Background: an optimization exercise with open tools, aiming at small area and a short achievable clock period. Do not read the settings as production practice. Where RTL was checked, it was by simulation tests only, not by an equivalence proof against the original. Not every run is shown, and edits may drop behaviour that the tests do not exercise. No functional check of the RTL was part of runs 2 to 5 and 10.

==> flow/design.v <==
module fullreg #(  parameter N = 16 )(
    input [N-1:0] d,
    output reg [N-1:0] q,
    input clk,
    input en,
    input clr,  
    input rst   
    );
always @(posedge clk,posedge rst) begin
    if(rst)
        q=0;
    else    
    if(en==1)begin
        if(clr)
            q=0;
        else
            q=d;
    end
end
endmodule
`timescale 1ns / 1ps
module adder
   #(parameter integer N=16)
   (
    input  [N-1:0] x1,
    input  [N-1:0] x2,
    output  [N-1:0] y
    );
    assign y=$unsigned(x1)+$unsigned(x2);
endmodule
`timescale 1ns / 1ps
module mult
   #(parameter integer N=9)
   (
    input  [N-1:0] x1,
    input  [N-1:0] x2,
    output  [2*N-1:0] y
    );
    assign y=$signed(x1)*$signed(x2);
endmodule
`timescale 1ns / 1ps
module mac(
    input [15:0] x1,
    input [15:0] x2,
    input clk,
    input rst,
    input en,
    output [39:0] y
    );
     wire [39:0]adder_out,reg_out,adder_x2;
     wire [31:0] mult_out;
      mult #(.N(16)) mult0
    (
    .x1(x1),
    .x2(x2),    
    .y(mult_out)
    );
    assign adder_x2={{8{mult_out[31]}},mult_out};
     adder #(.N(40)) adder0
    (
    .x1(reg_out),
    .x2(adder_x2),
    .y(adder_out)    
    );
     fullreg #(.N(40)) reg0
    (
    .d(adder_out),
    .q(reg_out),
    .clk(clk),
    .en(en),
    .rst(rst),
    .clr(1'b0)
    );
    assign y=reg_out;
endmodule
==> flow/run.sh <==
#!/bin/bash
# synth_recipe.tcl (not shown) runs the flow's synth.tcl, then flattens the netlist and writes it again
# the make line also repeats each setting of config.mk as NAME=value (left out here)
make -C /OpenROAD-flow-scripts/flow DESIGN_CONFIG=/design/flow/config.mk WORK_HOME=/design/flow/orfs CLKGATE_MAP_FILE= SYNTH_SCRIPT=/design/flow/synth_recipe.tcl finish
==> flow/config.mk <==
export PLATFORM = sky130hd
export DESIGN_NAME = mac
export DESIGN_NICKNAME = mac
export VERILOG_FILES = /design/flow/design.v
export SDC_FILE = /design/flow/constraint.sdc
export NUM_CORES = 4
export LEC_CHECK = 0
export CAP_MARGIN = 20
export CORE_MARGIN = 2
export CORE_UTILIZATION = 40
export SLEW_MARGIN = 20
==> flow/constraint.sdc <==
create_clock -name core_clock -period 12.0 [get_ports {clk}]
set_input_delay 2.4000 -clock core_clock [delete_from_list [all_inputs] [get_ports {clk}]]
set_output_delay 2.4000 -clock core_clock [all_outputs]
set_load 0.01 [all_outputs]
Fig. 1: run 1, M1 wires
Drawn at 2 px/µm. Cells faint in the background.
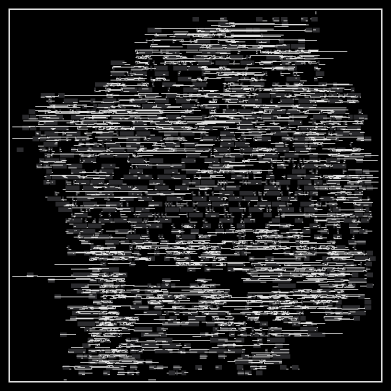
wire length on this layer: 12500 µm
share of all routed wire: 42%
main direction: horizontal
grt met1 use: 0.233
DRT Wirelength: 29.6 mm

Fig. 2: run 1, signal wires on met2
Drawn at 2 px/µm. Cells faint in the background.
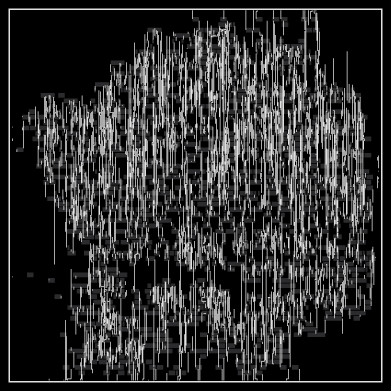
nets with wire on the layer: 1662
main direction: vertical

Fig. 3: run 1, met4 routing
Drawn at 2 px/µm. Cells faint in the background.
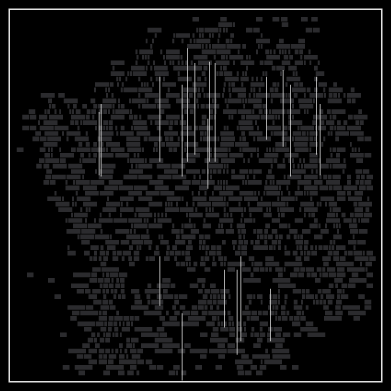
longest straight run: 56.4 µm
wire length on this layer: 776 µm

Fig. 4: run 1, full-chip view from the flow's report step
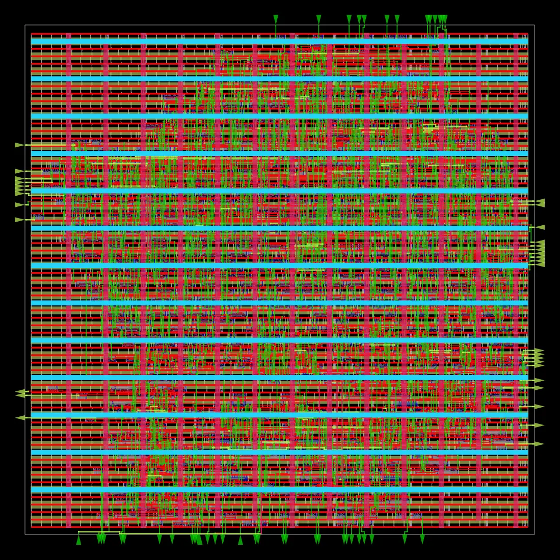
Ports: 75
Die ar.: 34400 µm²
number of cell rows: 66
Die H: 185 µm
fin area: 14500 µm²

==> reports/metrics.csv, run 1 <==
stage,metric,value,unit
status,status,finished clean,
critical_path,critPathBufInv,6,
sta,timing.final.crit_share,0.930,
drt,post_drt_wl_per_cell,15.6,µm
yosys,syn-cell-area,13200,µm²
die,fp.coreArea,32500,µm²
critical_path,crit_family,adder cells,
drt,drc_errors,0,
global_route,grt_max_degree,48,
yosys,yosys.area.top_type,fa_1,
yosys,synth_seq_cells,40,
layout,fillers,3191,
layout,final_util,0.448,
die,initial_core_util,0.406,
critical_path,cp.arrival,11.33,ns
yosys,async_reset_ff_frac,1.00,
drt,via_per_inst,4.99,
layout,drive_gt1_frac,0.0472,
critical_path,reg2reg_from,reg0.q[0],
global_route,grt_pass1_wl,49.8,mm
sta,slew_violations,0,
yosys,ys_seq_area_frac,0.0760,
cts,cts_resized,0,
cts,worstSkewPairLatency,0.29,ns
cts,h-tree-depth,2,
layout,largest_reg_flops,40,
place,place_area,14400,µm²
yosys,synth_warnings,1,
cts,cts_root_buf,clkbuf_16,
cts,post_cts_buffers,0,
sta,tightest_slew,1.04,ns
critical_path,slowest_stage,clkdlybuf4s50_1,
place,gp_congestion,0.875,
layout,fin_cells,1903,
worst_hold_path,hp-start,reg0.q[39],
==> run 1: cells by family (layout without fill, tap and decap cells) <==
group,count (synthesis),after routing,synth area share
compound gates,182,182,0.0949
xor+xnor,71,71,0.0472
fa+ha+maj,388,388,0.518
buf+inv,339,390,0.0967
flops,40,40,0.0760
mux,36,36,0.0307
simple gates,354,354,0.136
==> run 1: area by class of cell <==
cell class	count	area, µm²	area share
clock buffer	6	129	0.00887
clock inverter	1	5.00	0.000344
inverter	296	1110	0.0765
multi-input combinational	1031	10900	0.750
sequential	40	1000	0.0689
tap	442	553	0.0381
timing repair buffer	87	833	0.0573
==> run 1: worst register-to-register path, cell delays in order, from the launching register on <==
cell and delay [ns]:
dfrtp_1 0.42, ha_1 0.25, fa_1 0.41, a21o_1 0.22, a21oi_2 0.18, o21bai_1 0.15
a211oi_2 0.35, o31ai_2 0.20, a31oi_4 0.27, o21ai_2 0.11, a2111o_1 0.41, a31oi_1 0.22
xnor2_1 0.08, mux2_2 0.26
==> run 1: layer usage <==
metal	share of wire	GRT usage
met1	0.42	0.233
met2	0.53	0.332
met3	0.027	0.0182
met4	0.026	0.0460
met5	0	0
==> run 1: cells in the final DEF (no fill, tap or decap), types with 3 or more instances in the layout <==
cell	instances
dfrtp_1	40
nor3_1	4
fa_1	263
nand3_1	11
buf_4	13
xnor2_1	54
a31oi_1	11
and2_1	126
a211oi_1	5
nor2b_1	8
o21ai_1	3
clkbuf_16	5
inv_1	296
and3_1	8
nand2b_1	15
nand4_1	7
o21ai_0	21
nand2_1	137
xor2_1	17
and4_1	3
clkdlybuf4s50_1	73
mux2_2	35
a21oi_1	58
o21a_1	8
ha_1	125
o21bai_1	10
nor2_1	31
a21o_1	33
==> run 1: worst paths after layout <==
path,end,slack (ns),cells past startpoint
setup / recovery,reg0.q[36],0.84,35
hold / removal,reg0.q[39],0.48,1
setup reg to reg,reg0.q[36],8.37,13
hold reg to reg,reg0.q[39],0.48,1
max in group asynchronous,reg0.q[11],9.09,3
min in group asynchronous,reg0.q[0],2.55,3
Fig. 5: run 1, congestion heat map
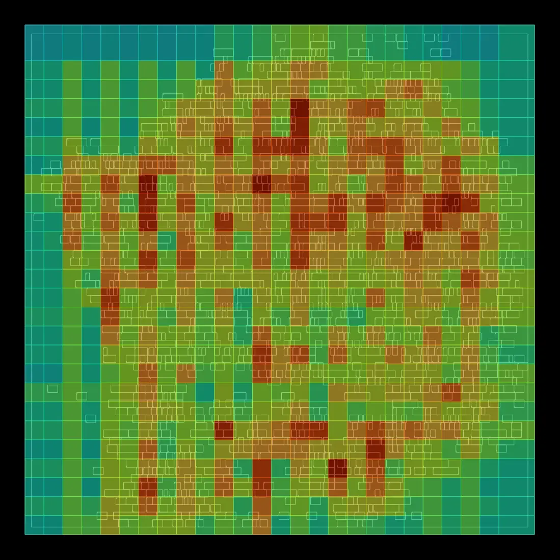

--- run 2 (changed files replaced; the others as in run 1) ---
==> flow/design.v <==
module fullreg #(  parameter N = 16 )(
    input [N-1:0] d,
    output reg [N-1:0] q,
    input clk,
    input en,
    input clr,  
    input rst   
    );
always @(posedge clk,posedge rst) begin
    if(rst)
        q=0;
    else    
    if(en==1)begin
        if(clr)
            q=0;
        else
            q=d;
    end
end
endmodule
`timescale 1ns / 1ps
module adder
   #(parameter integer N=16)
   (
    input  [N-1:0] x1,
    input  [N-1:0] x2,
    output  [N-1:0] y
    );
    assign y=$unsigned(x1)+$unsigned(x2);
endmodule
`timescale 1ns / 1ps
module mult
   #(parameter integer N=9)
   (
    input  [N-1:0] x1,
    input  [N-1:0] x2,
    output  [2*N-1:0] y
    );
    assign y=$signed(x1)*$signed(x2);
endmodule
module mac(
    input [15:0] x1,
    input [15:0] x2,
    input clk,
    input rst,
    input en,
    output [39:0] y
    );
reg [39:0] A;
reg K10;
reg K20;
reg K30;
wire s1;
wire c2;
wire s3;
wire c4;
wire s5;
wire c6;
wire s7;
wire c8;
wire s9;
wire c10;
wire s11;
wire c12;
wire s13;
wire c14;
wire s15;
wire c16;
wire s17;
wire c18;
wire s19;
wire c20;
wire s21;
wire c22;
wire s23;
wire c24;
wire s25;
wire c26;
wire s27;
wire c28;
wire s29;
wire c30;
wire s31;
wire c32;
wire s33;
wire c34;
wire s35;
wire c36;
wire s37;
wire c38;
wire s39;
wire c40;
wire s41;
wire c42;
wire s43;
wire c44;
wire s45;
wire c46;
wire s47;
wire c48;
wire s49;
wire c50;
wire s51;
wire c52;
wire s53;
wire c54;
wire s55;
wire c56;
wire s57;
wire c58;
wire s59;
wire c60;
wire s61;
wire c62;
wire s63;
wire c64;
wire s65;
wire c66;
wire s67;
wire c68;
wire s69;
wire c70;
wire s71;
wire c72;
wire s73;
wire c74;
wire s75;
wire c76;
wire s77;
wire c78;
wire s79;
wire c80;
wire s81;
wire c82;
wire s83;
wire c84;
wire s85;
wire c86;
wire s87;
wire c88;
wire s89;
wire c90;
wire s91;
wire c92;
wire s93;
wire c94;
wire s95;
wire c96;
wire s97;
wire c98;
wire s99;
wire c100;
wire s101;
wire c102;
wire s103;
wire c104;
wire s105;
wire c106;
wire s107;
wire c108;
wire s109;
wire c110;
wire s111;
wire c112;
wire s113;
wire c114;
wire s115;
wire c116;
wire s117;
wire c118;
wire s119;
wire c120;
wire s121;
wire c122;
wire s123;
wire c124;
wire s125;
wire c126;
wire s127;
wire c128;
wire s129;
wire c130;
wire s131;
wire c132;
wire s133;
wire c134;
wire s135;
wire c136;
wire s137;
wire c138;
wire s139;
wire c140;
wire s141;
wire c142;
wire s143;
wire c144;
wire s145;
wire c146;
wire s147;
wire c148;
wire s149;
wire c150;
wire s151;
wire c152;
wire s153;
wire c154;
wire s155;
wire c156;
wire s157;
wire c158;
wire s159;
wire c160;
wire s161;
wire c162;
wire s163;
wire c164;
wire s165;
wire c166;
wire s167;
wire c168;
wire s169;
wire c170;
wire s171;
wire c172;
wire s173;
wire c174;
wire s175;
wire c176;
wire s177;
wire c178;
wire s179;
wire c180;
wire s181;
wire c182;
wire s183;
wire c184;
wire s185;
wire c186;
wire s187;
wire c188;
wire s189;
wire c190;
wire s191;
wire c192;
wire s193;
wire c194;
wire s195;
wire c196;
wire s197;
wire c198;
wire s199;
wire c200;
wire s201;
wire c202;
wire s203;
wire c204;
wire s205;
wire c206;
wire s207;
wire c208;
wire s209;
wire c210;
wire s211;
wire c212;
wire s213;
wire c214;
wire s215;
wire c216;
wire s217;
wire c218;
wire s219;
wire c220;
wire s221;
wire c222;
wire s223;
wire c224;
wire s225;
wire c226;
wire s227;
wire c228;
wire s229;
wire c230;
wire s231;
wire c232;
wire s233;
wire c234;
wire s235;
wire c236;
wire s237;
wire c238;
wire s239;
wire c240;
wire s241;
wire c242;
wire s243;
wire c244;
wire s245;
wire c246;
wire s247;
wire c248;
wire s249;
wire c250;
wire s251;
wire c252;
wire s253;
wire c254;
wire s255;
wire c256;
wire s257;
wire c258;
wire s259;
wire c260;
wire s261;
wire c262;
wire s263;
wire c264;
wire s265;
wire c266;
wire s267;
wire c268;
wire s269;
wire c270;
wire s271;
wire c272;
wire s273;
wire c274;
wire s275;
wire c276;
wire s277;
wire c278;
wire s279;
wire c280;
wire s281;
wire c282;
wire s283;
wire c284;
wire s285;
wire c286;
wire s287;
wire c288;
wire s289;
wire c290;
wire s291;
wire c292;
wire s293;
wire c294;
wire s295;
wire c296;
wire s297;
wire c298;
wire s299;
wire c300;
wire s301;
wire c302;
wire s303;
wire c304;
wire s305;
wire c306;
wire s307;
wire c308;
wire one0 = en & (x2[0] ^ 1'b0);
wire two0 = en & ((x2[1] & ~x2[0] & ~1'b0) | (~x2[1] & x2[0] & 1'b0));
wire neg0 = en & x2[1];
wire pp0_0 = ((one0 & x1[0]) | (two0 & 1'b0)) ^ neg0;
wire pp0_1 = ((one0 & x1[1]) | (two0 & x1[0])) ^ neg0;
wire pp0_2 = ((one0 & x1[2]) | (two0 & x1[1])) ^ neg0;
wire pp0_3 = ((one0 & x1[3]) | (two0 & x1[2])) ^ neg0;
wire pp0_4 = ((one0 & x1[4]) | (two0 & x1[3])) ^ neg0;
wire pp0_5 = ((one0 & x1[5]) | (two0 & x1[4])) ^ neg0;
wire pp0_6 = ((one0 & x1[6]) | (two0 & x1[5])) ^ neg0;
wire pp0_7 = ((one0 & x1[7]) | (two0 & x1[6])) ^ neg0;
wire pp0_8 = ((one0 & x1[8]) | (two0 & x1[7])) ^ neg0;
wire pp0_9 = ((one0 & x1[9]) | (two0 & x1[8])) ^ neg0;
wire pp0_10 = ((one0 & x1[10]) | (two0 & x1[9])) ^ neg0;
wire pp0_11 = ((one0 & x1[11]) | (two0 & x1[10])) ^ neg0;
wire pp0_12 = ((one0 & x1[12]) | (two0 & x1[11])) ^ neg0;
wire pp0_13 = ((one0 & x1[13]) | (two0 & x1[12])) ^ neg0;
wire pp0_14 = ((one0 & x1[14]) | (two0 & x1[13])) ^ neg0;
wire pp0_15 = ((one0 & x1[15]) | (two0 & x1[14])) ^ neg0;
wire pp0_16 = ~(((one0 & x1[15]) | (two0 & x1[15])) ^ neg0);
wire one1 = en & (x2[2] ^ x2[1]);
wire two1 = en & ((x2[3] & ~x2[2] & ~x2[1]) | (~x2[3] & x2[2] & x2[1]));
wire neg1 = en & x2[3];
wire pp1_0 = ((one1 & x1[0]) | (two1 & 1'b0)) ^ neg1;
wire pp1_1 = ((one1 & x1[1]) | (two1 & x1[0])) ^ neg1;
wire pp1_2 = ((one1 & x1[2]) | (two1 & x1[1])) ^ neg1;
wire pp1_3 = ((one1 & x1[3]) | (two1 & x1[2])) ^ neg1;
wire pp1_4 = ((one1 & x1[4]) | (two1 & x1[3])) ^ neg1;
wire pp1_5 = ((one1 & x1[5]) | (two1 & x1[4])) ^ neg1;
wire pp1_6 = ((one1 & x1[6]) | (two1 & x1[5])) ^ neg1;
wire pp1_7 = ((one1 & x1[7]) | (two1 & x1[6])) ^ neg1;
wire pp1_8 = ((one1 & x1[8]) | (two1 & x1[7])) ^ neg1;
wire pp1_9 = ((one1 & x1[9]) | (two1 & x1[8])) ^ neg1;
wire pp1_10 = ((one1 & x1[10]) | (two1 & x1[9])) ^ neg1;
wire pp1_11 = ((one1 & x1[11]) | (two1 & x1[10])) ^ neg1;
wire pp1_12 = ((one1 & x1[12]) | (two1 & x1[11])) ^ neg1;
wire pp1_13 = ((one1 & x1[13]) | (two1 & x1[12])) ^ neg1;
wire pp1_14 = ((one1 & x1[14]) | (two1 & x1[13])) ^ neg1;
wire pp1_15 = ((one1 & x1[15]) | (two1 & x1[14])) ^ neg1;
wire pp1_16 = ~(((one1 & x1[15]) | (two1 & x1[15])) ^ neg1);
wire one2 = en & (x2[4] ^ x2[3]);
wire two2 = en & ((x2[5] & ~x2[4] & ~x2[3]) | (~x2[5] & x2[4] & x2[3]));
wire neg2 = en & x2[5];
wire pp2_0 = ((one2 & x1[0]) | (two2 & 1'b0)) ^ neg2;
wire pp2_1 = ((one2 & x1[1]) | (two2 & x1[0])) ^ neg2;
wire pp2_2 = ((one2 & x1[2]) | (two2 & x1[1])) ^ neg2;
wire pp2_3 = ((one2 & x1[3]) | (two2 & x1[2])) ^ neg2;
wire pp2_4 = ((one2 & x1[4]) | (two2 & x1[3])) ^ neg2;
wire pp2_5 = ((one2 & x1[5]) | (two2 & x1[4])) ^ neg2;
wire pp2_6 = ((one2 & x1[6]) | (two2 & x1[5])) ^ neg2;
wire pp2_7 = ((one2 & x1[7]) | (two2 & x1[6])) ^ neg2;
wire pp2_8 = ((one2 & x1[8]) | (two2 & x1[7])) ^ neg2;
wire pp2_9 = ((one2 & x1[9]) | (two2 & x1[8])) ^ neg2;
wire pp2_10 = ((one2 & x1[10]) | (two2 & x1[9])) ^ neg2;
wire pp2_11 = ((one2 & x1[11]) | (two2 & x1[10])) ^ neg2;
wire pp2_12 = ((one2 & x1[12]) | (two2 & x1[11])) ^ neg2;
wire pp2_13 = ((one2 & x1[13]) | (two2 & x1[12])) ^ neg2;
wire pp2_14 = ((one2 & x1[14]) | (two2 & x1[13])) ^ neg2;
wire pp2_15 = ((one2 & x1[15]) | (two2 & x1[14])) ^ neg2;
wire pp2_16 = ~(((one2 & x1[15]) | (two2 & x1[15])) ^ neg2);
wire one3 = en & (x2[6] ^ x2[5]);
wire two3 = en & ((x2[7] & ~x2[6] & ~x2[5]) | (~x2[7] & x2[6] & x2[5]));
wire neg3 = en & x2[7];
wire pp3_0 = ((one3 & x1[0]) | (two3 & 1'b0)) ^ neg3;
wire pp3_1 = ((one3 & x1[1]) | (two3 & x1[0])) ^ neg3;
wire pp3_2 = ((one3 & x1[2]) | (two3 & x1[1])) ^ neg3;
wire pp3_3 = ((one3 & x1[3]) | (two3 & x1[2])) ^ neg3;
wire pp3_4 = ((one3 & x1[4]) | (two3 & x1[3])) ^ neg3;
wire pp3_5 = ((one3 & x1[5]) | (two3 & x1[4])) ^ neg3;
wire pp3_6 = ((one3 & x1[6]) | (two3 & x1[5])) ^ neg3;
wire pp3_7 = ((one3 & x1[7]) | (two3 & x1[6])) ^ neg3;
wire pp3_8 = ((one3 & x1[8]) | (two3 & x1[7])) ^ neg3;
wire pp3_9 = ((one3 & x1[9]) | (two3 & x1[8])) ^ neg3;
wire pp3_10 = ((one3 & x1[10]) | (two3 & x1[9])) ^ neg3;
wire pp3_11 = ((one3 & x1[11]) | (two3 & x1[10])) ^ neg3;
wire pp3_12 = ((one3 & x1[12]) | (two3 & x1[11])) ^ neg3;
wire pp3_13 = ((one3 & x1[13]) | (two3 & x1[12])) ^ neg3;
wire pp3_14 = ((one3 & x1[14]) | (two3 & x1[13])) ^ neg3;
wire pp3_15 = ((one3 & x1[15]) | (two3 & x1[14])) ^ neg3;
wire pp3_16 = ~(((one3 & x1[15]) | (two3 & x1[15])) ^ neg3);
wire one4 = en & (x2[8] ^ x2[7]);
wire two4 = en & ((x2[9] & ~x2[8] & ~x2[7]) | (~x2[9] & x2[8] & x2[7]));
wire neg4 = en & x2[9];
wire pp4_0 = ((one4 & x1[0]) | (two4 & 1'b0)) ^ neg4;
wire pp4_1 = ((one4 & x1[1]) | (two4 & x1[0])) ^ neg4;
wire pp4_2 = ((one4 & x1[2]) | (two4 & x1[1])) ^ neg4;
wire pp4_3 = ((one4 & x1[3]) | (two4 & x1[2])) ^ neg4;
wire pp4_4 = ((one4 & x1[4]) | (two4 & x1[3])) ^ neg4;
wire pp4_5 = ((one4 & x1[5]) | (two4 & x1[4])) ^ neg4;
wire pp4_6 = ((one4 & x1[6]) | (two4 & x1[5])) ^ neg4;
wire pp4_7 = ((one4 & x1[7]) | (two4 & x1[6])) ^ neg4;
wire pp4_8 = ((one4 & x1[8]) | (two4 & x1[7])) ^ neg4;
wire pp4_9 = ((one4 & x1[9]) | (two4 & x1[8])) ^ neg4;
wire pp4_10 = ((one4 & x1[10]) | (two4 & x1[9])) ^ neg4;
wire pp4_11 = ((one4 & x1[11]) | (two4 & x1[10])) ^ neg4;
wire pp4_12 = ((one4 & x1[12]) | (two4 & x1[11])) ^ neg4;
wire pp4_13 = ((one4 & x1[13]) | (two4 & x1[12])) ^ neg4;
wire pp4_14 = ((one4 & x1[14]) | (two4 & x1[13])) ^ neg4;
wire pp4_15 = ((one4 & x1[15]) | (two4 & x1[14])) ^ neg4;
wire pp4_16 = ~(((one4 & x1[15]) | (two4 & x1[15])) ^ neg4);
wire one5 = en & (x2[10] ^ x2[9]);
wire two5 = en & ((x2[11] & ~x2[10] & ~x2[9]) | (~x2[11] & x2[10] & x2[9]));
wire neg5 = en & x2[11];
wire pp5_0 = ((one5 & x1[0]) | (two5 & 1'b0)) ^ neg5;
wire pp5_1 = ((one5 & x1[1]) | (two5 & x1[0])) ^ neg5;
wire pp5_2 = ((one5 & x1[2]) | (two5 & x1[1])) ^ neg5;
wire pp5_3 = ((one5 & x1[3]) | (two5 & x1[2])) ^ neg5;
wire pp5_4 = ((one5 & x1[4]) | (two5 & x1[3])) ^ neg5;
wire pp5_5 = ((one5 & x1[5]) | (two5 & x1[4])) ^ neg5;
wire pp5_6 = ((one5 & x1[6]) | (two5 & x1[5])) ^ neg5;
wire pp5_7 = ((one5 & x1[7]) | (two5 & x1[6])) ^ neg5;
wire pp5_8 = ((one5 & x1[8]) | (two5 & x1[7])) ^ neg5;
wire pp5_9 = ((one5 & x1[9]) | (two5 & x1[8])) ^ neg5;
wire pp5_10 = ((one5 & x1[10]) | (two5 & x1[9])) ^ neg5;
wire pp5_11 = ((one5 & x1[11]) | (two5 & x1[10])) ^ neg5;
wire pp5_12 = ((one5 & x1[12]) | (two5 & x1[11])) ^ neg5;
wire pp5_13 = ((one5 & x1[13]) | (two5 & x1[12])) ^ neg5;
wire pp5_14 = ((one5 & x1[14]) | (two5 & x1[13])) ^ neg5;
wire pp5_15 = ((one5 & x1[15]) | (two5 & x1[14])) ^ neg5;
wire pp5_16 = ~(((one5 & x1[15]) | (two5 & x1[15])) ^ neg5);
wire one6 = en & (x2[12] ^ x2[11]);
wire two6 = en & ((x2[13] & ~x2[12] & ~x2[11]) | (~x2[13] & x2[12] & x2[11]));
wire neg6 = en & x2[13];
wire pp6_0 = ((one6 & x1[0]) | (two6 & 1'b0)) ^ neg6;
wire pp6_1 = ((one6 & x1[1]) | (two6 & x1[0])) ^ neg6;
wire pp6_2 = ((one6 & x1[2]) | (two6 & x1[1])) ^ neg6;
wire pp6_3 = ((one6 & x1[3]) | (two6 & x1[2])) ^ neg6;
wire pp6_4 = ((one6 & x1[4]) | (two6 & x1[3])) ^ neg6;
wire pp6_5 = ((one6 & x1[5]) | (two6 & x1[4])) ^ neg6;
wire pp6_6 = ((one6 & x1[6]) | (two6 & x1[5])) ^ neg6;
wire pp6_7 = ((one6 & x1[7]) | (two6 & x1[6])) ^ neg6;
wire pp6_8 = ((one6 & x1[8]) | (two6 & x1[7])) ^ neg6;
wire pp6_9 = ((one6 & x1[9]) | (two6 & x1[8])) ^ neg6;
wire pp6_10 = ((one6 & x1[10]) | (two6 & x1[9])) ^ neg6;
wire pp6_11 = ((one6 & x1[11]) | (two6 & x1[10])) ^ neg6;
wire pp6_12 = ((one6 & x1[12]) | (two6 & x1[11])) ^ neg6;
wire pp6_13 = ((one6 & x1[13]) | (two6 & x1[12])) ^ neg6;
wire pp6_14 = ((one6 & x1[14]) | (two6 & x1[13])) ^ neg6;
wire pp6_15 = ((one6 & x1[15]) | (two6 & x1[14])) ^ neg6;
wire pp6_16 = ~(((one6 & x1[15]) | (two6 & x1[15])) ^ neg6);
wire one7 = en & (x2[14] ^ x2[13]);
wire two7 = en & ((x2[15] & ~x2[14] & ~x2[13]) | (~x2[15] & x2[14] & x2[13]));
wire neg7 = en & x2[15];
wire pp7_0 = ((one7 & x1[0]) | (two7 & 1'b0)) ^ neg7;
wire pp7_1 = ((one7 & x1[1]) | (two7 & x1[0])) ^ neg7;
wire pp7_2 = ((one7 & x1[2]) | (two7 & x1[1])) ^ neg7;
wire pp7_3 = ((one7 & x1[3]) | (two7 & x1[2])) ^ neg7;
wire pp7_4 = ((one7 & x1[4]) | (two7 & x1[3])) ^ neg7;
wire pp7_5 = ((one7 & x1[5]) | (two7 & x1[4])) ^ neg7;
wire pp7_6 = ((one7 & x1[6]) | (two7 & x1[5])) ^ neg7;
wire pp7_7 = ((one7 & x1[7]) | (two7 & x1[6])) ^ neg7;
wire pp7_8 = ((one7 & x1[8]) | (two7 & x1[7])) ^ neg7;
wire pp7_9 = ((one7 & x1[9]) | (two7 & x1[8])) ^ neg7;
wire pp7_10 = ((one7 & x1[10]) | (two7 & x1[9])) ^ neg7;
wire pp7_11 = ((one7 & x1[11]) | (two7 & x1[10])) ^ neg7;
wire pp7_12 = ((one7 & x1[12]) | (two7 & x1[11])) ^ neg7;
wire pp7_13 = ((one7 & x1[13]) | (two7 & x1[12])) ^ neg7;
wire pp7_14 = ((one7 & x1[14]) | (two7 & x1[13])) ^ neg7;
wire pp7_15 = ((one7 & x1[15]) | (two7 & x1[14])) ^ neg7;
wire pp7_16 = ~(((one7 & x1[15]) | (two7 & x1[15])) ^ neg7);
assign s1 = A[0] ^ neg0;
assign c2 = A[0] & neg0;
assign s3 = A[1] ^ c2;
assign c4 = A[1] & c2;
assign s5 = A[2] ^ neg1 ^ pp0_2;
assign c6 = (A[2] & neg1) | (A[2] & pp0_2) | (neg1 & pp0_2);
assign s7 = pp1_0 ^ c4;
assign c8 = pp1_0 & c4;
assign s9 = A[3] ^ pp0_3 ^ pp1_1;
assign c10 = (A[3] & pp0_3) | (A[3] & pp1_1) | (pp0_3 & pp1_1);
assign s11 = c8 ^ c6;
assign c12 = c8 & c6;
assign s13 = A[4] ^ neg2 ^ pp0_4;
assign c14 = (A[4] & neg2) | (A[4] & pp0_4) | (neg2 & pp0_4);
assign s15 = pp1_2 ^ pp2_0 ^ c10;
assign c16 = (pp1_2 & pp2_0) | (pp1_2 & c10) | (pp2_0 & c10);
assign s17 = s13 ^ c12;
assign c18 = s13 & c12;
assign s19 = A[5] ^ pp0_5 ^ pp1_3;
assign c20 = (A[5] & pp0_5) | (A[5] & pp1_3) | (pp0_5 & pp1_3);
assign s21 = pp2_1 ^ c14 ^ s19;
assign c22 = (pp2_1 & c14) | (pp2_1 & s19) | (c14 & s19);
assign s23 = c16 ^ c18;
assign c24 = c16 & c18;
assign s25 = A[6] ^ neg3 ^ pp0_6;
assign c26 = (A[6] & neg3) | (A[6] & pp0_6) | (neg3 & pp0_6);
assign s27 = pp1_4 ^ pp2_2 ^ pp3_0;
assign c28 = (pp1_4 & pp2_2) | (pp1_4 & pp3_0) | (pp2_2 & pp3_0);
assign s29 = c20 ^ s25 ^ s27;
assign c30 = (c20 & s25) | (c20 & s27) | (s25 & s27);
assign s31 = c22 ^ s29;
assign c32 = c22 & s29;
assign s33 = A[7] ^ pp0_7 ^ pp1_5;
assign c34 = (A[7] & pp0_7) | (A[7] & pp1_5) | (pp0_7 & pp1_5);
assign s35 = pp2_3 ^ pp3_1 ^ c26;
assign c36 = (pp2_3 & pp3_1) | (pp2_3 & c26) | (pp3_1 & c26);
assign s37 = c28 ^ s33 ^ c30;
assign c38 = (c28 & s33) | (c28 & c30) | (s33 & c30);
assign s39 = s35 ^ c32;
assign c40 = s35 & c32;
assign s41 = A[8] ^ neg4 ^ pp0_8;
assign c42 = (A[8] & neg4) | (A[8] & pp0_8) | (neg4 & pp0_8);
assign s43 = pp1_6 ^ pp2_4 ^ pp3_2;
assign c44 = (pp1_6 & pp2_4) | (pp1_6 & pp3_2) | (pp2_4 & pp3_2);
assign s45 = pp4_0 ^ c34 ^ s41;
assign c46 = (pp4_0 & c34) | (pp4_0 & s41) | (c34 & s41);
assign s47 = s43 ^ c36 ^ s45;
assign c48 = (s43 & c36) | (s43 & s45) | (c36 & s45);
assign s49 = c38 ^ c40;
assign c50 = c38 & c40;
assign s51 = A[9] ^ pp0_9 ^ pp1_7;
assign c52 = (A[9] & pp0_9) | (A[9] & pp1_7) | (pp0_9 & pp1_7);
assign s53 = pp2_5 ^ pp3_3 ^ pp4_1;
assign c54 = (pp2_5 & pp3_3) | (pp2_5 & pp4_1) | (pp3_3 & pp4_1);
assign s55 = c42 ^ c44 ^ s51;
assign c56 = (c42 & c44) | (c42 & s51) | (c44 & s51);
assign s57 = s53 ^ c46 ^ s55;
assign c58 = (s53 & c46) | (s53 & s55) | (c46 & s55);
assign s59 = c48 ^ s57;
assign c60 = c48 & s57;
assign s61 = A[10] ^ K10 ^ neg5;
assign c62 = (A[10] & K10) | (A[10] & neg5) | (K10 & neg5);
assign s63 = pp0_10 ^ pp1_8 ^ pp2_6;
assign c64 = (pp0_10 & pp1_8) | (pp0_10 & pp2_6) | (pp1_8 & pp2_6);
assign s65 = pp3_4 ^ pp4_2 ^ pp5_0;
assign c66 = (pp3_4 & pp4_2) | (pp3_4 & pp5_0) | (pp4_2 & pp5_0);
assign s67 = s61 ^ c52 ^ c54;
assign c68 = (s61 & c52) | (s61 & c54) | (c52 & c54);
assign s69 = s63 ^ s65 ^ c56;
assign c70 = (s63 & s65) | (s63 & c56) | (s65 & c56);
assign s71 = s67 ^ c58 ^ s69;
assign c72 = (s67 & c58) | (s67 & s69) | (c58 & s69);
assign s73 = A[11] ^ pp0_11 ^ pp1_9;
assign c74 = (A[11] & pp0_11) | (A[11] & pp1_9) | (pp0_11 & pp1_9);
assign s75 = pp2_7 ^ pp3_5 ^ pp4_3;
assign c76 = (pp2_7 & pp3_5) | (pp2_7 & pp4_3) | (pp3_5 & pp4_3);
assign s77 = pp5_1 ^ c62 ^ c64;
assign c78 = (pp5_1 & c62) | (pp5_1 & c64) | (c62 & c64);
assign s79 = c66 ^ s73 ^ s75;
assign c80 = (c66 & s73) | (c66 & s75) | (s73 & s75);
assign s81 = c68 ^ s77 ^ s79;
assign c82 = (c68 & s77) | (c68 & s79) | (s77 & s79);
assign s83 = c70 ^ s81;
assign c84 = c70 & s81;
assign s85 = A[12] ^ neg6 ^ pp0_12;
assign c86 = (A[12] & neg6) | (A[12] & pp0_12) | (neg6 & pp0_12);
assign s87 = pp1_10 ^ pp2_8 ^ pp3_6;
assign c88 = (pp1_10 & pp2_8) | (pp1_10 & pp3_6) | (pp2_8 & pp3_6);
assign s89 = pp4_4 ^ pp5_2 ^ pp6_0;
assign c90 = (pp4_4 & pp5_2) | (pp4_4 & pp6_0) | (pp5_2 & pp6_0);
assign s91 = c74 ^ c76 ^ s85;
assign c92 = (c74 & c76) | (c74 & s85) | (c76 & s85);
assign s93 = s87 ^ s89 ^ c78;
assign c94 = (s87 & s89) | (s87 & c78) | (s89 & c78);
assign s95 = c80 ^ s91 ^ s93;
assign c96 = (c80 & s91) | (c80 & s93) | (s91 & s93);
assign s97 = c82 ^ c84;
assign c98 = c82 & c84;
assign s99 = A[13] ^ pp0_13 ^ pp1_11;
assign c100 = (A[13] & pp0_13) | (A[13] & pp1_11) | (pp0_13 & pp1_11);
assign s101 = pp2_9 ^ pp3_7 ^ pp4_5;
assign c102 = (pp2_9 & pp3_7) | (pp2_9 & pp4_5) | (pp3_7 & pp4_5);
assign s103 = pp5_3 ^ pp6_1 ^ c86;
assign c104 = (pp5_3 & pp6_1) | (pp5_3 & c86) | (pp6_1 & c86);
assign s105 = c88 ^ c90 ^ s99;
assign c106 = (c88 & c90) | (c88 & s99) | (c90 & s99);
assign s107 = s101 ^ c92 ^ s103;
assign c108 = (s101 & c92) | (s101 & s103) | (c92 & s103);
assign s109 = s105 ^ c94 ^ s107;
assign c110 = (s105 & c94) | (s105 & s107) | (c94 & s107);
assign s111 = c96 ^ s109;
assign c112 = c96 & s109;
assign s113 = A[14] ^ neg7 ^ pp0_14;
assign c114 = (A[14] & neg7) | (A[14] & pp0_14) | (neg7 & pp0_14);
assign s115 = pp1_12 ^ pp2_10 ^ pp3_8;
assign c116 = (pp1_12 & pp2_10) | (pp1_12 & pp3_8) | (pp2_10 & pp3_8);
assign s117 = pp4_6 ^ pp5_4 ^ pp6_2;
assign c118 = (pp4_6 & pp5_4) | (pp4_6 & pp6_2) | (pp5_4 & pp6_2);
assign s119 = pp7_0 ^ c100 ^ c102;
assign c120 = (pp7_0 & c100) | (pp7_0 & c102) | (c100 & c102);
assign s121 = s113 ^ s115 ^ s117;
assign c122 = (s113 & s115) | (s113 & s117) | (s115 & s117);
assign s123 = c104 ^ c106 ^ s119;
assign c124 = (c104 & c106) | (c104 & s119) | (c106 & s119);
assign s125 = s121 ^ c108 ^ s123;
assign c126 = (s121 & c108) | (s121 & s123) | (c108 & s123);
assign s127 = c110 ^ s125;
assign c128 = c110 & s125;
assign s129 = A[15] ^ pp0_15 ^ pp1_13;
assign c130 = (A[15] & pp0_15) | (A[15] & pp1_13) | (pp0_15 & pp1_13);
assign s131 = pp2_11 ^ pp3_9 ^ pp4_7;
assign c132 = (pp2_11 & pp3_9) | (pp2_11 & pp4_7) | (pp3_9 & pp4_7);
assign s133 = pp5_5 ^ pp6_3 ^ pp7_1;
assign c134 = (pp5_5 & pp6_3) | (pp5_5 & pp7_1) | (pp6_3 & pp7_1);
assign s135 = c114 ^ c116 ^ c118;
assign c136 = (c114 & c116) | (c114 & c118) | (c116 & c118);
assign s137 = s129 ^ s131 ^ s133;
assign c138 = (s129 & s131) | (s129 & s133) | (s131 & s133);
assign s139 = c120 ^ c122 ^ s135;
assign c140 = (c120 & c122) | (c120 & s135) | (c122 & s135);
assign s141 = s137 ^ c124 ^ s139;
assign c142 = (s137 & c124) | (s137 & s139) | (c124 & s139);
assign s143 = c126 ^ s141;
assign c144 = c126 & s141;
assign s145 = 1'b1 ^ A[16] ^ pp0_16;
assign c146 = (1'b1 & A[16]) | (1'b1 & pp0_16) | (A[16] & pp0_16);
assign s147 = pp1_14 ^ pp2_12 ^ pp3_10;
assign c148 = (pp1_14 & pp2_12) | (pp1_14 & pp3_10) | (pp2_12 & pp3_10);
assign s149 = pp4_8 ^ pp5_6 ^ pp6_4;
assign c150 = (pp4_8 & pp5_6) | (pp4_8 & pp6_4) | (pp5_6 & pp6_4);
assign s151 = pp7_2 ^ c130 ^ c132;
assign c152 = (pp7_2 & c130) | (pp7_2 & c132) | (c130 & c132);
assign s153 = c134 ^ s145 ^ s147;
assign c154 = (c134 & s145) | (c134 & s147) | (s145 & s147);
assign s155 = s149 ^ c136 ^ c138;
assign c156 = (s149 & c136) | (s149 & c138) | (c136 & c138);
assign s157 = s151 ^ s153 ^ c140;
assign c158 = (s151 & s153) | (s151 & c140) | (s153 & c140);
assign s159 = s155 ^ c142 ^ s157;
assign c160 = (s155 & c142) | (s155 & s157) | (c142 & s157);
assign s161 = 1'b1 ^ A[17] ^ pp1_15;
assign c162 = (1'b1 & A[17]) | (1'b1 & pp1_15) | (A[17] & pp1_15);
assign s163 = pp2_13 ^ pp3_11 ^ pp4_9;
assign c164 = (pp2_13 & pp3_11) | (pp2_13 & pp4_9) | (pp3_11 & pp4_9);
assign s165 = pp5_7 ^ pp6_5 ^ pp7_3;
assign c166 = (pp5_7 & pp6_5) | (pp5_7 & pp7_3) | (pp6_5 & pp7_3);
assign s167 = c146 ^ c148 ^ c150;
assign c168 = (c146 & c148) | (c146 & c150) | (c148 & c150);
assign s169 = s161 ^ s163 ^ s165;
assign c170 = (s161 & s163) | (s161 & s165) | (s163 & s165);
assign s171 = c152 ^ c154 ^ s167;
assign c172 = (c152 & c154) | (c152 & s167) | (c154 & s167);
assign s173 = s169 ^ c156 ^ s171;
assign c174 = (s169 & c156) | (s169 & s171) | (c156 & s171);
assign s175 = c158 ^ s173;
assign c176 = c158 & s173;
assign s177 = A[18] ^ pp1_16 ^ pp2_14;
assign c178 = (A[18] & pp1_16) | (A[18] & pp2_14) | (pp1_16 & pp2_14);
assign s179 = pp3_12 ^ pp4_10 ^ pp5_8;
assign c180 = (pp3_12 & pp4_10) | (pp3_12 & pp5_8) | (pp4_10 & pp5_8);
assign s181 = pp6_6 ^ pp7_4 ^ c162;
assign c182 = (pp6_6 & pp7_4) | (pp6_6 & c162) | (pp7_4 & c162);
assign s183 = c164 ^ c166 ^ s177;
assign c184 = (c164 & c166) | (c164 & s177) | (c166 & s177);
assign s185 = s179 ^ c168 ^ c170;
assign c186 = (s179 & c168) | (s179 & c170) | (c168 & c170);
assign s187 = s181 ^ s183 ^ c172;
assign c188 = (s181 & s183) | (s181 & c172) | (s183 & c172);
assign s189 = s185 ^ c174 ^ s187;
assign c190 = (s185 & c174) | (s185 & s187) | (c174 & s187);
assign s191 = 1'b1 ^ A[19] ^ pp2_15;
assign c192 = (1'b1 & A[19]) | (1'b1 & pp2_15) | (A[19] & pp2_15);
assign s193 = pp3_13 ^ pp4_11 ^ pp5_9;
assign c194 = (pp3_13 & pp4_11) | (pp3_13 & pp5_9) | (pp4_11 & pp5_9);
assign s195 = pp6_7 ^ pp7_5 ^ c178;
assign c196 = (pp6_7 & pp7_5) | (pp6_7 & c178) | (pp7_5 & c178);
assign s197 = c180 ^ s191 ^ s193;
assign c198 = (c180 & s191) | (c180 & s193) | (s191 & s193);
assign s199 = c182 ^ c184 ^ s195;
assign c200 = (c182 & c184) | (c182 & s195) | (c184 & s195);
assign s201 = s197 ^ c186 ^ s199;
assign c202 = (s197 & c186) | (s197 & s199) | (c186 & s199);
assign s203 = c188 ^ s201;
assign c204 = c188 & s201;
assign s205 = A[20] ^ K20 ^ pp2_16;
assign c206 = (A[20] & K20) | (A[20] & pp2_16) | (K20 & pp2_16);
assign s207 = pp3_14 ^ pp4_12 ^ pp5_10;
assign c208 = (pp3_14 & pp4_12) | (pp3_14 & pp5_10) | (pp4_12 & pp5_10);
assign s209 = pp6_8 ^ pp7_6 ^ c192;
assign c210 = (pp6_8 & pp7_6) | (pp6_8 & c192) | (pp7_6 & c192);
assign s211 = c194 ^ s205 ^ s207;
assign c212 = (c194 & s205) | (c194 & s207) | (s205 & s207);
assign s213 = c196 ^ c198 ^ s209;
assign c214 = (c196 & c198) | (c196 & s209) | (c198 & s209);
assign s215 = s211 ^ c200 ^ s213;
assign c216 = (s211 & c200) | (s211 & s213) | (c200 & s213);
assign s217 = c202 ^ s215;
assign c218 = c202 & s215;
assign s219 = 1'b1 ^ A[21] ^ pp3_15;
assign c220 = (1'b1 & A[21]) | (1'b1 & pp3_15) | (A[21] & pp3_15);
assign s221 = pp4_13 ^ pp5_11 ^ pp6_9;
assign c222 = (pp4_13 & pp5_11) | (pp4_13 & pp6_9) | (pp5_11 & pp6_9);
assign s223 = pp7_7 ^ c206 ^ c208;
assign c224 = (pp7_7 & c206) | (pp7_7 & c208) | (c206 & c208);
assign s225 = s219 ^ s221 ^ c210;
assign c226 = (s219 & s221) | (s219 & c210) | (s221 & c210);
assign s227 = c212 ^ s223 ^ c214;
assign c228 = (c212 & s223) | (c212 & c214) | (s223 & c214);
assign s229 = s225 ^ c216 ^ s227;
assign c230 = (s225 & c216) | (s225 & s227) | (c216 & s227);
assign s231 = A[22] ^ pp3_16 ^ pp4_14;
assign c232 = (A[22] & pp3_16) | (A[22] & pp4_14) | (pp3_16 & pp4_14);
assign s233 = pp5_12 ^ pp6_10 ^ pp7_8;
assign c234 = (pp5_12 & pp6_10) | (pp5_12 & pp7_8) | (pp6_10 & pp7_8);
assign s235 = c220 ^ c222 ^ s231;
assign c236 = (c220 & c222) | (c220 & s231) | (c222 & s231);
assign s237 = s233 ^ c224 ^ s235;
assign c238 = (s233 & c224) | (s233 & s235) | (c224 & s235);
assign s239 = c226 ^ s237 ^ c228;
assign c240 = (c226 & s237) | (c226 & c228) | (s237 & c228);
assign s241 = 1'b1 ^ A[23] ^ pp4_15;
assign c242 = (1'b1 & A[23]) | (1'b1 & pp4_15) | (A[23] & pp4_15);
assign s243 = pp5_13 ^ pp6_11 ^ pp7_9;
assign c244 = (pp5_13 & pp6_11) | (pp5_13 & pp7_9) | (pp6_11 & pp7_9);
assign s245 = c232 ^ c234 ^ s241;
assign c246 = (c232 & c234) | (c232 & s241) | (c234 & s241);
assign s247 = s243 ^ c236 ^ s245;
assign c248 = (s243 & c236) | (s243 & s245) | (c236 & s245);
assign s249 = c238 ^ s247;
assign c250 = c238 & s247;
assign s251 = A[24] ^ pp4_16 ^ pp5_14;
assign c252 = (A[24] & pp4_16) | (A[24] & pp5_14) | (pp4_16 & pp5_14);
assign s253 = pp6_12 ^ pp7_10 ^ c242;
assign c254 = (pp6_12 & pp7_10) | (pp6_12 & c242) | (pp7_10 & c242);
assign s255 = c244 ^ s251 ^ c246;
assign c256 = (c244 & s251) | (c244 & c246) | (s251 & c246);
assign s257 = s253 ^ c248 ^ s255;
assign c258 = (s253 & c248) | (s253 & s255) | (c248 & s255);
assign s259 = 1'b1 ^ A[25] ^ pp5_15;
assign c260 = (1'b1 & A[25]) | (1'b1 & pp5_15) | (A[25] & pp5_15);
assign s261 = pp6_13 ^ pp7_11 ^ c252;
assign c262 = (pp6_13 & pp7_11) | (pp6_13 & c252) | (pp7_11 & c252);
assign s263 = s259 ^ c254 ^ s261;
assign c264 = (s259 & c254) | (s259 & s261) | (c254 & s261);
assign s265 = c256 ^ s263;
assign c266 = c256 & s263;
assign s267 = A[26] ^ pp5_16 ^ pp6_14;
assign c268 = (A[26] & pp5_16) | (A[26] & pp6_14) | (pp5_16 & pp6_14);
assign s269 = pp7_12 ^ c260 ^ s267;
assign c270 = (pp7_12 & c260) | (pp7_12 & s267) | (c260 & s267);
assign s271 = c262 ^ s269 ^ c264;
assign c272 = (c262 & s269) | (c262 & c264) | (s269 & c264);
assign s273 = 1'b1 ^ A[27] ^ pp6_15;
assign c274 = (1'b1 & A[27]) | (1'b1 & pp6_15) | (A[27] & pp6_15);
assign s275 = pp7_13 ^ c268 ^ s273;
assign c276 = (pp7_13 & c268) | (pp7_13 & s273) | (c268 & s273);
assign s277 = c270 ^ s275;
assign c278 = c270 & s275;
assign s279 = A[28] ^ pp6_16 ^ pp7_14;
assign c280 = (A[28] & pp6_16) | (A[28] & pp7_14) | (pp6_16 & pp7_14);
assign s281 = c274 ^ s279 ^ c276;
assign c282 = (c274 & s279) | (c274 & c276) | (s279 & c276);
assign s283 = 1'b1 ^ A[29] ^ pp7_15;
assign c284 = (1'b1 & A[29]) | (1'b1 & pp7_15) | (A[29] & pp7_15);
assign s285 = c280 ^ s283;
assign c286 = c280 & s283;
assign s287 = A[30] ^ K30 ^ pp7_16;
assign c288 = (A[30] & K30) | (A[30] & pp7_16) | (K30 & pp7_16);
assign s289 = c284 ^ s287;
assign c290 = c284 & s287;
assign s291 = 1'b1 ^ A[31] ^ c288;
assign c292 = (1'b1 & A[31]) | (1'b1 & c288) | (A[31] & c288);
assign s293 = 1'b1 ^ A[32];
assign c294 = 1'b1 & A[32];
assign s295 = 1'b1 ^ A[33];
assign c296 = 1'b1 & A[33];
assign s297 = 1'b1 ^ A[34];
assign c298 = 1'b1 & A[34];
assign s299 = 1'b1 ^ A[35];
assign c300 = 1'b1 & A[35];
assign s301 = 1'b1 ^ A[36];
assign c302 = 1'b1 & A[36];
assign s303 = 1'b1 ^ A[37];
assign c304 = 1'b1 & A[37];
assign s305 = 1'b1 ^ A[38];
assign c306 = 1'b1 & A[38];
assign s307 = 1'b1 ^ A[39];
assign c308 = 1'b1 & A[39];
wire [39:0] R0 = {c306, c304, c302, c300, c298, c296, c294, c292, c290, c286, c282, c278, c272, c266, c258, c250, c240, c230, c218, c204, c190, c176, c160, c144, c128, c112, c98, s95, c72, c60, c50, s47, s37, c24, s21, s15, s9, s5, pp0_1, pp0_0};
wire [39:0] R1 = {s307, s305, s303, s301, s299, s297, s295, s293, s291, s289, s285, s281, s277, s271, s265, s257, s249, s239, s229, s217, s203, s189, s175, s159, s143, s127, s111, s97, s83, s71, s59, s49, s39, s31, s23, s17, s11, s7, s3, s1};
wire [10:0] B0 = R0[9:0] + R1[9:0];
wire [10:0] B10 = R0[19:10] + R1[19:10];
wire [10:0] B20 = R0[29:20] + R1[29:20];
wire [10:0] B30 = R0[39:30] + R1[39:30];
wire [39:0] An = {B30[9:0], B20[9:0], B10[9:0], B0[9:0]};
always @(posedge clk or posedge rst)
  if (rst) begin
    A <= 40'd0;
    K10 <= 1'b0;
    K20 <= 1'b0;
    K30 <= 1'b0;
  end else begin
    A <= An;
    K10 <= B0[10];
    K20 <= B10[10];
    K30 <= B20[10];
  end
assign y = A + {1'b0, 1'b0, 1'b0, 1'b0, 1'b0, 1'b0, 1'b0, 1'b0, 1'b0, K30, 1'b0, 1'b0, 1'b0, 1'b0, 1'b0, 1'b0, 1'b0, 1'b0, 1'b0, K20, 1'b0, 1'b0, 1'b0, 1'b0, 1'b0, 1'b0, 1'b0, 1'b0, 1'b0, K10, 1'b0, 1'b0, 1'b0, 1'b0, 1'b0, 1'b0, 1'b0, 1'b0, 1'b0, 1'b0};
endmodule
Fig. 6: run 2, congestion heat map
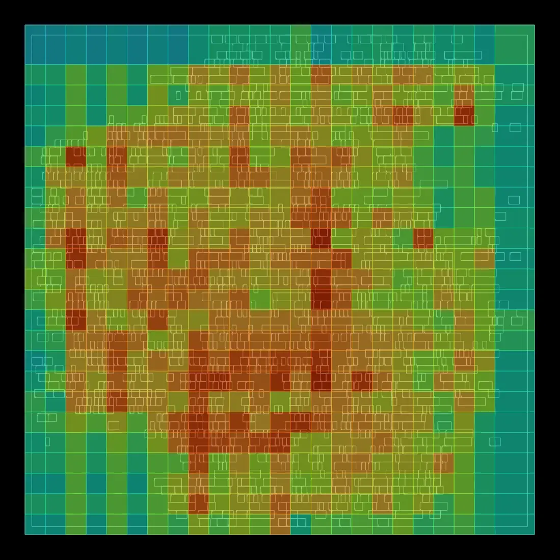
gr usage total: 0.237
GR peak layer: met1
GR Util met2: 0.352
grt met1 use: 0.362
wire per inst: 18.2 µm

Fig. 7: run 2, met4 routing
Drawn at 3 px/µm. Cells faint in the background.
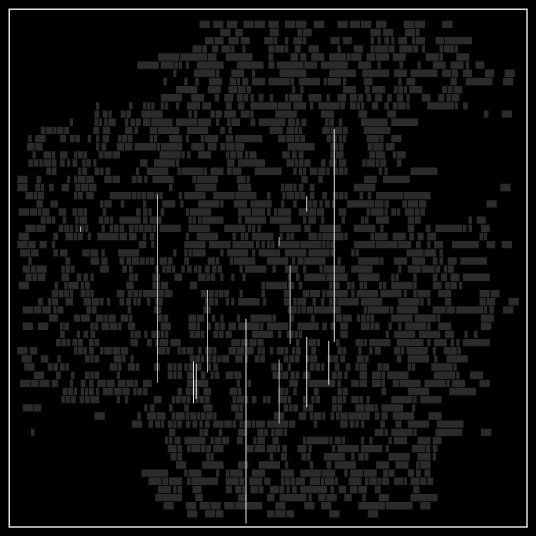
longest straight run: 70.7 µm
wire length on this layer: 347 µm

==> run 2 against run 1 <==
Clock skew fell by 0.00083 ns. Utilization fell by 0.86 points. Critical endpoint is now K30. Sequential cell count grew 3. Worst setup slack better by 2.6 ns.
==> reports/metrics.csv, run 2 <==
stage,metric,value,unit
worst_hold_path,hold_depth,2,
layout,largest_reg_flops,40,
global_route,grt_max_degree,78,
yosys,async_reset_ff_frac,1.00,
yosys,synth_top_area_frac,0.209,
sta,timing.final.crit_share,0.715,
worst_hold_path,hp-start,A[0],
status,status,finished clean,
critical_path,slowest_stage,clkdlybuf4s50_1,
layout,final_common_cell,o21ai_0,
critical_path,start_kind,input pin,
critical_path,critPathBufInv,5,
die,rows,61,
layout,layout_common_cells,"239 x o21ai_0, 181 x nand2_1, 175 x inv_1",
cts,post_cts_buffers,0,
cts,worstSkewPairLatency,0.31,ns
die,ios,75,
critical_path,crit_family,adder cells,
die,fp.coreArea,27800,µm²
layout,drive_gt1_frac,0.0344,
yosys,syn-cell-area,11300,µm²
cts,cts_root_buf,clkbuf_16,
die,die_area,29600,µm²
sta,tightest_slew,0.984,ns
critical_path,ff2ff_setup_slack,7.41,ns
place,gp_congestion,0.856,
die,initial_core_util,0.407,
yosys,ys_seq_area_frac,0.0952,
yosys,synth_edf_count,0,
global_route,grt_pass1_wl,54.3,mm
yosys,synth_warnings,1,
critical_path,cp.arrival,8.75,ns
yosys,synth_seq_cells,43,
cts,h-tree-depth,2,
sta,rsz0062_at_grt,no,
critical_path,r2r_cells,14,
critical_path,reg2reg_from,A[18],
drt,routed_wl,34.3,mm
cts,cts_resized,0,
layout,fin_cells,1891,
sta,max_freq,0.117,GHz
drt,via_per_inst,5.56,
drt,drc_errors,0,
yosys,yosys.area.top_type,fa_1,
critical_path,timing.rr.end,K30,
Fig. 8: run 2, M1 wires
Drawn at 3 px/µm. Cells faint in the background.
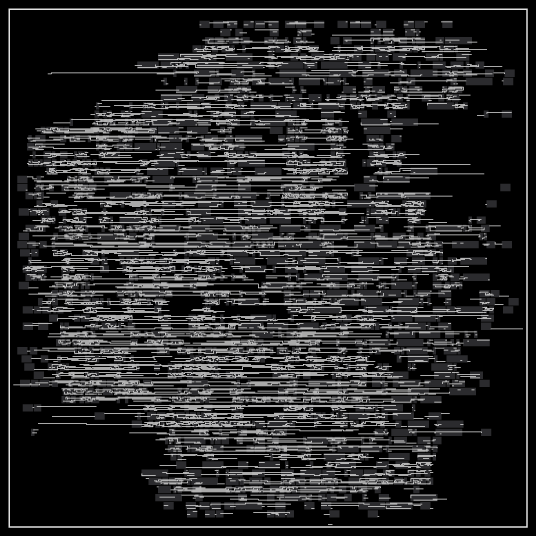
share of all routed wire: 47%
main direction: horizontal
wire length on this layer: 16100 µm
longest straight run: 60.7 µm
nets with wire on the layer: 1596

Fig. 9: run 2, full-chip view from the flow's report step
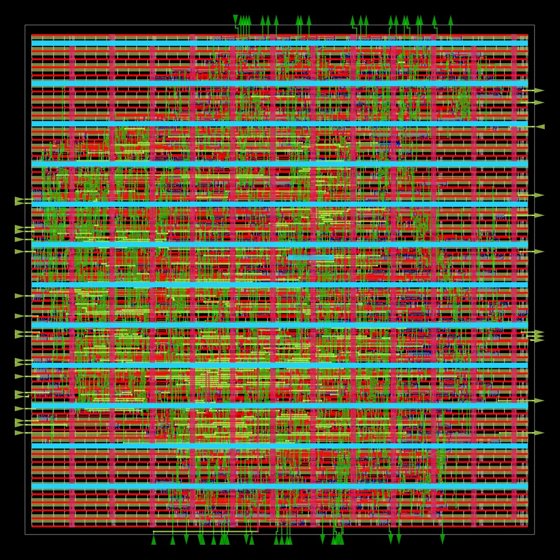
Die H: 172 µm
die width: 172 µm

run 2: changes by cell type after synthesis, moves of 44 or more:
cell | previous run | this run
a22oi_1 | 1 | 99
and2_1 | 126 | 15
clkbuf_1 | 39 | 99
fa_1 | 263 | 118
ha_1 | 125 | 81
inv_1 | 296 | 176
nand2_1 | 137 | 181
nor2_1 | 31 | 149
o21ai_0 | 21 | 239
run 2: layout make-up:
type                            instances  area (µm²)
Tap cell                              378         473
Fill cell                            2891       15600
Clock inverter                          2        12.5
Multi-Input combinational cell       1191        8950
Sequential cell                        43        1080
Timing Repair Buffer                   95         896
Clock buffer                            6         129
Inverter                              176         662
run 2: worst max-delay path by stage:
stage | startpoint | slack (ns) | endpoint | cells past startpoint
after CTS | x2[5] | 3.49 | K30 | 21
final | x2[5] | 3.42 | K30 | 21
after global placement | x2[5] | 3.25 | K30 | 21
after detailed placement | x2[5] | 3.16 | K30 | 21
after floorplan | x2[7] | 4.74 | K30 | 22
after global routing | x2[5] | 2.99 | K30 | 21
run 2: metal layers:
layer / GRT usage / vias to the layer above / part of all wire
li1: - / 5042 / -
met1: 0.362 / 5024 / 0.47
met2: 0.352 / 416 / 0.43
met3: 0.0412 / 29 / 0.092
met4: 0.0406 / 2 / 0.010
met5: 0 / - / 0.00038
run 2: through the flow:
| stage | cell area (µm²) | setup slack, ns | util |
|---|---|---|---|
| after floorplan | 11300 | 4.74 | - |
| after global placement | 12100 | 3.25 | 0.434 |
| after detailed placement | 12100 | 3.16 | 0.434 |
| after CTS | 12200 | 3.49 | 0.439 |
| after global routing | 12200 | 2.99 | 0.439 |
| final | 12200 | 3.42 | 0.439 |
run 2: kinds of logic after synthesis:
kind of cell | count (synthesis) | synth area share
flops | 43 | 0.0952
buf+inv | 318 | 0.112
compound gates | 452 | 0.248
xor+xnor | 85 | 0.0659
fa+ha+maj | 203 | 0.302
simple gates | 451 | 0.176
run 2: worst min-delay path: stages (launching register included):
cell and delay (ns):
dfrtp_1 0.35, ha_1 0.14, ha_1 0.11
## Run 3: large edit since run 2, in outline
flow/design.v: 849 -> 920 lines; modules unchanged: 3
  mac: edited, 809 -> 880 lines
Fig. 10: run 3, signal wires on met2
Drawn at 2 px/µm. Cells faint in the background.
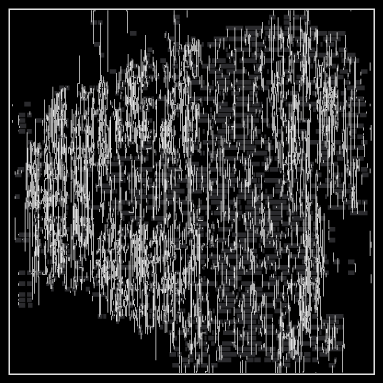
share of all routed wire: 42%
longest straight run: 58.6 µm

Fig. 11: run 3, met4 routing
Drawn at 2 px/µm. Cells faint in the background.
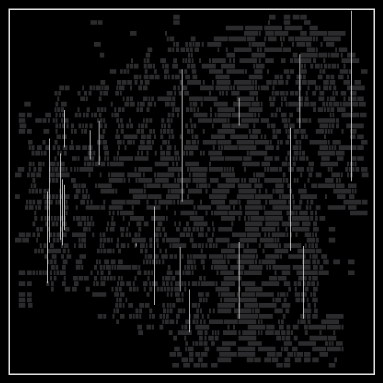
longest straight run: 85.0 µm
main direction: vertical
wire length on this layer: 679 µm
DRT Wirelength: 37.2 mm
Via Count: 11200

Fig. 12: run 3, congestion heat map
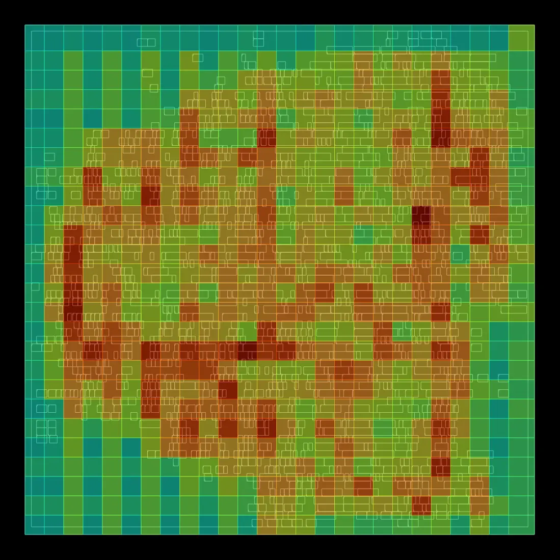
grt met1 use: 0.347
gr usage total: 0.231
wire per inst: 18.3 µm
Util after Layout: 0.443
GR Util met2: 0.337

Fig. 13: run 3, full-chip view from the flow's report step
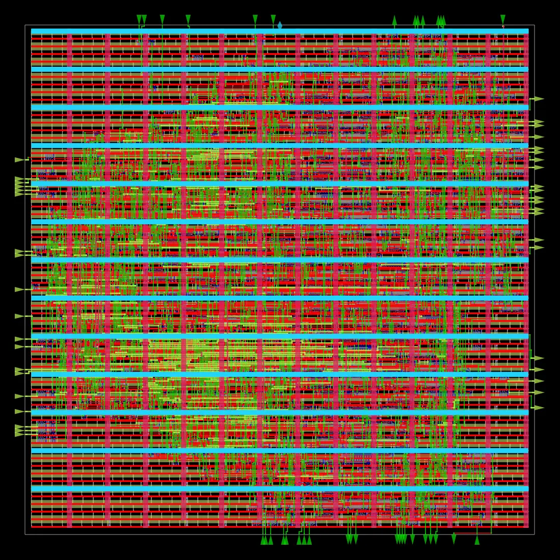
Die H: 182 µm
fin area: 13900 µm²
Finished Layout Cells: 2030

==> run 3 against run 2 <==
Worst setup slack improved by 1.5 ns. Sequential share of layout area rose by 5.6 points. Global-route usage fell by 0.60 points. Die area rose by 12%. Final area rose by 14%. Hold slack got worse by 0.056 ns. Clock-buffer cell count rose by 4. Wire length rose by 8.4%. Critical endpoint is now C[18].
==> reports/metrics.csv, run 3 <==
stage,metric,value,unit
status,status,finished clean,
die,rows,65,
sta,tightest_slew,1.12,ns
sta,slew_violations,0,
die,fp.coreArea,31300,µm²
place,place_area,13500,µm²
layout,drive_gt1_frac,0.0363,
drt,drc_errors,0,
critical_path,reg2reg_from,C[17],
cts,cts_resized,0,
critical_path,start_kind,input pin,
place,gp_congestion,0.931,
sta,timing.final.crit_share,0.591,
critical_path,crit_family,adder cells,
layout,final_common_cell,o21ai_0,
critical_path,cp.arrival,7.32,ns
critical_path,critPathBufInv,3,
yosys,yosys.area.top_type,fa_1,
yosys,synth_seq_cells,80,
cts,cts_root_buf,clkbuf_16,
worst_hold_path,holdPathEnd,S[3],
critical_path,slowest_stage,clkdlybuf4s50_1,
drt,via_per_inst,5.51,
global_route,grt_pass1_wl,60.4,mm
worst_hold_path,hp-start,S[3],
die,die_area,33000,µm²
critical_path,ff2ff_setup_slack,8.25,ns
run 3: metrics by stage:
step / hold slack [ns] / std cells / setup WS [ns]
after detailed placement: 0.565 / 2012 / 4.61
after global routing: 0.602 / 2028 / 4.62
after CTS: 0.579 / 2028 / 4.98
final: 0.571 / 2030 / 4.91
after floorplan: 0.538 / 1648 / 5.95
after global placement: 0.548 / 2012 / 4.71
run 3: layer usage:
metal	share of wire	track usage	vias to the layer above
met1	0.47	0.347	5385
li1	-	-	5346
met4	0.018	0.0582	0
met2	0.42	0.337	418
met3	0.087	0.0481	43
met5	0	0	-
run 3: cell type report:
cell class	instances	area, µm²
Timing Repair Buffer	94	888
Clock inverter	6	116
Clock buffer	10	229
Antenna cell	2	5.00
Multi-Input combinational cell	1223	9330
Fill cell	3155	17400
Tap cell	402	503
Sequential cell	80	2000
Inverter	213	801
run 3: worst max path at each step:
stage	from	endpoint	slack, ns	depth (start not counted)
finish	x2[9]	C[18]	4.91	12
global route	x2[3]	C[20]	4.62	14
CTS	x2[3]	C[20]	4.98	14
detailed placement	x2[3]	C[20]	4.61	14
global placement	x2[3]	C[20]	4.71	14
floorplan	x2[13]	C[18]	5.95	13
run 3: logic make-up after synthesis:
kind of cell | after synthesis | synth area share
buf+inv | 345 | 0.103
fa+ha+maj | 215 | 0.298
simple gates | 435 | 0.146
compound gates | 507 | 0.249
flops | 80 | 0.158
xor+xnor | 66 | 0.0458
==> run 4, diff against run 3 <==
--- a/flow/config.mk
+++ b/flow/config.mk
@@ -7,2 +7,3 @@
 export LEC_CHECK = 0
+export ABC_AREA = 1
 export CAP_MARGIN = 20
==> run 4 against run 3 <==
Global-route usage fell by 1.2 points. Maximum frequency shrank 2.3%. Synthesized area decreased by 6.1%. Sequential share of layout area rose by 0.70 points. Wire length shrank 13%. Hold slack better by 0.0066 ns. First-iteration DRC count shrank 4.2%. Still clean on timing, DRC and antenna. Synthesized cell count down 12%.
==> reports/metrics.csv, run 4 <==
stage,metric,value,unit
layout,seq_area,2000,µm²
run,maxCapViolCount,0,
yosys,synthCells,1453,
drt,post_drt_wl_per_cell,17.1,µm
sta,whs,0.578,ns
sta,min_period,7.25,ns
layout,antenna_cells,0,
drt,ant_nets,0,
drt,via_per_inst,5.02,
place,gp_congestion,0.884,
die,fp.coreArea,29400,µm²
cts,cts_resized,0,
layout,fillers,2943,
place,place_inst,1880,
layout,drive_gt1_frac,0.0704,
cts,worstSkewPairLatency,0.34,ns
global_route,grt_antenna_before_repair,0,
yosys,synthTopCellsByArea,"fa_1 24%, dfrtp_1 17%, xor2_1 11%, inv_1 11%, nand2_1 8.6%",
yosys,synth_top_area_frac,0.241,
sta,slew_violations,0,
critical_path,ff2ff_setup_slack,8.29,ns
cts,post_cts_buffers,0,
layout,layout_common_cells,"341 x inv_1, 271 x nand2_1, 152 x xor2_1",
yosys,syn-cell-area,11900,µm²
die,initial_core_util,0.404,
cts,numClockSinks,80,
layout,multi_input_area,8350,µm²
cts,h-tree-depth,3,
critical_path,start_kind,input pin,
sta,timing.final.crit_share,0.604,
yosys,synth_seq_cells,80,
global_route,grt_max_degree,81,
global_route,grt_pass1_vias,9681,
sta,skew,0.0158,ns
layout,final_nets,1750,
critical_path,slowest_stage,clkdlybuf4s50_1,
die,die_area,31100,µm²
global_route,grt_pass1_wl,52.8,mm
yosys,ys_seq_area_frac,0.169,
yosys,yosys.area.top_type,fa_1,
yosys,async_reset_ff_frac,1.00,
yosys,synth_edf_count,0,
cts,cts_root_buf,clkbuf_16,
status,status,finished clean,
sta,max_freq,0.138,GHz
yosys,synth_cell_types,34,
die,ios,75,
yosys,synth_warnings,1,
sta,tightest_slew,0.960,ns
sta,rsz0062_at_grt,no,
critical_path,cp.arrival,7.47,ns
layout,final_common_cell,inv_1,
drt,drc_errors,0,
yosys,syn-mean-instance-area,8.17,µm²
run 4: routing by layer:
layer	GRT usage	wire length [µm]	vias to the layer above
li1	-	-	4522
met1	0.323	15200	4568
met2	0.333	14100	384
met3	0.0383	2520	51
met4	0.0541	600	0
met5	0	0	-
run 4: path summary, 6_finish.rpt:
kind,start,to,cells past startpoint
setup / recovery,en,C[18],12
hold / removal,S[3],S[3],1
setup reg to reg,C[17],C[20],13
hold reg to reg,S[3],S[3],1
max in group asynchronous,rst,C[37],3
min in group asynchronous,rst,C[1],3
run 4: worst max-delay path: cells and delay by family:
kind            cells  cell delay (ns)
compound gates      2             0.88
buf+inv             2             0.77
simple gates        2             0.83
fa+ha+maj           5             2.41
xor+xnor            1             0.20
run 4: logic make-up (layout without fill, tap and decap cells):
logic type / count (synthesis) / after routing / share of synthesized area
and+or+nand+nor: 419 / 419 / 0.143
buffers and inverters: 391 / 444 / 0.128
adders and majority gates: 214 / 214 / 0.316
AOI/OAI and AO/OA: 191 / 191 / 0.128
xor gates and xnor gates: 158 / 158 / 0.117
DFF: 80 / 80 / 0.169
run 4: final cells by class:
type | instances | share of cell area
clock buffer | 9 | 0.0170
clock inverter | 7 | 0.00605
sequential | 80 | 0.151
timing repair buffer | 78 | 0.0585
multi-input combinational | 982 | 0.631
tap | 390 | 0.0369
inverter | 350 | 0.0994
run 4: stage by stage:
stage / setup WS, ns / instance area, µm²
2_1_floorplan: 6.07 / 11900
3_3_place_gp: 4.48 / 12900
3_5_place_dp: 4.45 / 12900
4_1_cts: 4.79 / 13200
5_1_grt: 4.46 / 13200
6_report: 4.75 / 13200
Fig. 14: run 4, full-chip view from the flow's report step
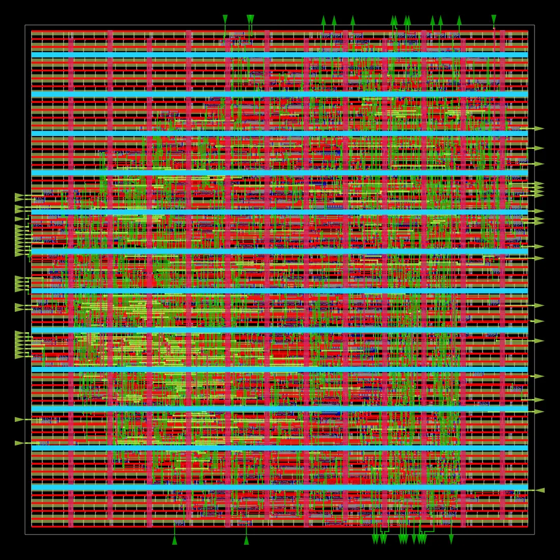
die width: 176 µm
Util after Layout: 0.450
number of cell rows: 63
Finished Layout Cells: 1896

Fig. 15: run 4, M1 wires
Drawn at 3 px/µm. Cells faint in the background.
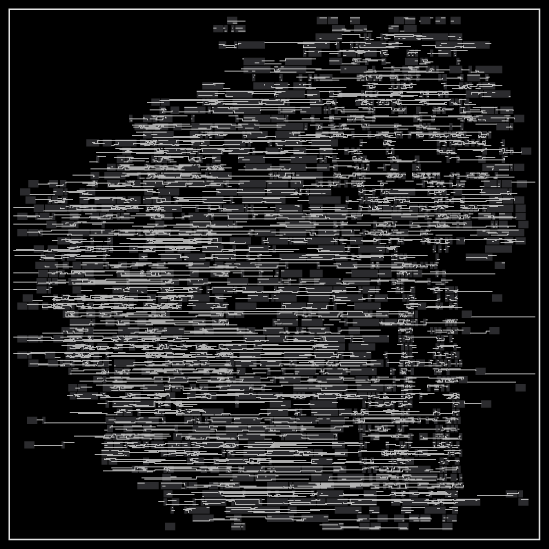
main direction: horizontal
nets with wire on the layer: 1596
share of all routed wire: 47%
Via Count: 9525
DRT Wirelength: 32.4 mm

Fig. 16: run 4, signal wires on met2
Drawn at 2 px/µm. Cells faint in the background.
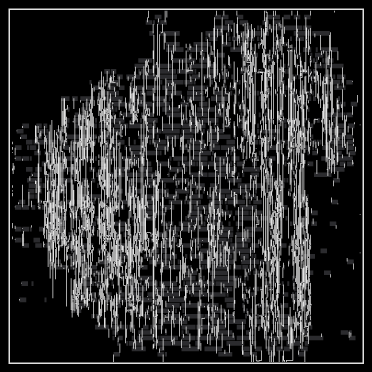
longest straight run: 61.5 µm
main direction: vertical
GR Util met2: 0.333

Fig. 17: run 4, congestion heat map
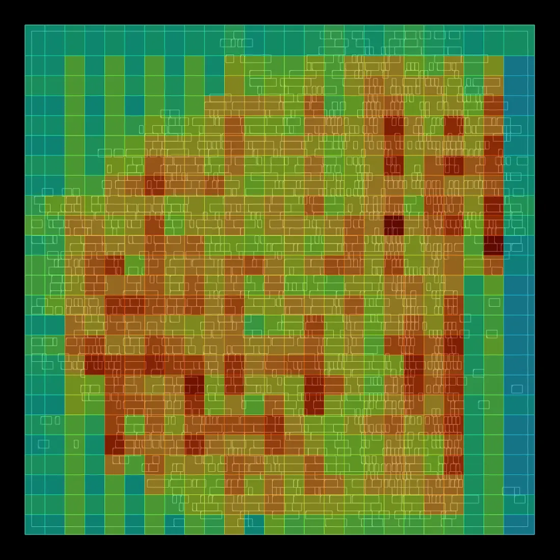
gr usage total: 0.219
GR peak layer: met2

==> run 5, diff against run 4 <==
--- a/flow/config.mk
+++ b/flow/config.mk
@@ -11,2 +11,3 @@
 export CORE_UTILIZATION = 40
+export SETUP_SLACK_MARGIN = 5
 export SLEW_MARGIN = 20
Fig. 18: run 5, congestion heat map
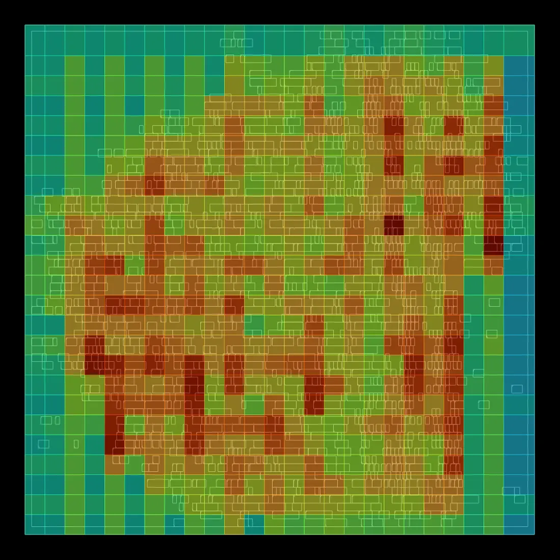
wire per inst: 17.1 µm
Util after Layout: 0.452

Fig. 19: run 5, full-chip view from the flow's report step
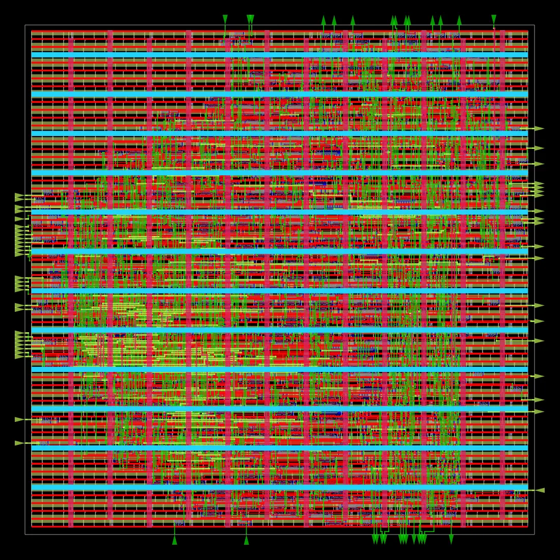
DRT Wirelength: 32.5 mm
Die H: 176 µm
Die ar.: 31100 µm²
fin area: 13300 µm²

==> run 5 against run 4 <==
Die area unchanged. Highest routed layer unchanged. Wire length increased by 0.12%. Via count decreased by 0.35%. Critical path type unchanged. Critical endpoint unchanged. Still clean.
==> reports/metrics.csv, run 5 <==
stage,metric,value,unit
drt,via_per_inst,5.01,
yosys,synth_top_area_frac,0.241,
global_route,use_met2,0.333,
global_route,grt_pass1_vias,9697,
run,maxCapViolCount,0,
yosys,syn-mean-instance-area,8.17,µm²
sta,rsz0062_at_grt,no,
global_route,top_usage_layer,met2,
status,status,finished clean,
cts,cts_root_buf,clkbuf_16,
yosys,synthCells,1453,
cts,post_cts_buffers,0,
critical_path,cp-startpoint,en,
layout,multi_input_area,8390,µm²
critical_path,reg2reg_from,C[17],
global_route,grt_antenna_before_repair,0,
layout,final_nets,1750,
critical_path,cp.arrival,6.86,ns
yosys,yosys.area.top_type,fa_1,
yosys,synth_warnings,1,
critical_path,r2r_cells,13,
drt,num_vias,9492,
yosys,synthXorXnorAreaFrac,0.117,
yosys,synth_cell_types,34,
yosys,synth_fa_ha_area_frac,0.316,
layout,fillers,2937,
layout,layout_common_cells,"341 x inv_1, 266 x nand2_1, 152 x xor2_1",
global_route,grt_max_degree,81,
yosys,syn-cell-area,11900,µm²
die,fp.coreArea,29400,µm²
die,initial_core_util,0.404,
layout,drive_gt1_frac,0.0744,
yosys,synthMuxAreaShare,0,
yosys,synth-simple-area-share,0.143,
sta,slew_violations,0,
sta,max_freq,0.151,GHz
cts,worstSkewPairLatency,0.34,ns
sta,tightest_slew,0.841,ns
sta,min_period,6.64,ns
drt,drc_errors,0,
global_route,grt_usage,0.219,
die,rows,63,
sta,skew,0.0167,ns
sta,timing.final.crit_share,0.553,
yosys,async_reset_ff_frac,1.00,
yosys,synth_top_family_by_area,adder cells,
global_route,use_met1,0.321,
cts,numClockSinks,80,
layout,antenna_cells,0,
yosys,synthTopCellsByArea,"fa_1 24%, dfrtp_1 17%, xor2_1 11%, inv_1 11%, nand2_1 8.6%",
die,ios,75,
Fig. 20: run 5, met4 routing
Drawn at 3 px/µm. Cells faint in the background.
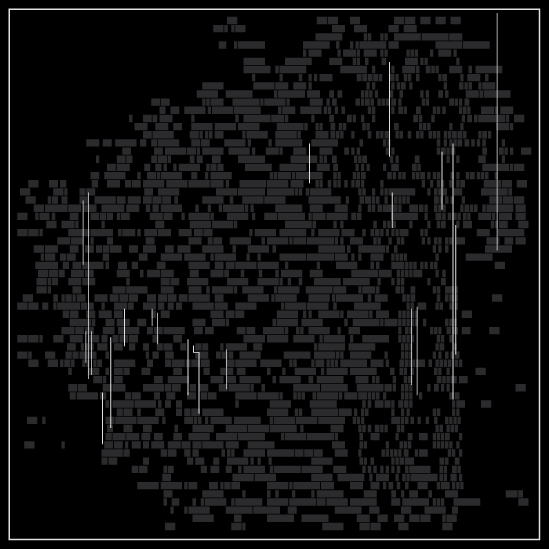
wire length on this layer: 574 µm
main direction: vertical

Fig. 21: run 5, M1 wires
Drawn at 3 px/µm. Cells faint in the background.
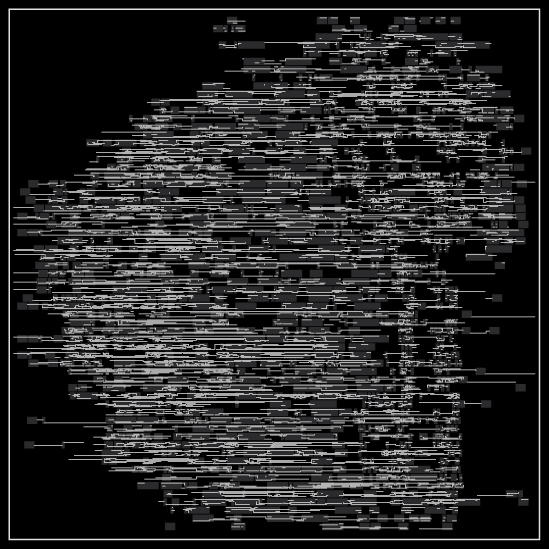
share of all routed wire: 47%
wire length on this layer: 15400 µm
nets with wire on the layer: 1589

==> run 5: cell counts after synthesis <==
Identical to the previous run, type by type.
==> run 5: cell type report <==
type,instances,share of cell area
multi-input cells,982,0.632
flip-flops and latches,80,0.151
inverters,350,0.0990
repair buffers,78,0.0585
well taps,390,0.0367
clock buffers,9,0.0170
clock inverters,7,0.00603
==> run 5: worst min path at each step <==
stage | startpoint | end | slack (ns) | depth (start not counted)
2_1_floorplan | S[0] | C[0] | 0.54 | 1
3_3_place_gp | S[0] | C[0] | 0.56 | 1
3_5_place_dp | S[3] | S[3] | 0.57 | 1
4_1_cts | S[3] | S[3] | 0.58 | 1
5_1_grt | S[3] | S[3] | 0.61 | 1
6_report | S[3] | S[3] | 0.58 | 1
==> run 5: kinds of logic (layout without fill, tap and decap cells) <==
family	after synthesis	after routing
adders and majority gates	214	214
xor gates and xnor gates	158	158
DFF	80	80
buffers and inverters	391	444
and+or+nand+nor	419	419
AOI/OAI and AO/OA	191	191
==> run 5: per-stage QoR <==
stage	util	std cells	setup WS [ns]	hold slack (ns)
after floorplan	-	1453	6.07	0.538
after global placement	0.440	1880	4.48	0.558
after detailed placement	0.440	1880	4.45	0.566
after CTS	0.451	1896	5.00	0.581
after global routing	0.452	1896	5.18	0.609
final	0.452	1896	5.36	0.578
==> run 5: routing by layer <==
layer / vias up / wire length [µm] / share of wire
met5: - / 0 / 0
met4: 0 / 573 / 0.018
met3: 45 / 2340 / 0.072
met2: 338 / 14200 / 0.44
met1: 4584 / 15400 / 0.47
li1: 4525 / - / -
==> run 5: critical path: stages <==
cell,delay (ns)
dlymetal6s2s_1,0.62
inv_2,0.29
a21oi_1,0.19
nand2_1,0.41
o22ai_1,0.35
xor2_1,0.22
fa_1,0.48
fa_1,0.44
fa_1,0.44
fa_1,0.54
inv_1,0.05
fa_1,0.43
==> run 5: what timing repair did <==
item	4_1_cts	5_1_grt
resized for setup	9	3
pin swaps	0	0
endpoints found under the setup margin	8	10
## Run 6: large edit since run 5, in outline
flow/design.v: 920 -> 922 lines; modules unchanged: 3
  fa_cell: new, 4 lines
  ha_cell: new, 4 lines
  mac: edited, 880 -> 874 lines
==> module fa_cell as of run 6 <==
module fa_cell(input a, input b, input c, output s, output co);
  assign s = a ^ b ^ c;
  assign co = (a & b) | (a & c) | (b & c);
endmodule
==> module ha_cell as of run 6 <==
module ha_cell(input a, input b, output s, output co);
  assign s = a ^ b;
  assign co = a & b;
endmodule
--- a/flow/config.mk
+++ b/flow/config.mk
@@ -12,2 +12,3 @@
 export SETUP_SLACK_MARGIN = 5
 export SLEW_MARGIN = 20
+export SYNTH_HIERARCHICAL = 1
Fig. 22: run 6, met4 routing
Drawn at 3 px/µm. Cells faint in the background.
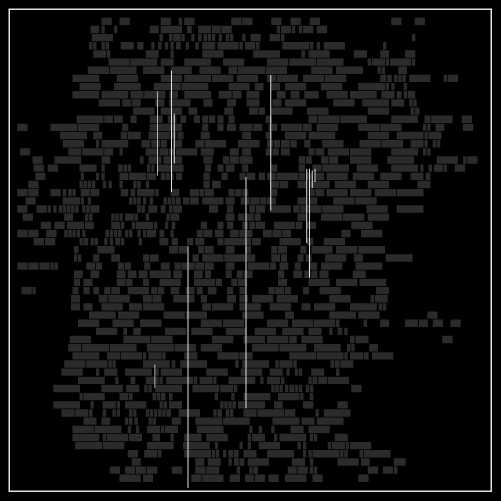
main direction: vertical
nets with wire on the layer: 9
longest straight run: 80.2 µm
wire length on this layer: 364 µm
share of all routed wire: 1.7%
Via Count: 6689
DRT Wirelength: 21.8 mm

Fig. 23: run 6, M1 wires
Drawn at 3 px/µm. Cells faint in the background.
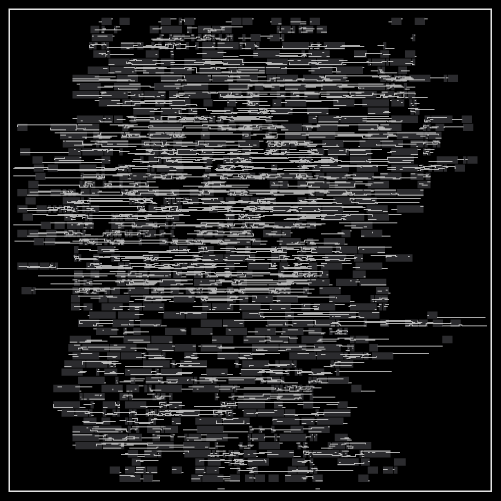
longest straight run: 65.3 µm
nets with wire on the layer: 1114
wire length on this layer: 10100 µm
main direction: horizontal
grt met1 use: 0.259

==> run 6 against run 5 <==
Worst setup slack improved by 0.042 ns. Utilization rose by 0.24 points. Clock-buffer cell count rose by 2. Critical endpoint is now S[16].
==> reports/metrics.csv, run 6 <==
stage,metric,value,unit
status,status,finished clean,
yosys,synthCells,937,
yosys,ys_seq_area_frac,0.192,
cts,worstSkewPairLatency,0.35,ns
critical_path,path_common_cell,fa_1,
die,die_h,160,µm
cts,numClockSinks,75,
drt,drc_errors,0,
drt,via_per_inst,5.10,
layout,antenna_cells,0,
layout,final_common_cell,fa_1,
yosys,synth_edf_count,0,
layout,largest_reg_flops,40,
die,die_w,160,µm
yosys,synth_top_area_frac,0.341,
critical_path,start_kind,input pin,
sta,rsz0062_at_grt,no,
critical_path,slowest_stage,clkdlybuf4s50_1,
global_route,grt_pass1_vias,6741,
sta,min_period,6.60,ns
critical_path,crit_chain,"clkdlybuf4s50_1, inv_2, nor2_1, nand2_1, o21ai_2, inv_1, o22ai_1, xor2_1, fa_1, fa_1, fa_1, fa_1, fa_1",
die,die_area,25700,µm²
sta,timing.final.crit_share,0.550,
yosys,async_reset_ff_frac,1.00,
global_route,grt_antenna_before_repair,0,
global_route,grt_pass1_wl,35.8,mm
drt,ant_nets,0,
die,fp.coreArea,24100,µm²
cts,h-tree-depth,3,
drt,post_drt_wl_per_cell,16.6,µm
yosys,synth_cell_types,29,
Fig. 24: run 6, clock network drawn from the DEF
Drawn at 4 px/µm.
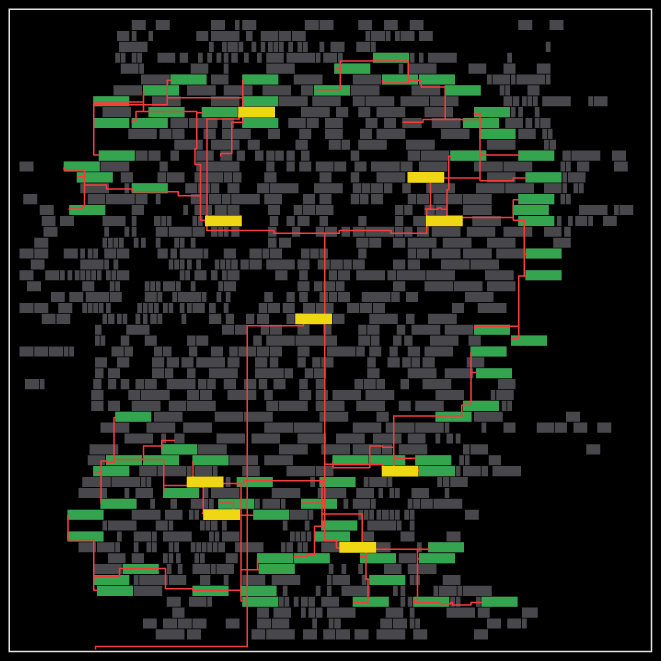
[clock wires] red | length: 1240 µm
[cells driving clock nets] yellow | count: 9
[flip-flops] green | count: 75
flops lie: all over the die
routed clock nets: 10

Fig. 25: run 6, signal wires on met2
Drawn at 2 px/µm. Cells faint in the background.
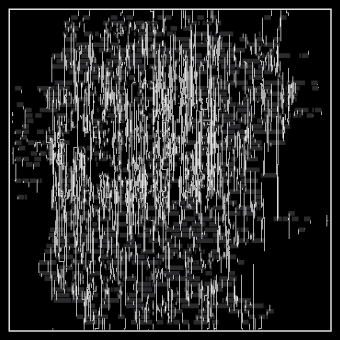
main direction: vertical
nets with wire on the layer: 1032
wire length on this layer: 10300 µm
share of all routed wire: 47%
GR Util met2: 0.277

==> run 6: cell types whose count changed after synthesis, moves of 29 or more <==
cell and delta:
nor2_1 -53, a21oi_1 -29, o22ai_2 -40, inv_1 -209, o22ai_1 +39, nand2_1 -177
==> run 6: layout make-up <==
cell class	count	area, µm²	area share
well taps	324	405	0.0370
flip-flops and latches	75	1880	0.171
repair buffers	75	752	0.0687
clock inverters	5	61.3	0.00560
inverters	151	567	0.0518
clock buffers	11	243	0.0222
multi-input cells	670	7040	0.643
==> run 6: layer usage <==
layer / vias up / routed length (µm) / GRT usage
met5: - / 0 / 0
met4: 0 / 363 / 0.0500
met3: 27 / 1020 / 0.0257
met2: 183 / 10300 / 0.277
met1: 3395 / 10100 / 0.259
li1: 3084 / - / -
==> run 6: final timing paths <==
kind / from / to / slack [ns] / cells past startpoint
min in group asynchronous: rst / S[39] / 2.54 / 3
max in group asynchronous: rst / C[2] / 8.96 / 3
hold / removal: C[0] / S[1] / 0.57 / 1
setup reg to reg: C[17] / C[20] / 8.51 / 9
setup / recovery: en / S[16] / 5.40 / 13
hold reg to reg: C[0] / S[1] / 0.57 / 1
==> run 6: worst max-delay path, delay by kind of cell <==
| kind | cells | cell delay (ns) |
|---|---|---|
| XOR/XNOR | 1 | 0.20 |
| AO/OA/AOI/OAI | 2 | 0.22 |
| adder cells (fa/ha/maj) | 5 | 2.36 |
| AND/OR/NAND/NOR | 2 | 0.17 |
| buffers and inverters | 3 | 1.46 |
==> run 6: kinds of logic (layout without fill, tap and decap cells) <==
logic type	after synthesis	count (layout)	share of synthesized area
DFF	75	75	0.192
xor gates and xnor gates	154	154	0.138
buffers and inverters	192	242	0.0857
AOI/OAI and AO/OA	151	151	0.103
adders and majority gates	224	224	0.415
and+or+nand+nor	141	141	0.0654
==> run 6: through the flow <==
stage               worst slack (ns)  instance area [µm²]  instances
floorplan                       6.20                 9760        937
global placement                5.14                10600       1295
detailed placement              5.08                10600       1295
CTS                             5.43                10900       1311
global route                    5.19                10900       1311
finish                          5.40                10900       1311
Fig. 26: run 6, congestion heat map
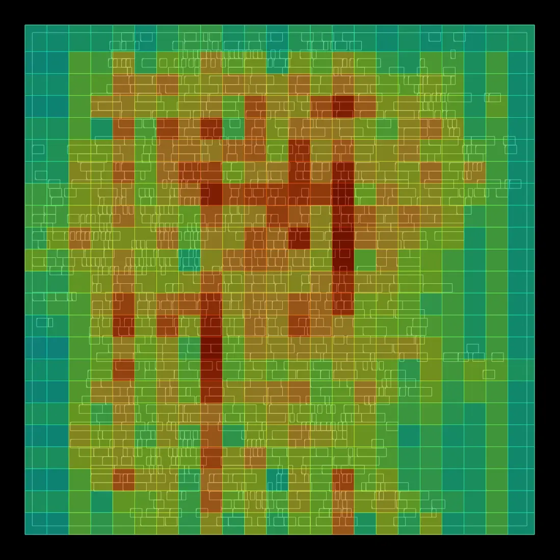

==> run 7, diff against run 6 <==
==> flow/flow/run.sh (new file) <==
#!/bin/bash
MARGIN=${MARGIN:-7}
bash standard.sh SETUP_SLACK_MARGIN=$MARGIN finish > standard.log 2>&1
==> flow/standard.sh (new file) <==
#!/bin/bash
# synth_recipe.tcl (not shown) runs the flow's synth.tcl, then flattens the netlist and writes it again
# the make line also repeats each setting of config.mk as NAME=value (left out here)
make -C /OpenROAD-flow-scripts/flow DESIGN_CONFIG=/design/flow/config.mk WORK_HOME=/design/flow/orfs CLKGATE_MAP_FILE= SYNTH_SCRIPT=/design/flow/synth_recipe.tcl "${@:-finish}"
removed: flow/run.sh
Fig. 27: run 7, congestion heat map
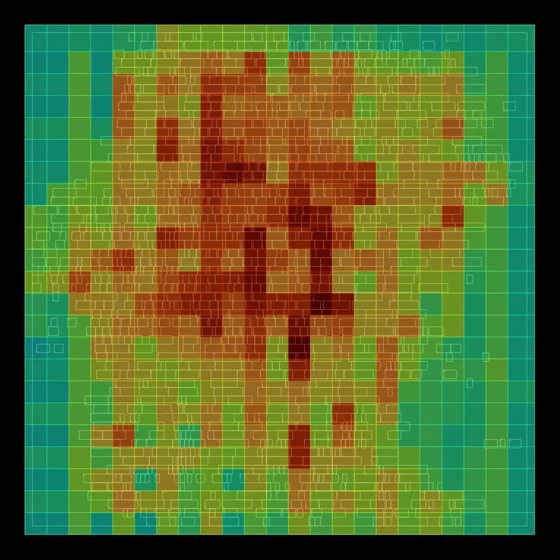
GR Util met2: 0.343
gr usage total: 0.227
Util after Layout: 0.571
grt met1 use: 0.330

Fig. 28: run 7, M1 wires
Drawn at 3 px/µm. Cells faint in the background.
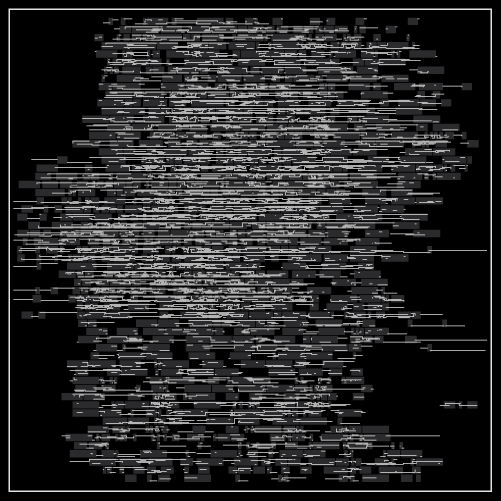
share of all routed wire: 41%
main direction: horizontal
wire length on this layer: 11900 µm
nets with wire on the layer: 1272

Fig. 29: run 7, met4 routing
Drawn at 3 px/µm. Cells faint in the background.
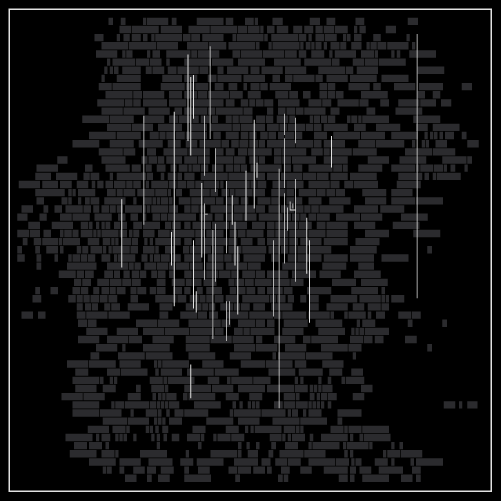
longest straight run: 87.7 µm
nets with wire on the layer: 35
share of all routed wire: 3.1%
wire length on this layer: 904 µm

Fig. 30: run 7, full-chip view from the flow's report step
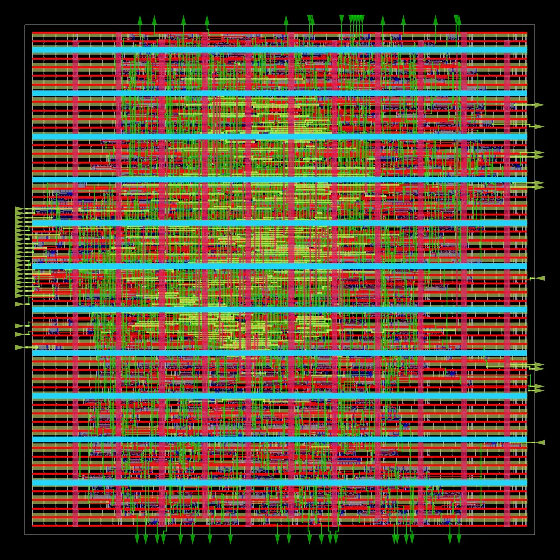
Die ar.: 25700 µm²
DRT Wirelength: 29.4 mm

==> run 7 against run 6 <==
Still clean on timing, DRC and antenna. Maximum frequency up 21%. Final area up 26%. Synthesized area unchanged. Worst setup slack better by 1.2 ns. Critical endpoint unchanged. Largest cell class unchanged.
==> reports/metrics.csv, run 7 <==
stage,metric,value,unit
status,status,finished clean,
yosys,synthTopCellsByArea,"fa_1 34%, dfrtp_1 19%, xor2_1 13%, ha_1 7.4%, o22ai_1 7.0%",
worst_hold_path,hp-start,S[35],
yosys,async_reset_ff_frac,1.00,
layout,fillers,1967,
sta,whs,0.618,ns
worst_hold_path,holdPathEnd,C[36],
layout,stdcell_area,13800,µm²
critical_path,r2r_cells,9,
layout,final_nets,1397,
cts,numClockSinks,75,
worst_hold_path,hold_depth,1,
yosys,synth_edf_count,0,
yosys,syn-cell-area,9760,µm²
cts,worstSkewPairLatency,0.36,ns
drt,num_vias,7769,
layout,antenna_cells,0,
cts,h-tree-depth,3,
place,gp_congestion,0.882,
critical_path,slowest_stage,fa_2,
drt,wl_met1,11.9,mm
die,rows,57,
drt,dr_wl_met3,2.88,mm
global_route,grt_pass1_wl,44.9,mm
[run 7: cell types whose count changed in the layout (fill, tap and decap cells not counted), moves of 24 or more]
cell             delta
inv_1              -35
fa_1               -79
buf_6              +49
buf_4             +116
o22ai_2            +31
o22ai_1            -46
nand2_1            -33
clkdlybuf4s50_1    -69
fa_2               +79
xor2_1             -24
[run 7: repair_timing]
action / 4_1_cts / 5_1_grt
resized for setup: 445 / 150
pin swaps: 101 / 57
gates cloned: 2 / 0
setup buffers: 127 / 27
setup endpoints to repair: 87 / 68
[run 7: worst max-delay path by stage]
stage                        to  startpoint  cells past startpoint
final                     S[16]       x2[7]                     12
after detailed placement  S[16]          en                      9
after floorplan           S[16]          en                     12
after global placement    S[16]          en                      9
after global routing      S[16]       x2[7]                     12
after CTS                 C[20]       x2[3]                     13
[run 7: cells by family after synthesis]
logic type,count (synthesis),share of synthesized area
xor+xnor,154,0.138
compound gates,151,0.103
buf+inv,192,0.0857
simple gates,141,0.0654
fa+ha+maj,224,0.415
flops,75,0.192
[run 7: metrics by stage]
stage               cells  worst slack [ns]
global route         1465              6.48
floorplan             937              6.41
global placement     1295              4.98
CTS                  1438              6.65
detailed placement   1295              4.86
finish               1465              6.56
[run 7: cell type report]
| class | count | area [µm²] | area share |
|---|---|---|---|
| repair inverters | 1 | 7.51 | 0.000546 |
| well taps | 324 | 405 | 0.0295 |
| clock inverters | 5 | 56.3 | 0.00409 |
| repair buffers | 230 | 2060 | 0.150 |
| inverters | 151 | 714 | 0.0519 |
| multi-input cells | 670 | 8400 | 0.611 |
| clock buffers | 9 | 225 | 0.0164 |
| flip-flops and latches | 75 | 1880 | 0.137 |
[run 7: per-layer routing]
layer,vias up,GRT usage
li1,3377,-
met1,3904,0.330
met2,401,0.343
met3,87,0.0548
met4,0,0.0610
met5,-,0
[run 7: critical path: cells and delay by family]
kind / cells / cell delay [ns]
AOI/OAI and AO/OA: 1 / 0.19
xor gates and xnor gates: 1 / 0.27
adders and majority gates: 5 / 2.33
buffers and inverters: 3 / 0.28
and+or+nand+nor: 2 / 0.23
[run 7: Yosys stat by module (local to each module, per instance)]
module   times used  cells
fa_cell         147      1
mac               1    778
ha_cell          12      1
==> run 8, diff against run 7 <==
==> flow/flow/run.sh (replaced) <==
#!/bin/bash
MARGIN=${MARGIN:-8}
bash standard.sh SETUP_SLACK_MARGIN=$MARGIN finish > standard.log 2>&1
==> run 8 against run 7 <==
Still clean on timing, DRC and antenna. Via count shrank 0.77%. Clock-buffer cell count grew 1. Hold slack is essentially flat. Register-to-register slack lost 0.03 ns. First-iteration DRC count shrank 20%. Global-route usage shrank 0.68 points. Sequential share of layout area shrank 0.54 points. Non-clock buffer count grew 3. Clock skew shrank 0.0041 ns. Critical path type unchanged. Largest cell class unchanged. Highest routed layer unchanged.
==> reports/metrics.csv, run 8 <==
stage,metric,value,unit
yosys,synth_cell_types,29,
cts,numClockSinks,75,
critical_path,start_kind,input pin,
sta,rsz0062_at_grt,yes,
sta,timing.final.crit_share,0.462,
yosys,synth_warnings,7,
global_route,grt_pass1_wl,44.2,mm
sta,slew_violations,0,
global_route,grt_antenna_before_repair,0,
sta,min_period,5.55,ns
run,maxCapViolCount,0,
layout,antenna_cells,0,
drt,drc_errors,0,
layout,fillers,1919,
place,place_area,11200,µm²
place,place_ws,5.32,ns
layout,final_nets,1400,
yosys,yosys.area.top_type,fa_1,
yosys,synth_edf_count,0,
place,gp_congestion,0.862,
layout,stdcell_area,14300,µm²
die,rows,57,
layout,final_common_cell,xor2_1,
cts,cts_root_buf,clkbuf_16,
layout,layout_common_cells,"104 x xor2_1, 103 x fa_2, 98 x buf_4",
sta,whs,0.618,ns
die,die_area,25700,µm²
layout,drive_gt1_frac,0.530,
global_route,grt_pass1_vias,8149,
yosys,syn-mean-instance-area,10.4,µm²
drt,post_drt_wl_per_cell,19.3,µm
yosys,synthCells,937,
layout,largest_reg_flops,40,
sta,worst_slack,6.45,ns
drt,ant_nets,0,
drt,via_per_inst,5.24,
layout,seq_area,1880,µm²
yosys,syn-cell-area,9760,µm²
yosys,async_reset_ff_frac,1.00,
yosys,ys_seq_area_frac,0.192,
cts,worstSkewPairLatency,0.36,ns
die,fp.coreArea,24100,µm²
yosys,synth_seq_cells,75,
critical_path,cp.arrival,5.83,ns
global_route,grt_max_degree,76,
status,status,finished clean,
sta,max_freq,0.180,GHz
run 8: cell families after synthesis:
kind of cell | synth area share
buffers and inverters | 0.0857
flip-flops | 0.192
XOR/XNOR | 0.138
adder cells (fa/ha/maj) | 0.415
AO/OA/AOI/OAI | 0.103
AND/OR/NAND/NOR | 0.0654
run 8: final timing paths:
kind                            startpoint  endpoint  slack [ns]  depth (start not counted)
worst max-delay path                x2[11]     C[20]        6.45                         13
worst min-delay path                  S[1]      C[1]        0.62                          1
worst max register to register       C[17]     C[20]        8.50                          9
worst min register to register        S[1]      C[1]        0.62                          1
max in group asynchronous              rst     C[12]        8.85                          3
min in group asynchronous              rst     S[39]        2.58                          3
run 8: final cells by class:
class / count / area share
multi-input cells: 670 / 0.618
flip-flops and latches: 75 / 0.131
well taps: 324 / 0.0284
repair buffers: 233 / 0.149
clock inverters: 6 / 0.00621
repair inverters: 1 / 0.000263
inverters: 151 / 0.0513
clock buffers: 10 / 0.0160
run 8: critical path, stage by stage:
cell and delay, ns:
buf_4 0.14, nand2_2 0.06, inv_2 0.04, nor3_4 0.25
clkinv_4 0.18, buf_6 0.18, o22ai_4 0.18, xor2_2 0.21
fa_2 0.49, fa_2 0.39, fa_2 0.40, fa_2 0.37
fa_2 0.52
run 8: routing by layer:
layer / vias to the layer above / part of all wire / GRT usage
li1: 3363 / - / -
met1: 3909 / 0.42 / 0.309
met2: 355 / 0.47 / 0.343
met3: 82 / 0.074 / 0.0447
met4: 0 / 0.032 / 0.0782
met5: - / 0 / 0
run 8: modules after synthesis (local to each module, per instance):
| module | cell area [µm²] | flops+latches | copies in the design | cells |
|---|---|---|---|---|
| ha_cell | 12.5 | 0 | 12 | 1 |
| fa_cell | 20.0 | 0 | 147 | 1 |
| mac | 6660 | 75 | 1 | 778 |
run 8: repair_timing:
| action | CTS | global route |
|---|---|---|
| gates cloned | 1 | 0 |
| setup buffers | 119 | 38 |
| gates resized for setup | 479 | 153 |
| pin swaps | 105 | 87 |
| setup endpoints to repair | 99 | 94 |
run 8: per-stage QoR:
stage	utilization	cells
finish	0.593	1470
CTS	0.554	1432
global route	0.593	1470
detailed placement	0.466	1296
global placement	0.466	1296
floorplan	-	937
Fig. 31: run 8, full-chip view from the flow's report step
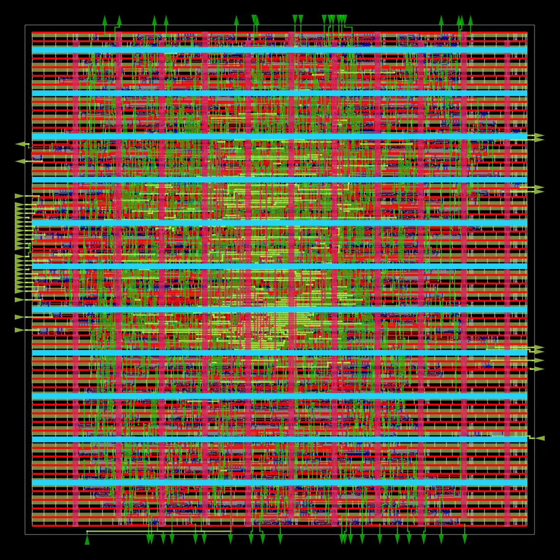
DRT Wirelength: 28.3 mm
die width: 160 µm

Fig. 32: run 8, met4 routing
Drawn at 3 px/µm. Cells faint in the background.
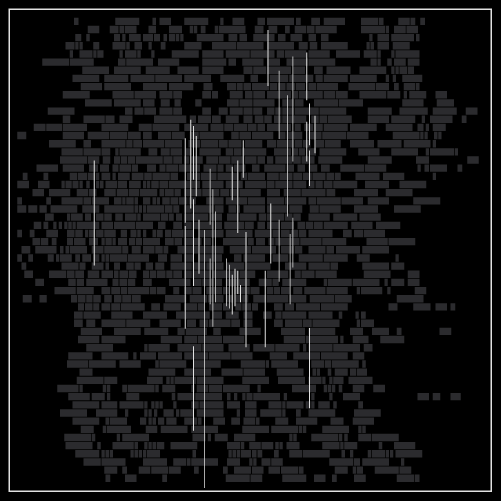
wire length on this layer: 898 µm
longest straight run: 85.7 µm
nets with wire on the layer: 33
main direction: vertical

Fig. 33: run 8, congestion heat map
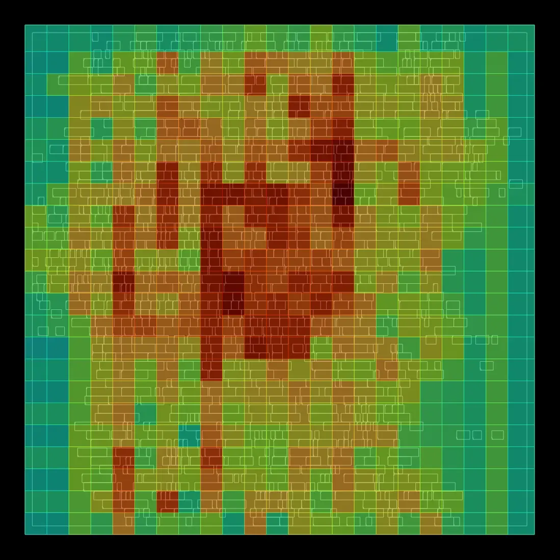
grt met1 use: 0.309
M3 GR Usage: 0.0447
gr usage total: 0.221
GR Util met2: 0.343

Fig. 34: run 8, M1 wires
Drawn at 3 px/µm. Cells faint in the background.
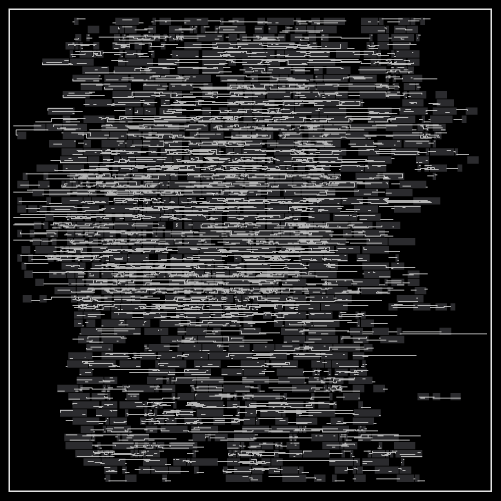
main direction: horizontal
wire length on this layer: 11900 µm
longest straight run: 75.0 µm
share of all routed wire: 42%
Via Count: 7709

Fig. 35: run 8, clock network drawn from the DEF
Drawn at 4 px/µm.
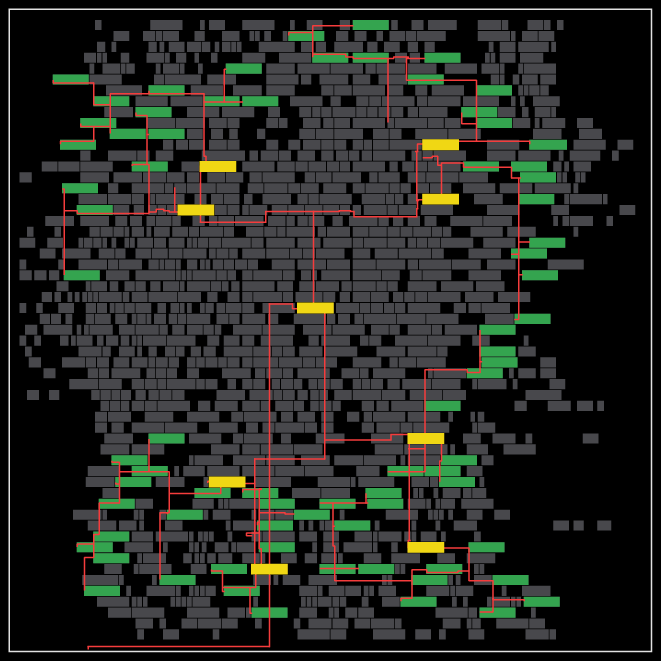

==> run 9, diff against run 8 <==
==> flow/flow/run.sh (replaced) <==
#!/bin/bash
MARGIN=${MARGIN:-6}
bash standard.sh SETUP_SLACK_MARGIN=$MARGIN finish > standard.log 2>&1
Fig. 36: run 9, clock network drawn from the DEF
Drawn at 4 px/µm.
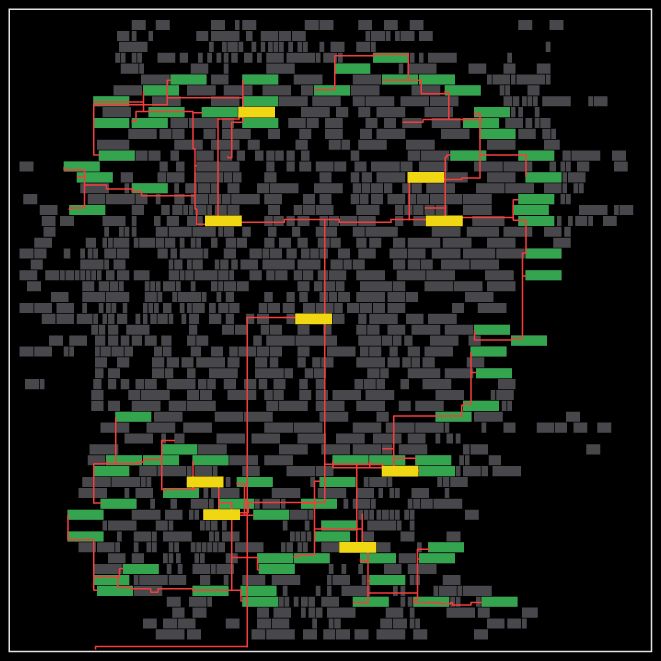
[flip-flops] green | count: 75
[cells driving clock nets] yellow | count: 9
[clock wires] red | length: 1240 µm
flops lie: all over the die
Clock Skew: 0.00694 ns

Fig. 37: run 9, M1 wires
Drawn at 3 px/µm. Cells faint in the background.
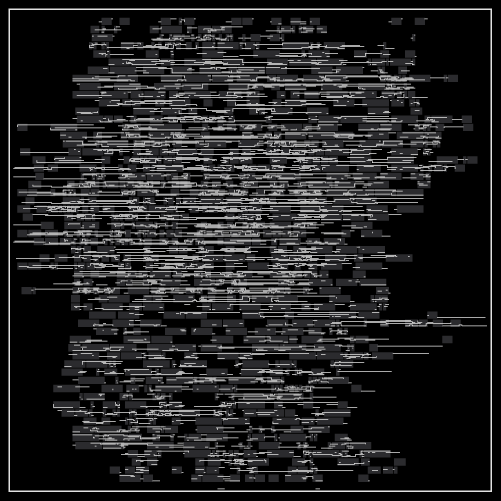
longest straight run: 69.5 µm
wire length on this layer: 10000 µm
share of all routed wire: 44%
main direction: horizontal
DRT Wirelength: 22.6 mm
Via Count: 6834
grt met1 use: 0.263

==> run 9 against run 8 <==
Register-to-register slack hardly changed. Wire length is 20% lower.
==> reports/metrics.csv, run 9 <==
stage,metric,value,unit
global_route,grt_pass1_wl,36.5,mm
yosys,async_reset_ff_frac,1.00,
sta,min_period,5.93,ns
yosys,synthCells,937,
worst_hold_path,holdPathEnd,S[1],
place,place_ws,5.08,ns
yosys,ys_seq_area_frac,0.192,
die,initial_core_util,0.405,
place,gp_congestion,0.856,
yosys,synth_cell_types,29,
cts,worstSkewPairLatency,0.35,ns
worst_hold_path,hold_depth,1,
sta,max_freq,0.169,GHz
layout,antenna_cells,0,
status,status,finished clean,
die,rows,57,
layout,final_common_cell,fa_1,
yosys,yosys.area.top_type,fa_1,
sta,slew_violations,0,
yosys,synth_warnings,7,
critical_path,r2r_cells,9,
layout,largest_reg_flops,40,
Fig. 38: run 9, full-chip view from the flow's report step
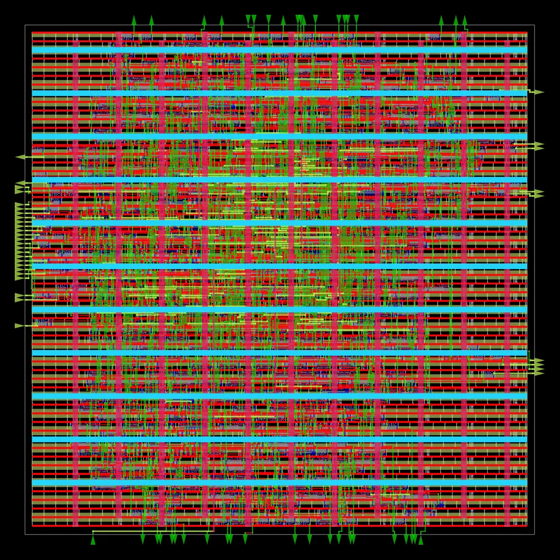
Util after Layout: 0.478
Finished Layout Cells: 1346
Die H: 160 µm
fin area: 11500 µm²

Fig. 39: run 9, met4 routing
Drawn at 3 px/µm. Cells faint in the background.
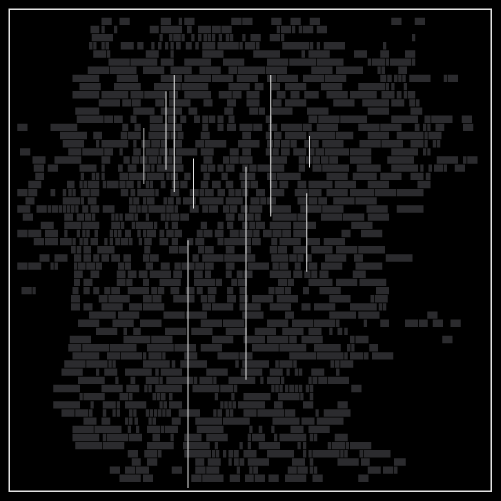
nets with wire on the layer: 7
longest straight run: 82.3 µm

## run 9: repair_timing
item	in CTS	in global routing
endpoints found under the setup margin	32	20
buffers inserted	18	15
cloned	2	0
pin swaps	8	8
gates resized for setup	33	58
## run 9: metrics by stage
step | util | area (µm²) | hold slack [ns]
finish | 0.478 | 11500 | 0.570
global route | 0.478 | 11500 | 0.618
CTS | 0.464 | 11200 | 0.577
detailed placement | 0.441 | 10600 | 0.564
global placement | 0.441 | 10600 | 0.562
floorplan | - | 9760 | 0.540
## run 9: worst max-delay path: stages
cell and delay, ns:
clkdlybuf4s50_1 0.50, nand2_1 0.16, o21ai_2 0.24, clkinvlp_4 0.23, o22ai_1 0.19, xor2_1 0.23
fa_1 0.46, fa_1 0.40, fa_1 0.43, fa_1 0.51, fa_1 0.40
## run 9: per-layer routing
| metal | routed length, µm | up-vias | global-route usage |
|---|---|---|---|
| li1 | - | 3147 | - |
| met1 | 10000 | 3433 | 0.263 |
| met2 | 10800 | 233 | 0.284 |
| met3 | 1430 | 21 | 0.0275 |
| met4 | 335 | 0 | 0.0504 |
| met5 | 0 | - | 0 |
## run 9: how the worst max path moves through the flow
stage	startpoint	endpoint	slack (ns)	cells after the start
floorplan	en	S[16]	6.20	10
global placement	en	S[16]	5.14	13
detailed placement	en	S[16]	5.08	13
CTS	x2[11]	S[16]	5.99	12
global route	x2[15]	C[18]	5.93	11
finish	x2[15]	C[18]	6.07	11
## run 9: layout make-up
cell class / count / area (µm²)
sequential: 75 / 1880
fill: 2266 / 12600
timing repair inverter: 2 / 15.0
clock inverter: 5 / 61.3
tap: 324 / 405
clock buffer: 11 / 243
timing repair buffer: 108 / 1030
inverter: 151 / 609
multi-input combinational: 670 / 7280
## run 9: logic make-up after synthesis
logic type                 share of synthesized area
adders and majority gates                      0.415
buffers and inverters                         0.0857
xor gates and xnor gates                       0.138
AOI/OAI and AO/OA                              0.103
and+or+nand+nor                               0.0654
DFF                                            0.192
## run 9: modules after synthesis, one instance, submodules excluded
| module | cells | area, µm² | copies in the design |
|---|---|---|---|
| ha_cell | 1 | 12.5 | 12 |
| fa_cell | 1 | 20.0 | 147 |
| mac | 778 | 6660 | 1 |
==> run 10, diff against run 9 <==
--- a/flow/design.v
+++ b/flow/design.v
@@ -57,3 +57,3 @@
 reg [39:0] S;
-reg [39:0] C;
+reg [39:4] C;
 wire s1;
@@ -570,8 +570,8 @@
 wire pp7_16 = ~(((one7 & x1[15]) | (two7 & x1[15])) ^ neg7);
-fa_cell fs1 (.a(S[0]), .b(C[0]), .c(neg0), .s(s1), .co(c2));
-fa_cell fs3 (.a(S[1]), .b(C[1]), .c(pp0_1), .s(s3), .co(c4));
-fa_cell fs5 (.a(S[2]), .b(C[2]), .c(neg1), .s(s5), .co(c6));
-fa_cell fs7 (.a(pp0_2), .b(pp1_0), .c(s5), .s(s7), .co(c8));
-fa_cell fs9 (.a(S[3]), .b(C[3]), .c(pp0_3), .s(s9), .co(c10));
-fa_cell fs11 (.a(pp1_1), .b(c6), .c(c8), .s(s11), .co(c12));
+fa_cell fs1 (.a(S[0]), .b(neg0), .c(pp0_0), .s(s1), .co(c2));
+fa_cell fs3 (.a(S[1]), .b(pp0_1), .c(c2), .s(s3), .co(c4));
+fa_cell fs5 (.a(S[2]), .b(neg1), .c(pp0_2), .s(s5), .co(c6));
+fa_cell fs7 (.a(pp1_0), .b(s5), .c(c4), .s(s7), .co(c8));
+fa_cell fs9 (.a(S[3]), .b(pp0_3), .c(pp1_1), .s(s9), .co(c10));
+fa_cell fs11 (.a(c6), .b(s9), .c(c8), .s(s11), .co(c12));
 fa_cell fs13 (.a(S[4]), .b(C[4]), .c(neg2), .s(s13), .co(c14));
@@ -763,4 +763,4 @@
 fa_cell fs351 (.a(c346), .b(s349), .c(c348), .s(s351), .co(c352));
-wire [39:0] Sn = {s351, c344, s343, c336, s335, c328, s327, c320, c316, c312, c306, c300, c292, c284, c274, c264, c252, c240, c226, c212, c196, c180, c162, s161, c128, c112, c98, c84, c72, c60, c50, c40, c32, s29, c18, c12, s9, c4, c2, pp0_0};
-wire [39:0] Cn = {1'b0, s347, 1'b0, s339, 1'b0, s331, 1'b0, s323, s319, s315, s311, s305, s299, s291, s283, s273, s263, s251, s239, s225, s211, s195, s179, 1'b0, s143, s127, s111, s97, s83, s71, s59, s49, s39, s31, s23, s17, s11, s7, s3, s1};
+wire [39:0] Sn = {s351, c344, s343, c336, s335, c328, s327, c320, c316, c312, c306, c300, c292, c284, c274, c264, c252, c240, c226, c212, c196, c180, c162, s161, c128, c112, c98, c84, c72, c60, c50, c40, c32, s29, c18, c12, s11, s7, s3, s1};
+wire [39:4] Cn = {1'b0, s347, 1'b0, s339, 1'b0, s331, 1'b0, s323, s319, s315, s311, s305, s299, s291, s283, s273, s263, s251, s239, s225, s211, s195, s179, 1'b0, s143, s127, s111, s97, s83, s71, s59, s49, s39, s31, s23, s17};
 always @(posedge clk or posedge rst)
@@ -768,3 +768,3 @@
     S <= 40'd0;
-    C <= 40'd0;
+    C <= 36'd0;
   end else begin
@@ -773,4 +773,5 @@
   end
-wire [39:0] ya = S[39:0], yb = C[39:0];
-wire [39:0] p0 = ya ^ yb, g0 = ya & yb;
+assign y[3:0] = S[3:0];
+wire [35:0] ya = S[39:4], yb = C[39:4];
+wire [35:0] p0 = ya ^ yb, g0 = ya & yb;
 wire bg0_1 = g0[1] | (p0[1] & g0[0]);
@@ -811,6 +812,2 @@
 wire bp0_35 = p0[35] & p0[34];
-wire bg0_37 = g0[37] | (p0[37] & g0[36]);
-wire bp0_37 = p0[37] & p0[36];
-wire bg0_39 = g0[39] | (p0[39] & g0[38]);
-wire bp0_39 = p0[39] & p0[38];
 wire bg1_3 = bg0_3 | (bp0_3 & bg0_1);
@@ -833,4 +830,2 @@
 wire bp1_35 = bp0_35 & bp0_33;
-wire bg1_39 = bg0_39 | (bp0_39 & bg0_37);
-wire bp1_39 = bp0_39 & bp0_37;
 wire bg2_7 = bg1_7 | (bp1_7 & bg1_3);
@@ -843,4 +838,2 @@
 wire bp2_31 = bp1_31 & bp1_27;
-wire bg2_39 = bg1_39 | (bp1_39 & bg1_35);
-wire bp2_39 = bp1_39 & bp1_35;
 wire bg3_15 = bg2_15 | (bp2_15 & bg2_7);
@@ -853,4 +846,2 @@
 wire bp8_23 = bp2_23 & bp3_15;
-wire bg8_39 = bg2_39 | (bp2_39 & bg4_31);
-wire bp8_39 = bp2_39 & bp4_31;
 wire bg9_11 = bg1_11 | (bp1_11 & bg2_7);
@@ -879,4 +870,2 @@
 wire bp10_33 = bp0_33 & bp4_31;
-wire bg10_37 = bg0_37 | (bp0_37 & bg9_35);
-wire bp10_37 = bp0_37 & bp9_35;
 wire bg11_2 = g0[2] | (p0[2] & bg0_1);
@@ -915,8 +904,4 @@
 wire bp11_34 = p0[34] & bp10_33;
-wire bg11_36 = g0[36] | (p0[36] & bg9_35);
-wire bp11_36 = p0[36] & bp9_35;
-wire bg11_38 = g0[38] | (p0[38] & bg10_37);
-wire bp11_38 = p0[38] & bp10_37;
-wire [39:0] cy = {bg11_38, bg10_37, bg11_36, bg9_35, bg11_34, bg10_33, bg11_32, bg4_31, bg11_30, bg10_29, bg11_28, bg9_27, bg11_26, bg10_25, bg11_24, bg8_23, bg11_22, bg10_21, bg11_20, bg9_19, bg11_18, bg10_17, bg11_16, bg3_15, bg11_14, bg10_13, bg11_12, bg9_11, bg11_10, bg10_9, bg11_8, bg2_7, bg11_6, bg10_5, bg11_4, bg1_3, bg11_2, bg0_1, g0[0], 1'b0};
-assign y[39:0] = p0 ^ cy;
+wire [35:0] cy = {bg11_34, bg10_33, bg11_32, bg4_31, bg11_30, bg10_29, bg11_28, bg9_27, bg11_26, bg10_25, bg11_24, bg8_23, bg11_22, bg10_21, bg11_20, bg9_19, bg11_18, bg10_17, bg11_16, bg3_15, bg11_14, bg10_13, bg11_12, bg9_11, bg11_10, bg10_9, bg11_8, bg2_7, bg11_6, bg10_5, bg11_4, bg1_3, bg11_2, bg0_1, g0[0], 1'b0};
+assign y[39:4] = p0 ^ cy;
 endmodule
==> flow/run.sh (new file) <==
#!/bin/bash
# synth_recipe.tcl (not shown) runs the flow's synth.tcl, then flattens the netlist and writes it again
# the make line also repeats each setting of config.mk as NAME=value (left out here)
make -C /OpenROAD-flow-scripts/flow DESIGN_CONFIG=/design/flow/config.mk WORK_HOME=/design/flow/orfs CLKGATE_MAP_FILE= SYNTH_SCRIPT=/design/flow/synth_recipe.tcl finish
removed: flow/flow/run.sh
removed: flow/standard.sh
==> run 10 against run 9 <==
Clock-buffer cell count is 1 lower. Still clean on timing, DRC and antenna. Critical path depth increased by 2. Cell count fell by 6.6%. Sequential cell count fell by 4. Sequential share of layout area grew 0.40 points. Final area down 7.6%. Maximum frequency is 11% lower. Hold slack better by 0.028 ns. Clock skew increased by 0.0025 ns.
==> reports/metrics.csv, run 10 <==
stage,metric,value,unit
layout,stdcell_area,10600,µm²
cts,h-tree-depth,3,
critical_path,cp-startpoint,en,
yosys,synth_edf_count,0,
critical_path,crit_chain,"clkdlybuf4s50_1, inv_2, nor2_1, nand2_1, o21ai_2, inv_1, o22ai_1, xor2_1, fa_1, fa_1, fa_1, fa_1, fa_1",
run,maxCapViolCount,0,
die,ios,75,
global_route,grt_antenna_before_repair,0,
global_route,grt_pass1_vias,6482,
die,die_area,24900,µm²
layout,fillers,2181,
drt,via_per_inst,5.08,
yosys,syn-mean-instance-area,10.6,µm²
critical_path,path_common_cell,fa_1,
critical_path,cp.arrival,6.86,ns
layout,final_nets,1186,
layout,fin_cells,1257,
drt,routed_wl,21.9,mm
status,status,finished clean,
drt,ant_nets,0,
[run 10: cell types whose count changed after synthesis, moves of 4 or more]
cell and change:
nand4_1 +4, buf_4 +4, ha_1 -4, inv_1 -13
nor2_1 -4, nand2_1 -25, dfrtp_1 -4
[run 10: per-module statistics from Yosys (local to each module, per instance)]
module | cells inside | area (µm²) | times used | flops+latches
fa_cell | 1 | 20.0 | 147 | 0
ha_cell | 1 | 12.5 | 12 | 0
mac | 733 | 6360 | 1 | 71
[run 10: kinds of logic (layout without fill, tap and decap cells)]
logic type,after synthesis,in the layout,synth area share
xor+xnor,152,152,0.141
compound gates,153,153,0.108
buf+inv,183,229,0.0864
fa+ha+maj,218,218,0.419
flops,71,71,0.188
simple gates,115,115,0.0581
[run 10: final cells by class]
cell class / count / area share
multi-input combinational: 638 / 0.645
sequential: 71 / 0.167
timing repair buffer: 75 / 0.0703
inverter: 138 / 0.0487
tap: 319 / 0.0375
clock buffer: 10 / 0.0225
clock inverter: 6 / 0.00870
[run 10: critical path: cells and delay by family]
kind	cells	cell delay (ns)
compound gates	2	0.21
simple gates	2	0.16
fa+ha+maj	5	2.35
xor+xnor	1	0.20
buf+inv	3	1.52
[run 10: metal layers]
metal  part of all wire  global-route usage  wire (µm)  up-vias
met5                  0                   0          0        -
met4              0.015              0.0424        337        0
met3              0.072              0.0446       1570       28
met2               0.44               0.273       9720      205
met1               0.47               0.286      10200     3201
li1                   -                   -          -     2956
[run 10: stage by stage]
stage / worst slack (ns) / hold slack [ns] / utilization
after floorplan: 6.20 / 0.545 / -
after global placement: 5.09 / 0.589 / 0.442
after detailed placement: 5.06 / 0.585 / 0.442
after CTS: 5.41 / 0.612 / 0.456
after global routing: 5.12 / 0.638 / 0.456
final: 5.36 / 0.597 / 0.456
[run 10: final timing paths]
| check | end | slack (ns) | cells past startpoint |
|---|---|---|---|
| max | C[14] | 5.36 | 13 |
| min | S[0] | 0.60 | 1 |
| max reg2reg | C[16] | 8.48 | 9 |
| min reg2reg | S[0] | 0.60 | 1 |
| max in group asynchronous | S[8] | 8.73 | 3 |
| min in group asynchronous | S[39] | 2.67 | 3 |
Fig. 40: run 10, congestion heat map
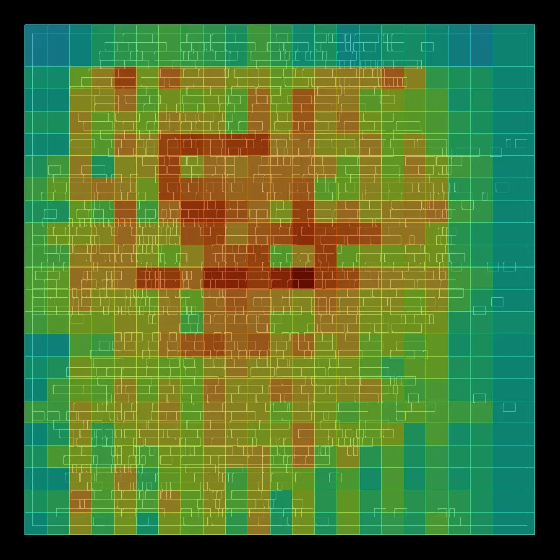
wire per inst: 17.4 µm
Util after Layout: 0.456
grt met1 use: 0.286

Fig. 41: run 10, M1 wires
Drawn at 3 px/µm. Cells faint in the background.
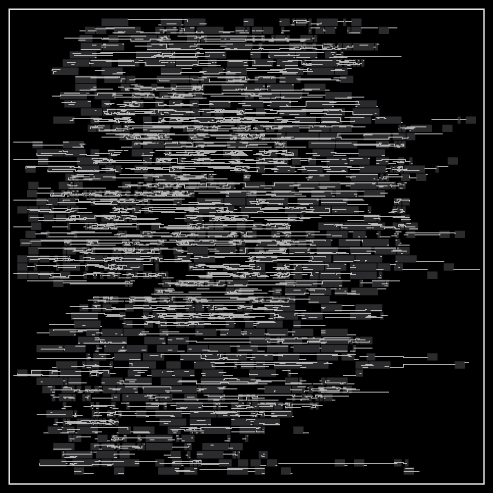
longest straight run: 39.6 µm
share of all routed wire: 47%

Fig. 42: run 10, clock network drawn from the DEF
Drawn at 4 px/µm.
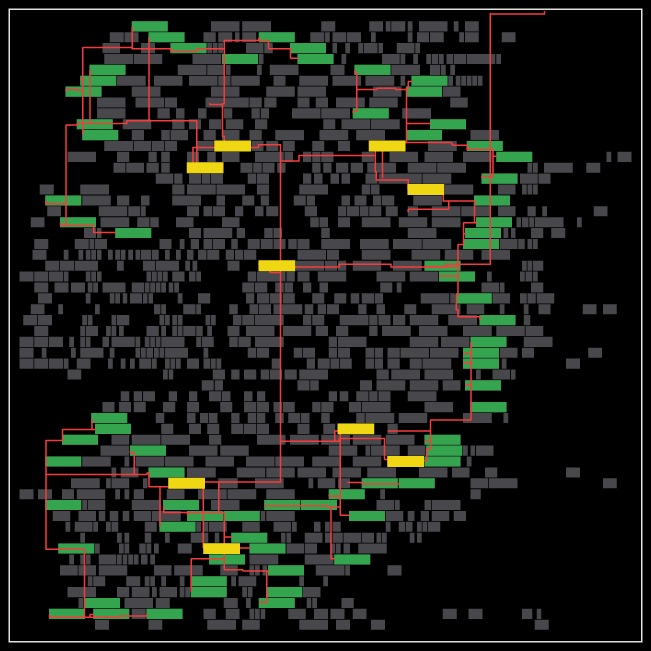
[flip-flops] green | count: 71
[clock wires] red | length: 1200 µm
[cells driving clock nets] yellow | count: 9
routed clock nets: 10

Fig. 43: run 10, met4 routing
Drawn at 3 px/µm. Cells faint in the background.
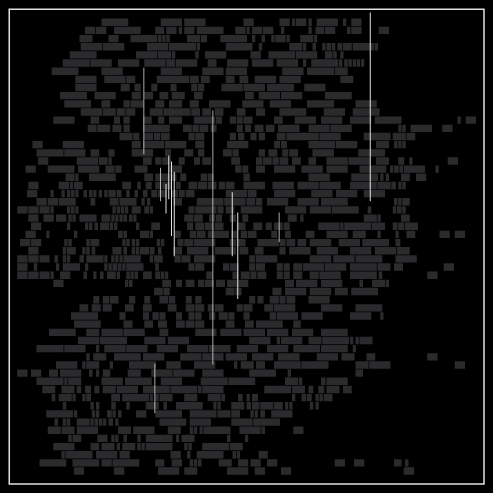
nets with wire on the layer: 11
share of all routed wire: 1.6%
wire length on this layer: 338 µm
main direction: vertical

## afterwards: timing with drivers on the ports
How much do the figures lean on ideal ports? The routed layouts below were timed once more, with nothing changed but the port constraints.
Step 1 assumes that a clkbuf_16 drives the clock port and a buf_2 every other input.
Step 2 moves the port delays by t, midway between the first and last clock arrival at a register: inputs arrive t later, outputs are due t later. That takes back most of the time a late clock gives input paths.
a / b / c = ideal ports / drivers / drivers and shift; a / b = the first two.
| run | t (ns) | slack for setup (ns) | worst setup path at the end | latest minus earliest clock arrival (ns) |
|---|---|---|---|---|
| run 1 | 0.323 | 0.845 / 0.861 / 0.538 | input to register | 0.008 / 0.008 |
| run 2 | 0.346 | 3.417 / 3.437 / 3.091 | input to register | 0.010 / 0.010 |
| run 3 | 0.393 | 4.914 / 4.908 / 4.515 | input to register | 0.011 / 0.012 |
| run 4 | 0.379 | 4.747 / 4.763 / 4.384 | input to register | 0.016 / 0.016 |
| run 5 | 0.378 | 5.362 / 5.377 / 4.999 | input to register | 0.017 / 0.017 |
| run 6 | 0.393 | 5.404 / 5.422 / 5.029 | input to register | 0.010 / 0.010 |
| run 7 | 0.400 | 6.562 / 6.450 / 6.050 | input to register | 0.016 / 0.015 |
| run 8 | 0.397 | 6.455 / 6.470 / 6.073 | input to register | 0.011 / 0.010 |
| run 9 | 0.393 | 6.071 / 6.084 / 5.691 | input to register | 0.009 / 0.010 |
| run 10 | 0.389 | 5.356 / 5.378 / 4.990 | input to register | 0.014 / 0.013 |
After both steps setup and hold are still met in every run listed. The setup slack of run 7, which loses most, moves by -0.112 ns with the drivers and by -0.512 ns with both steps.
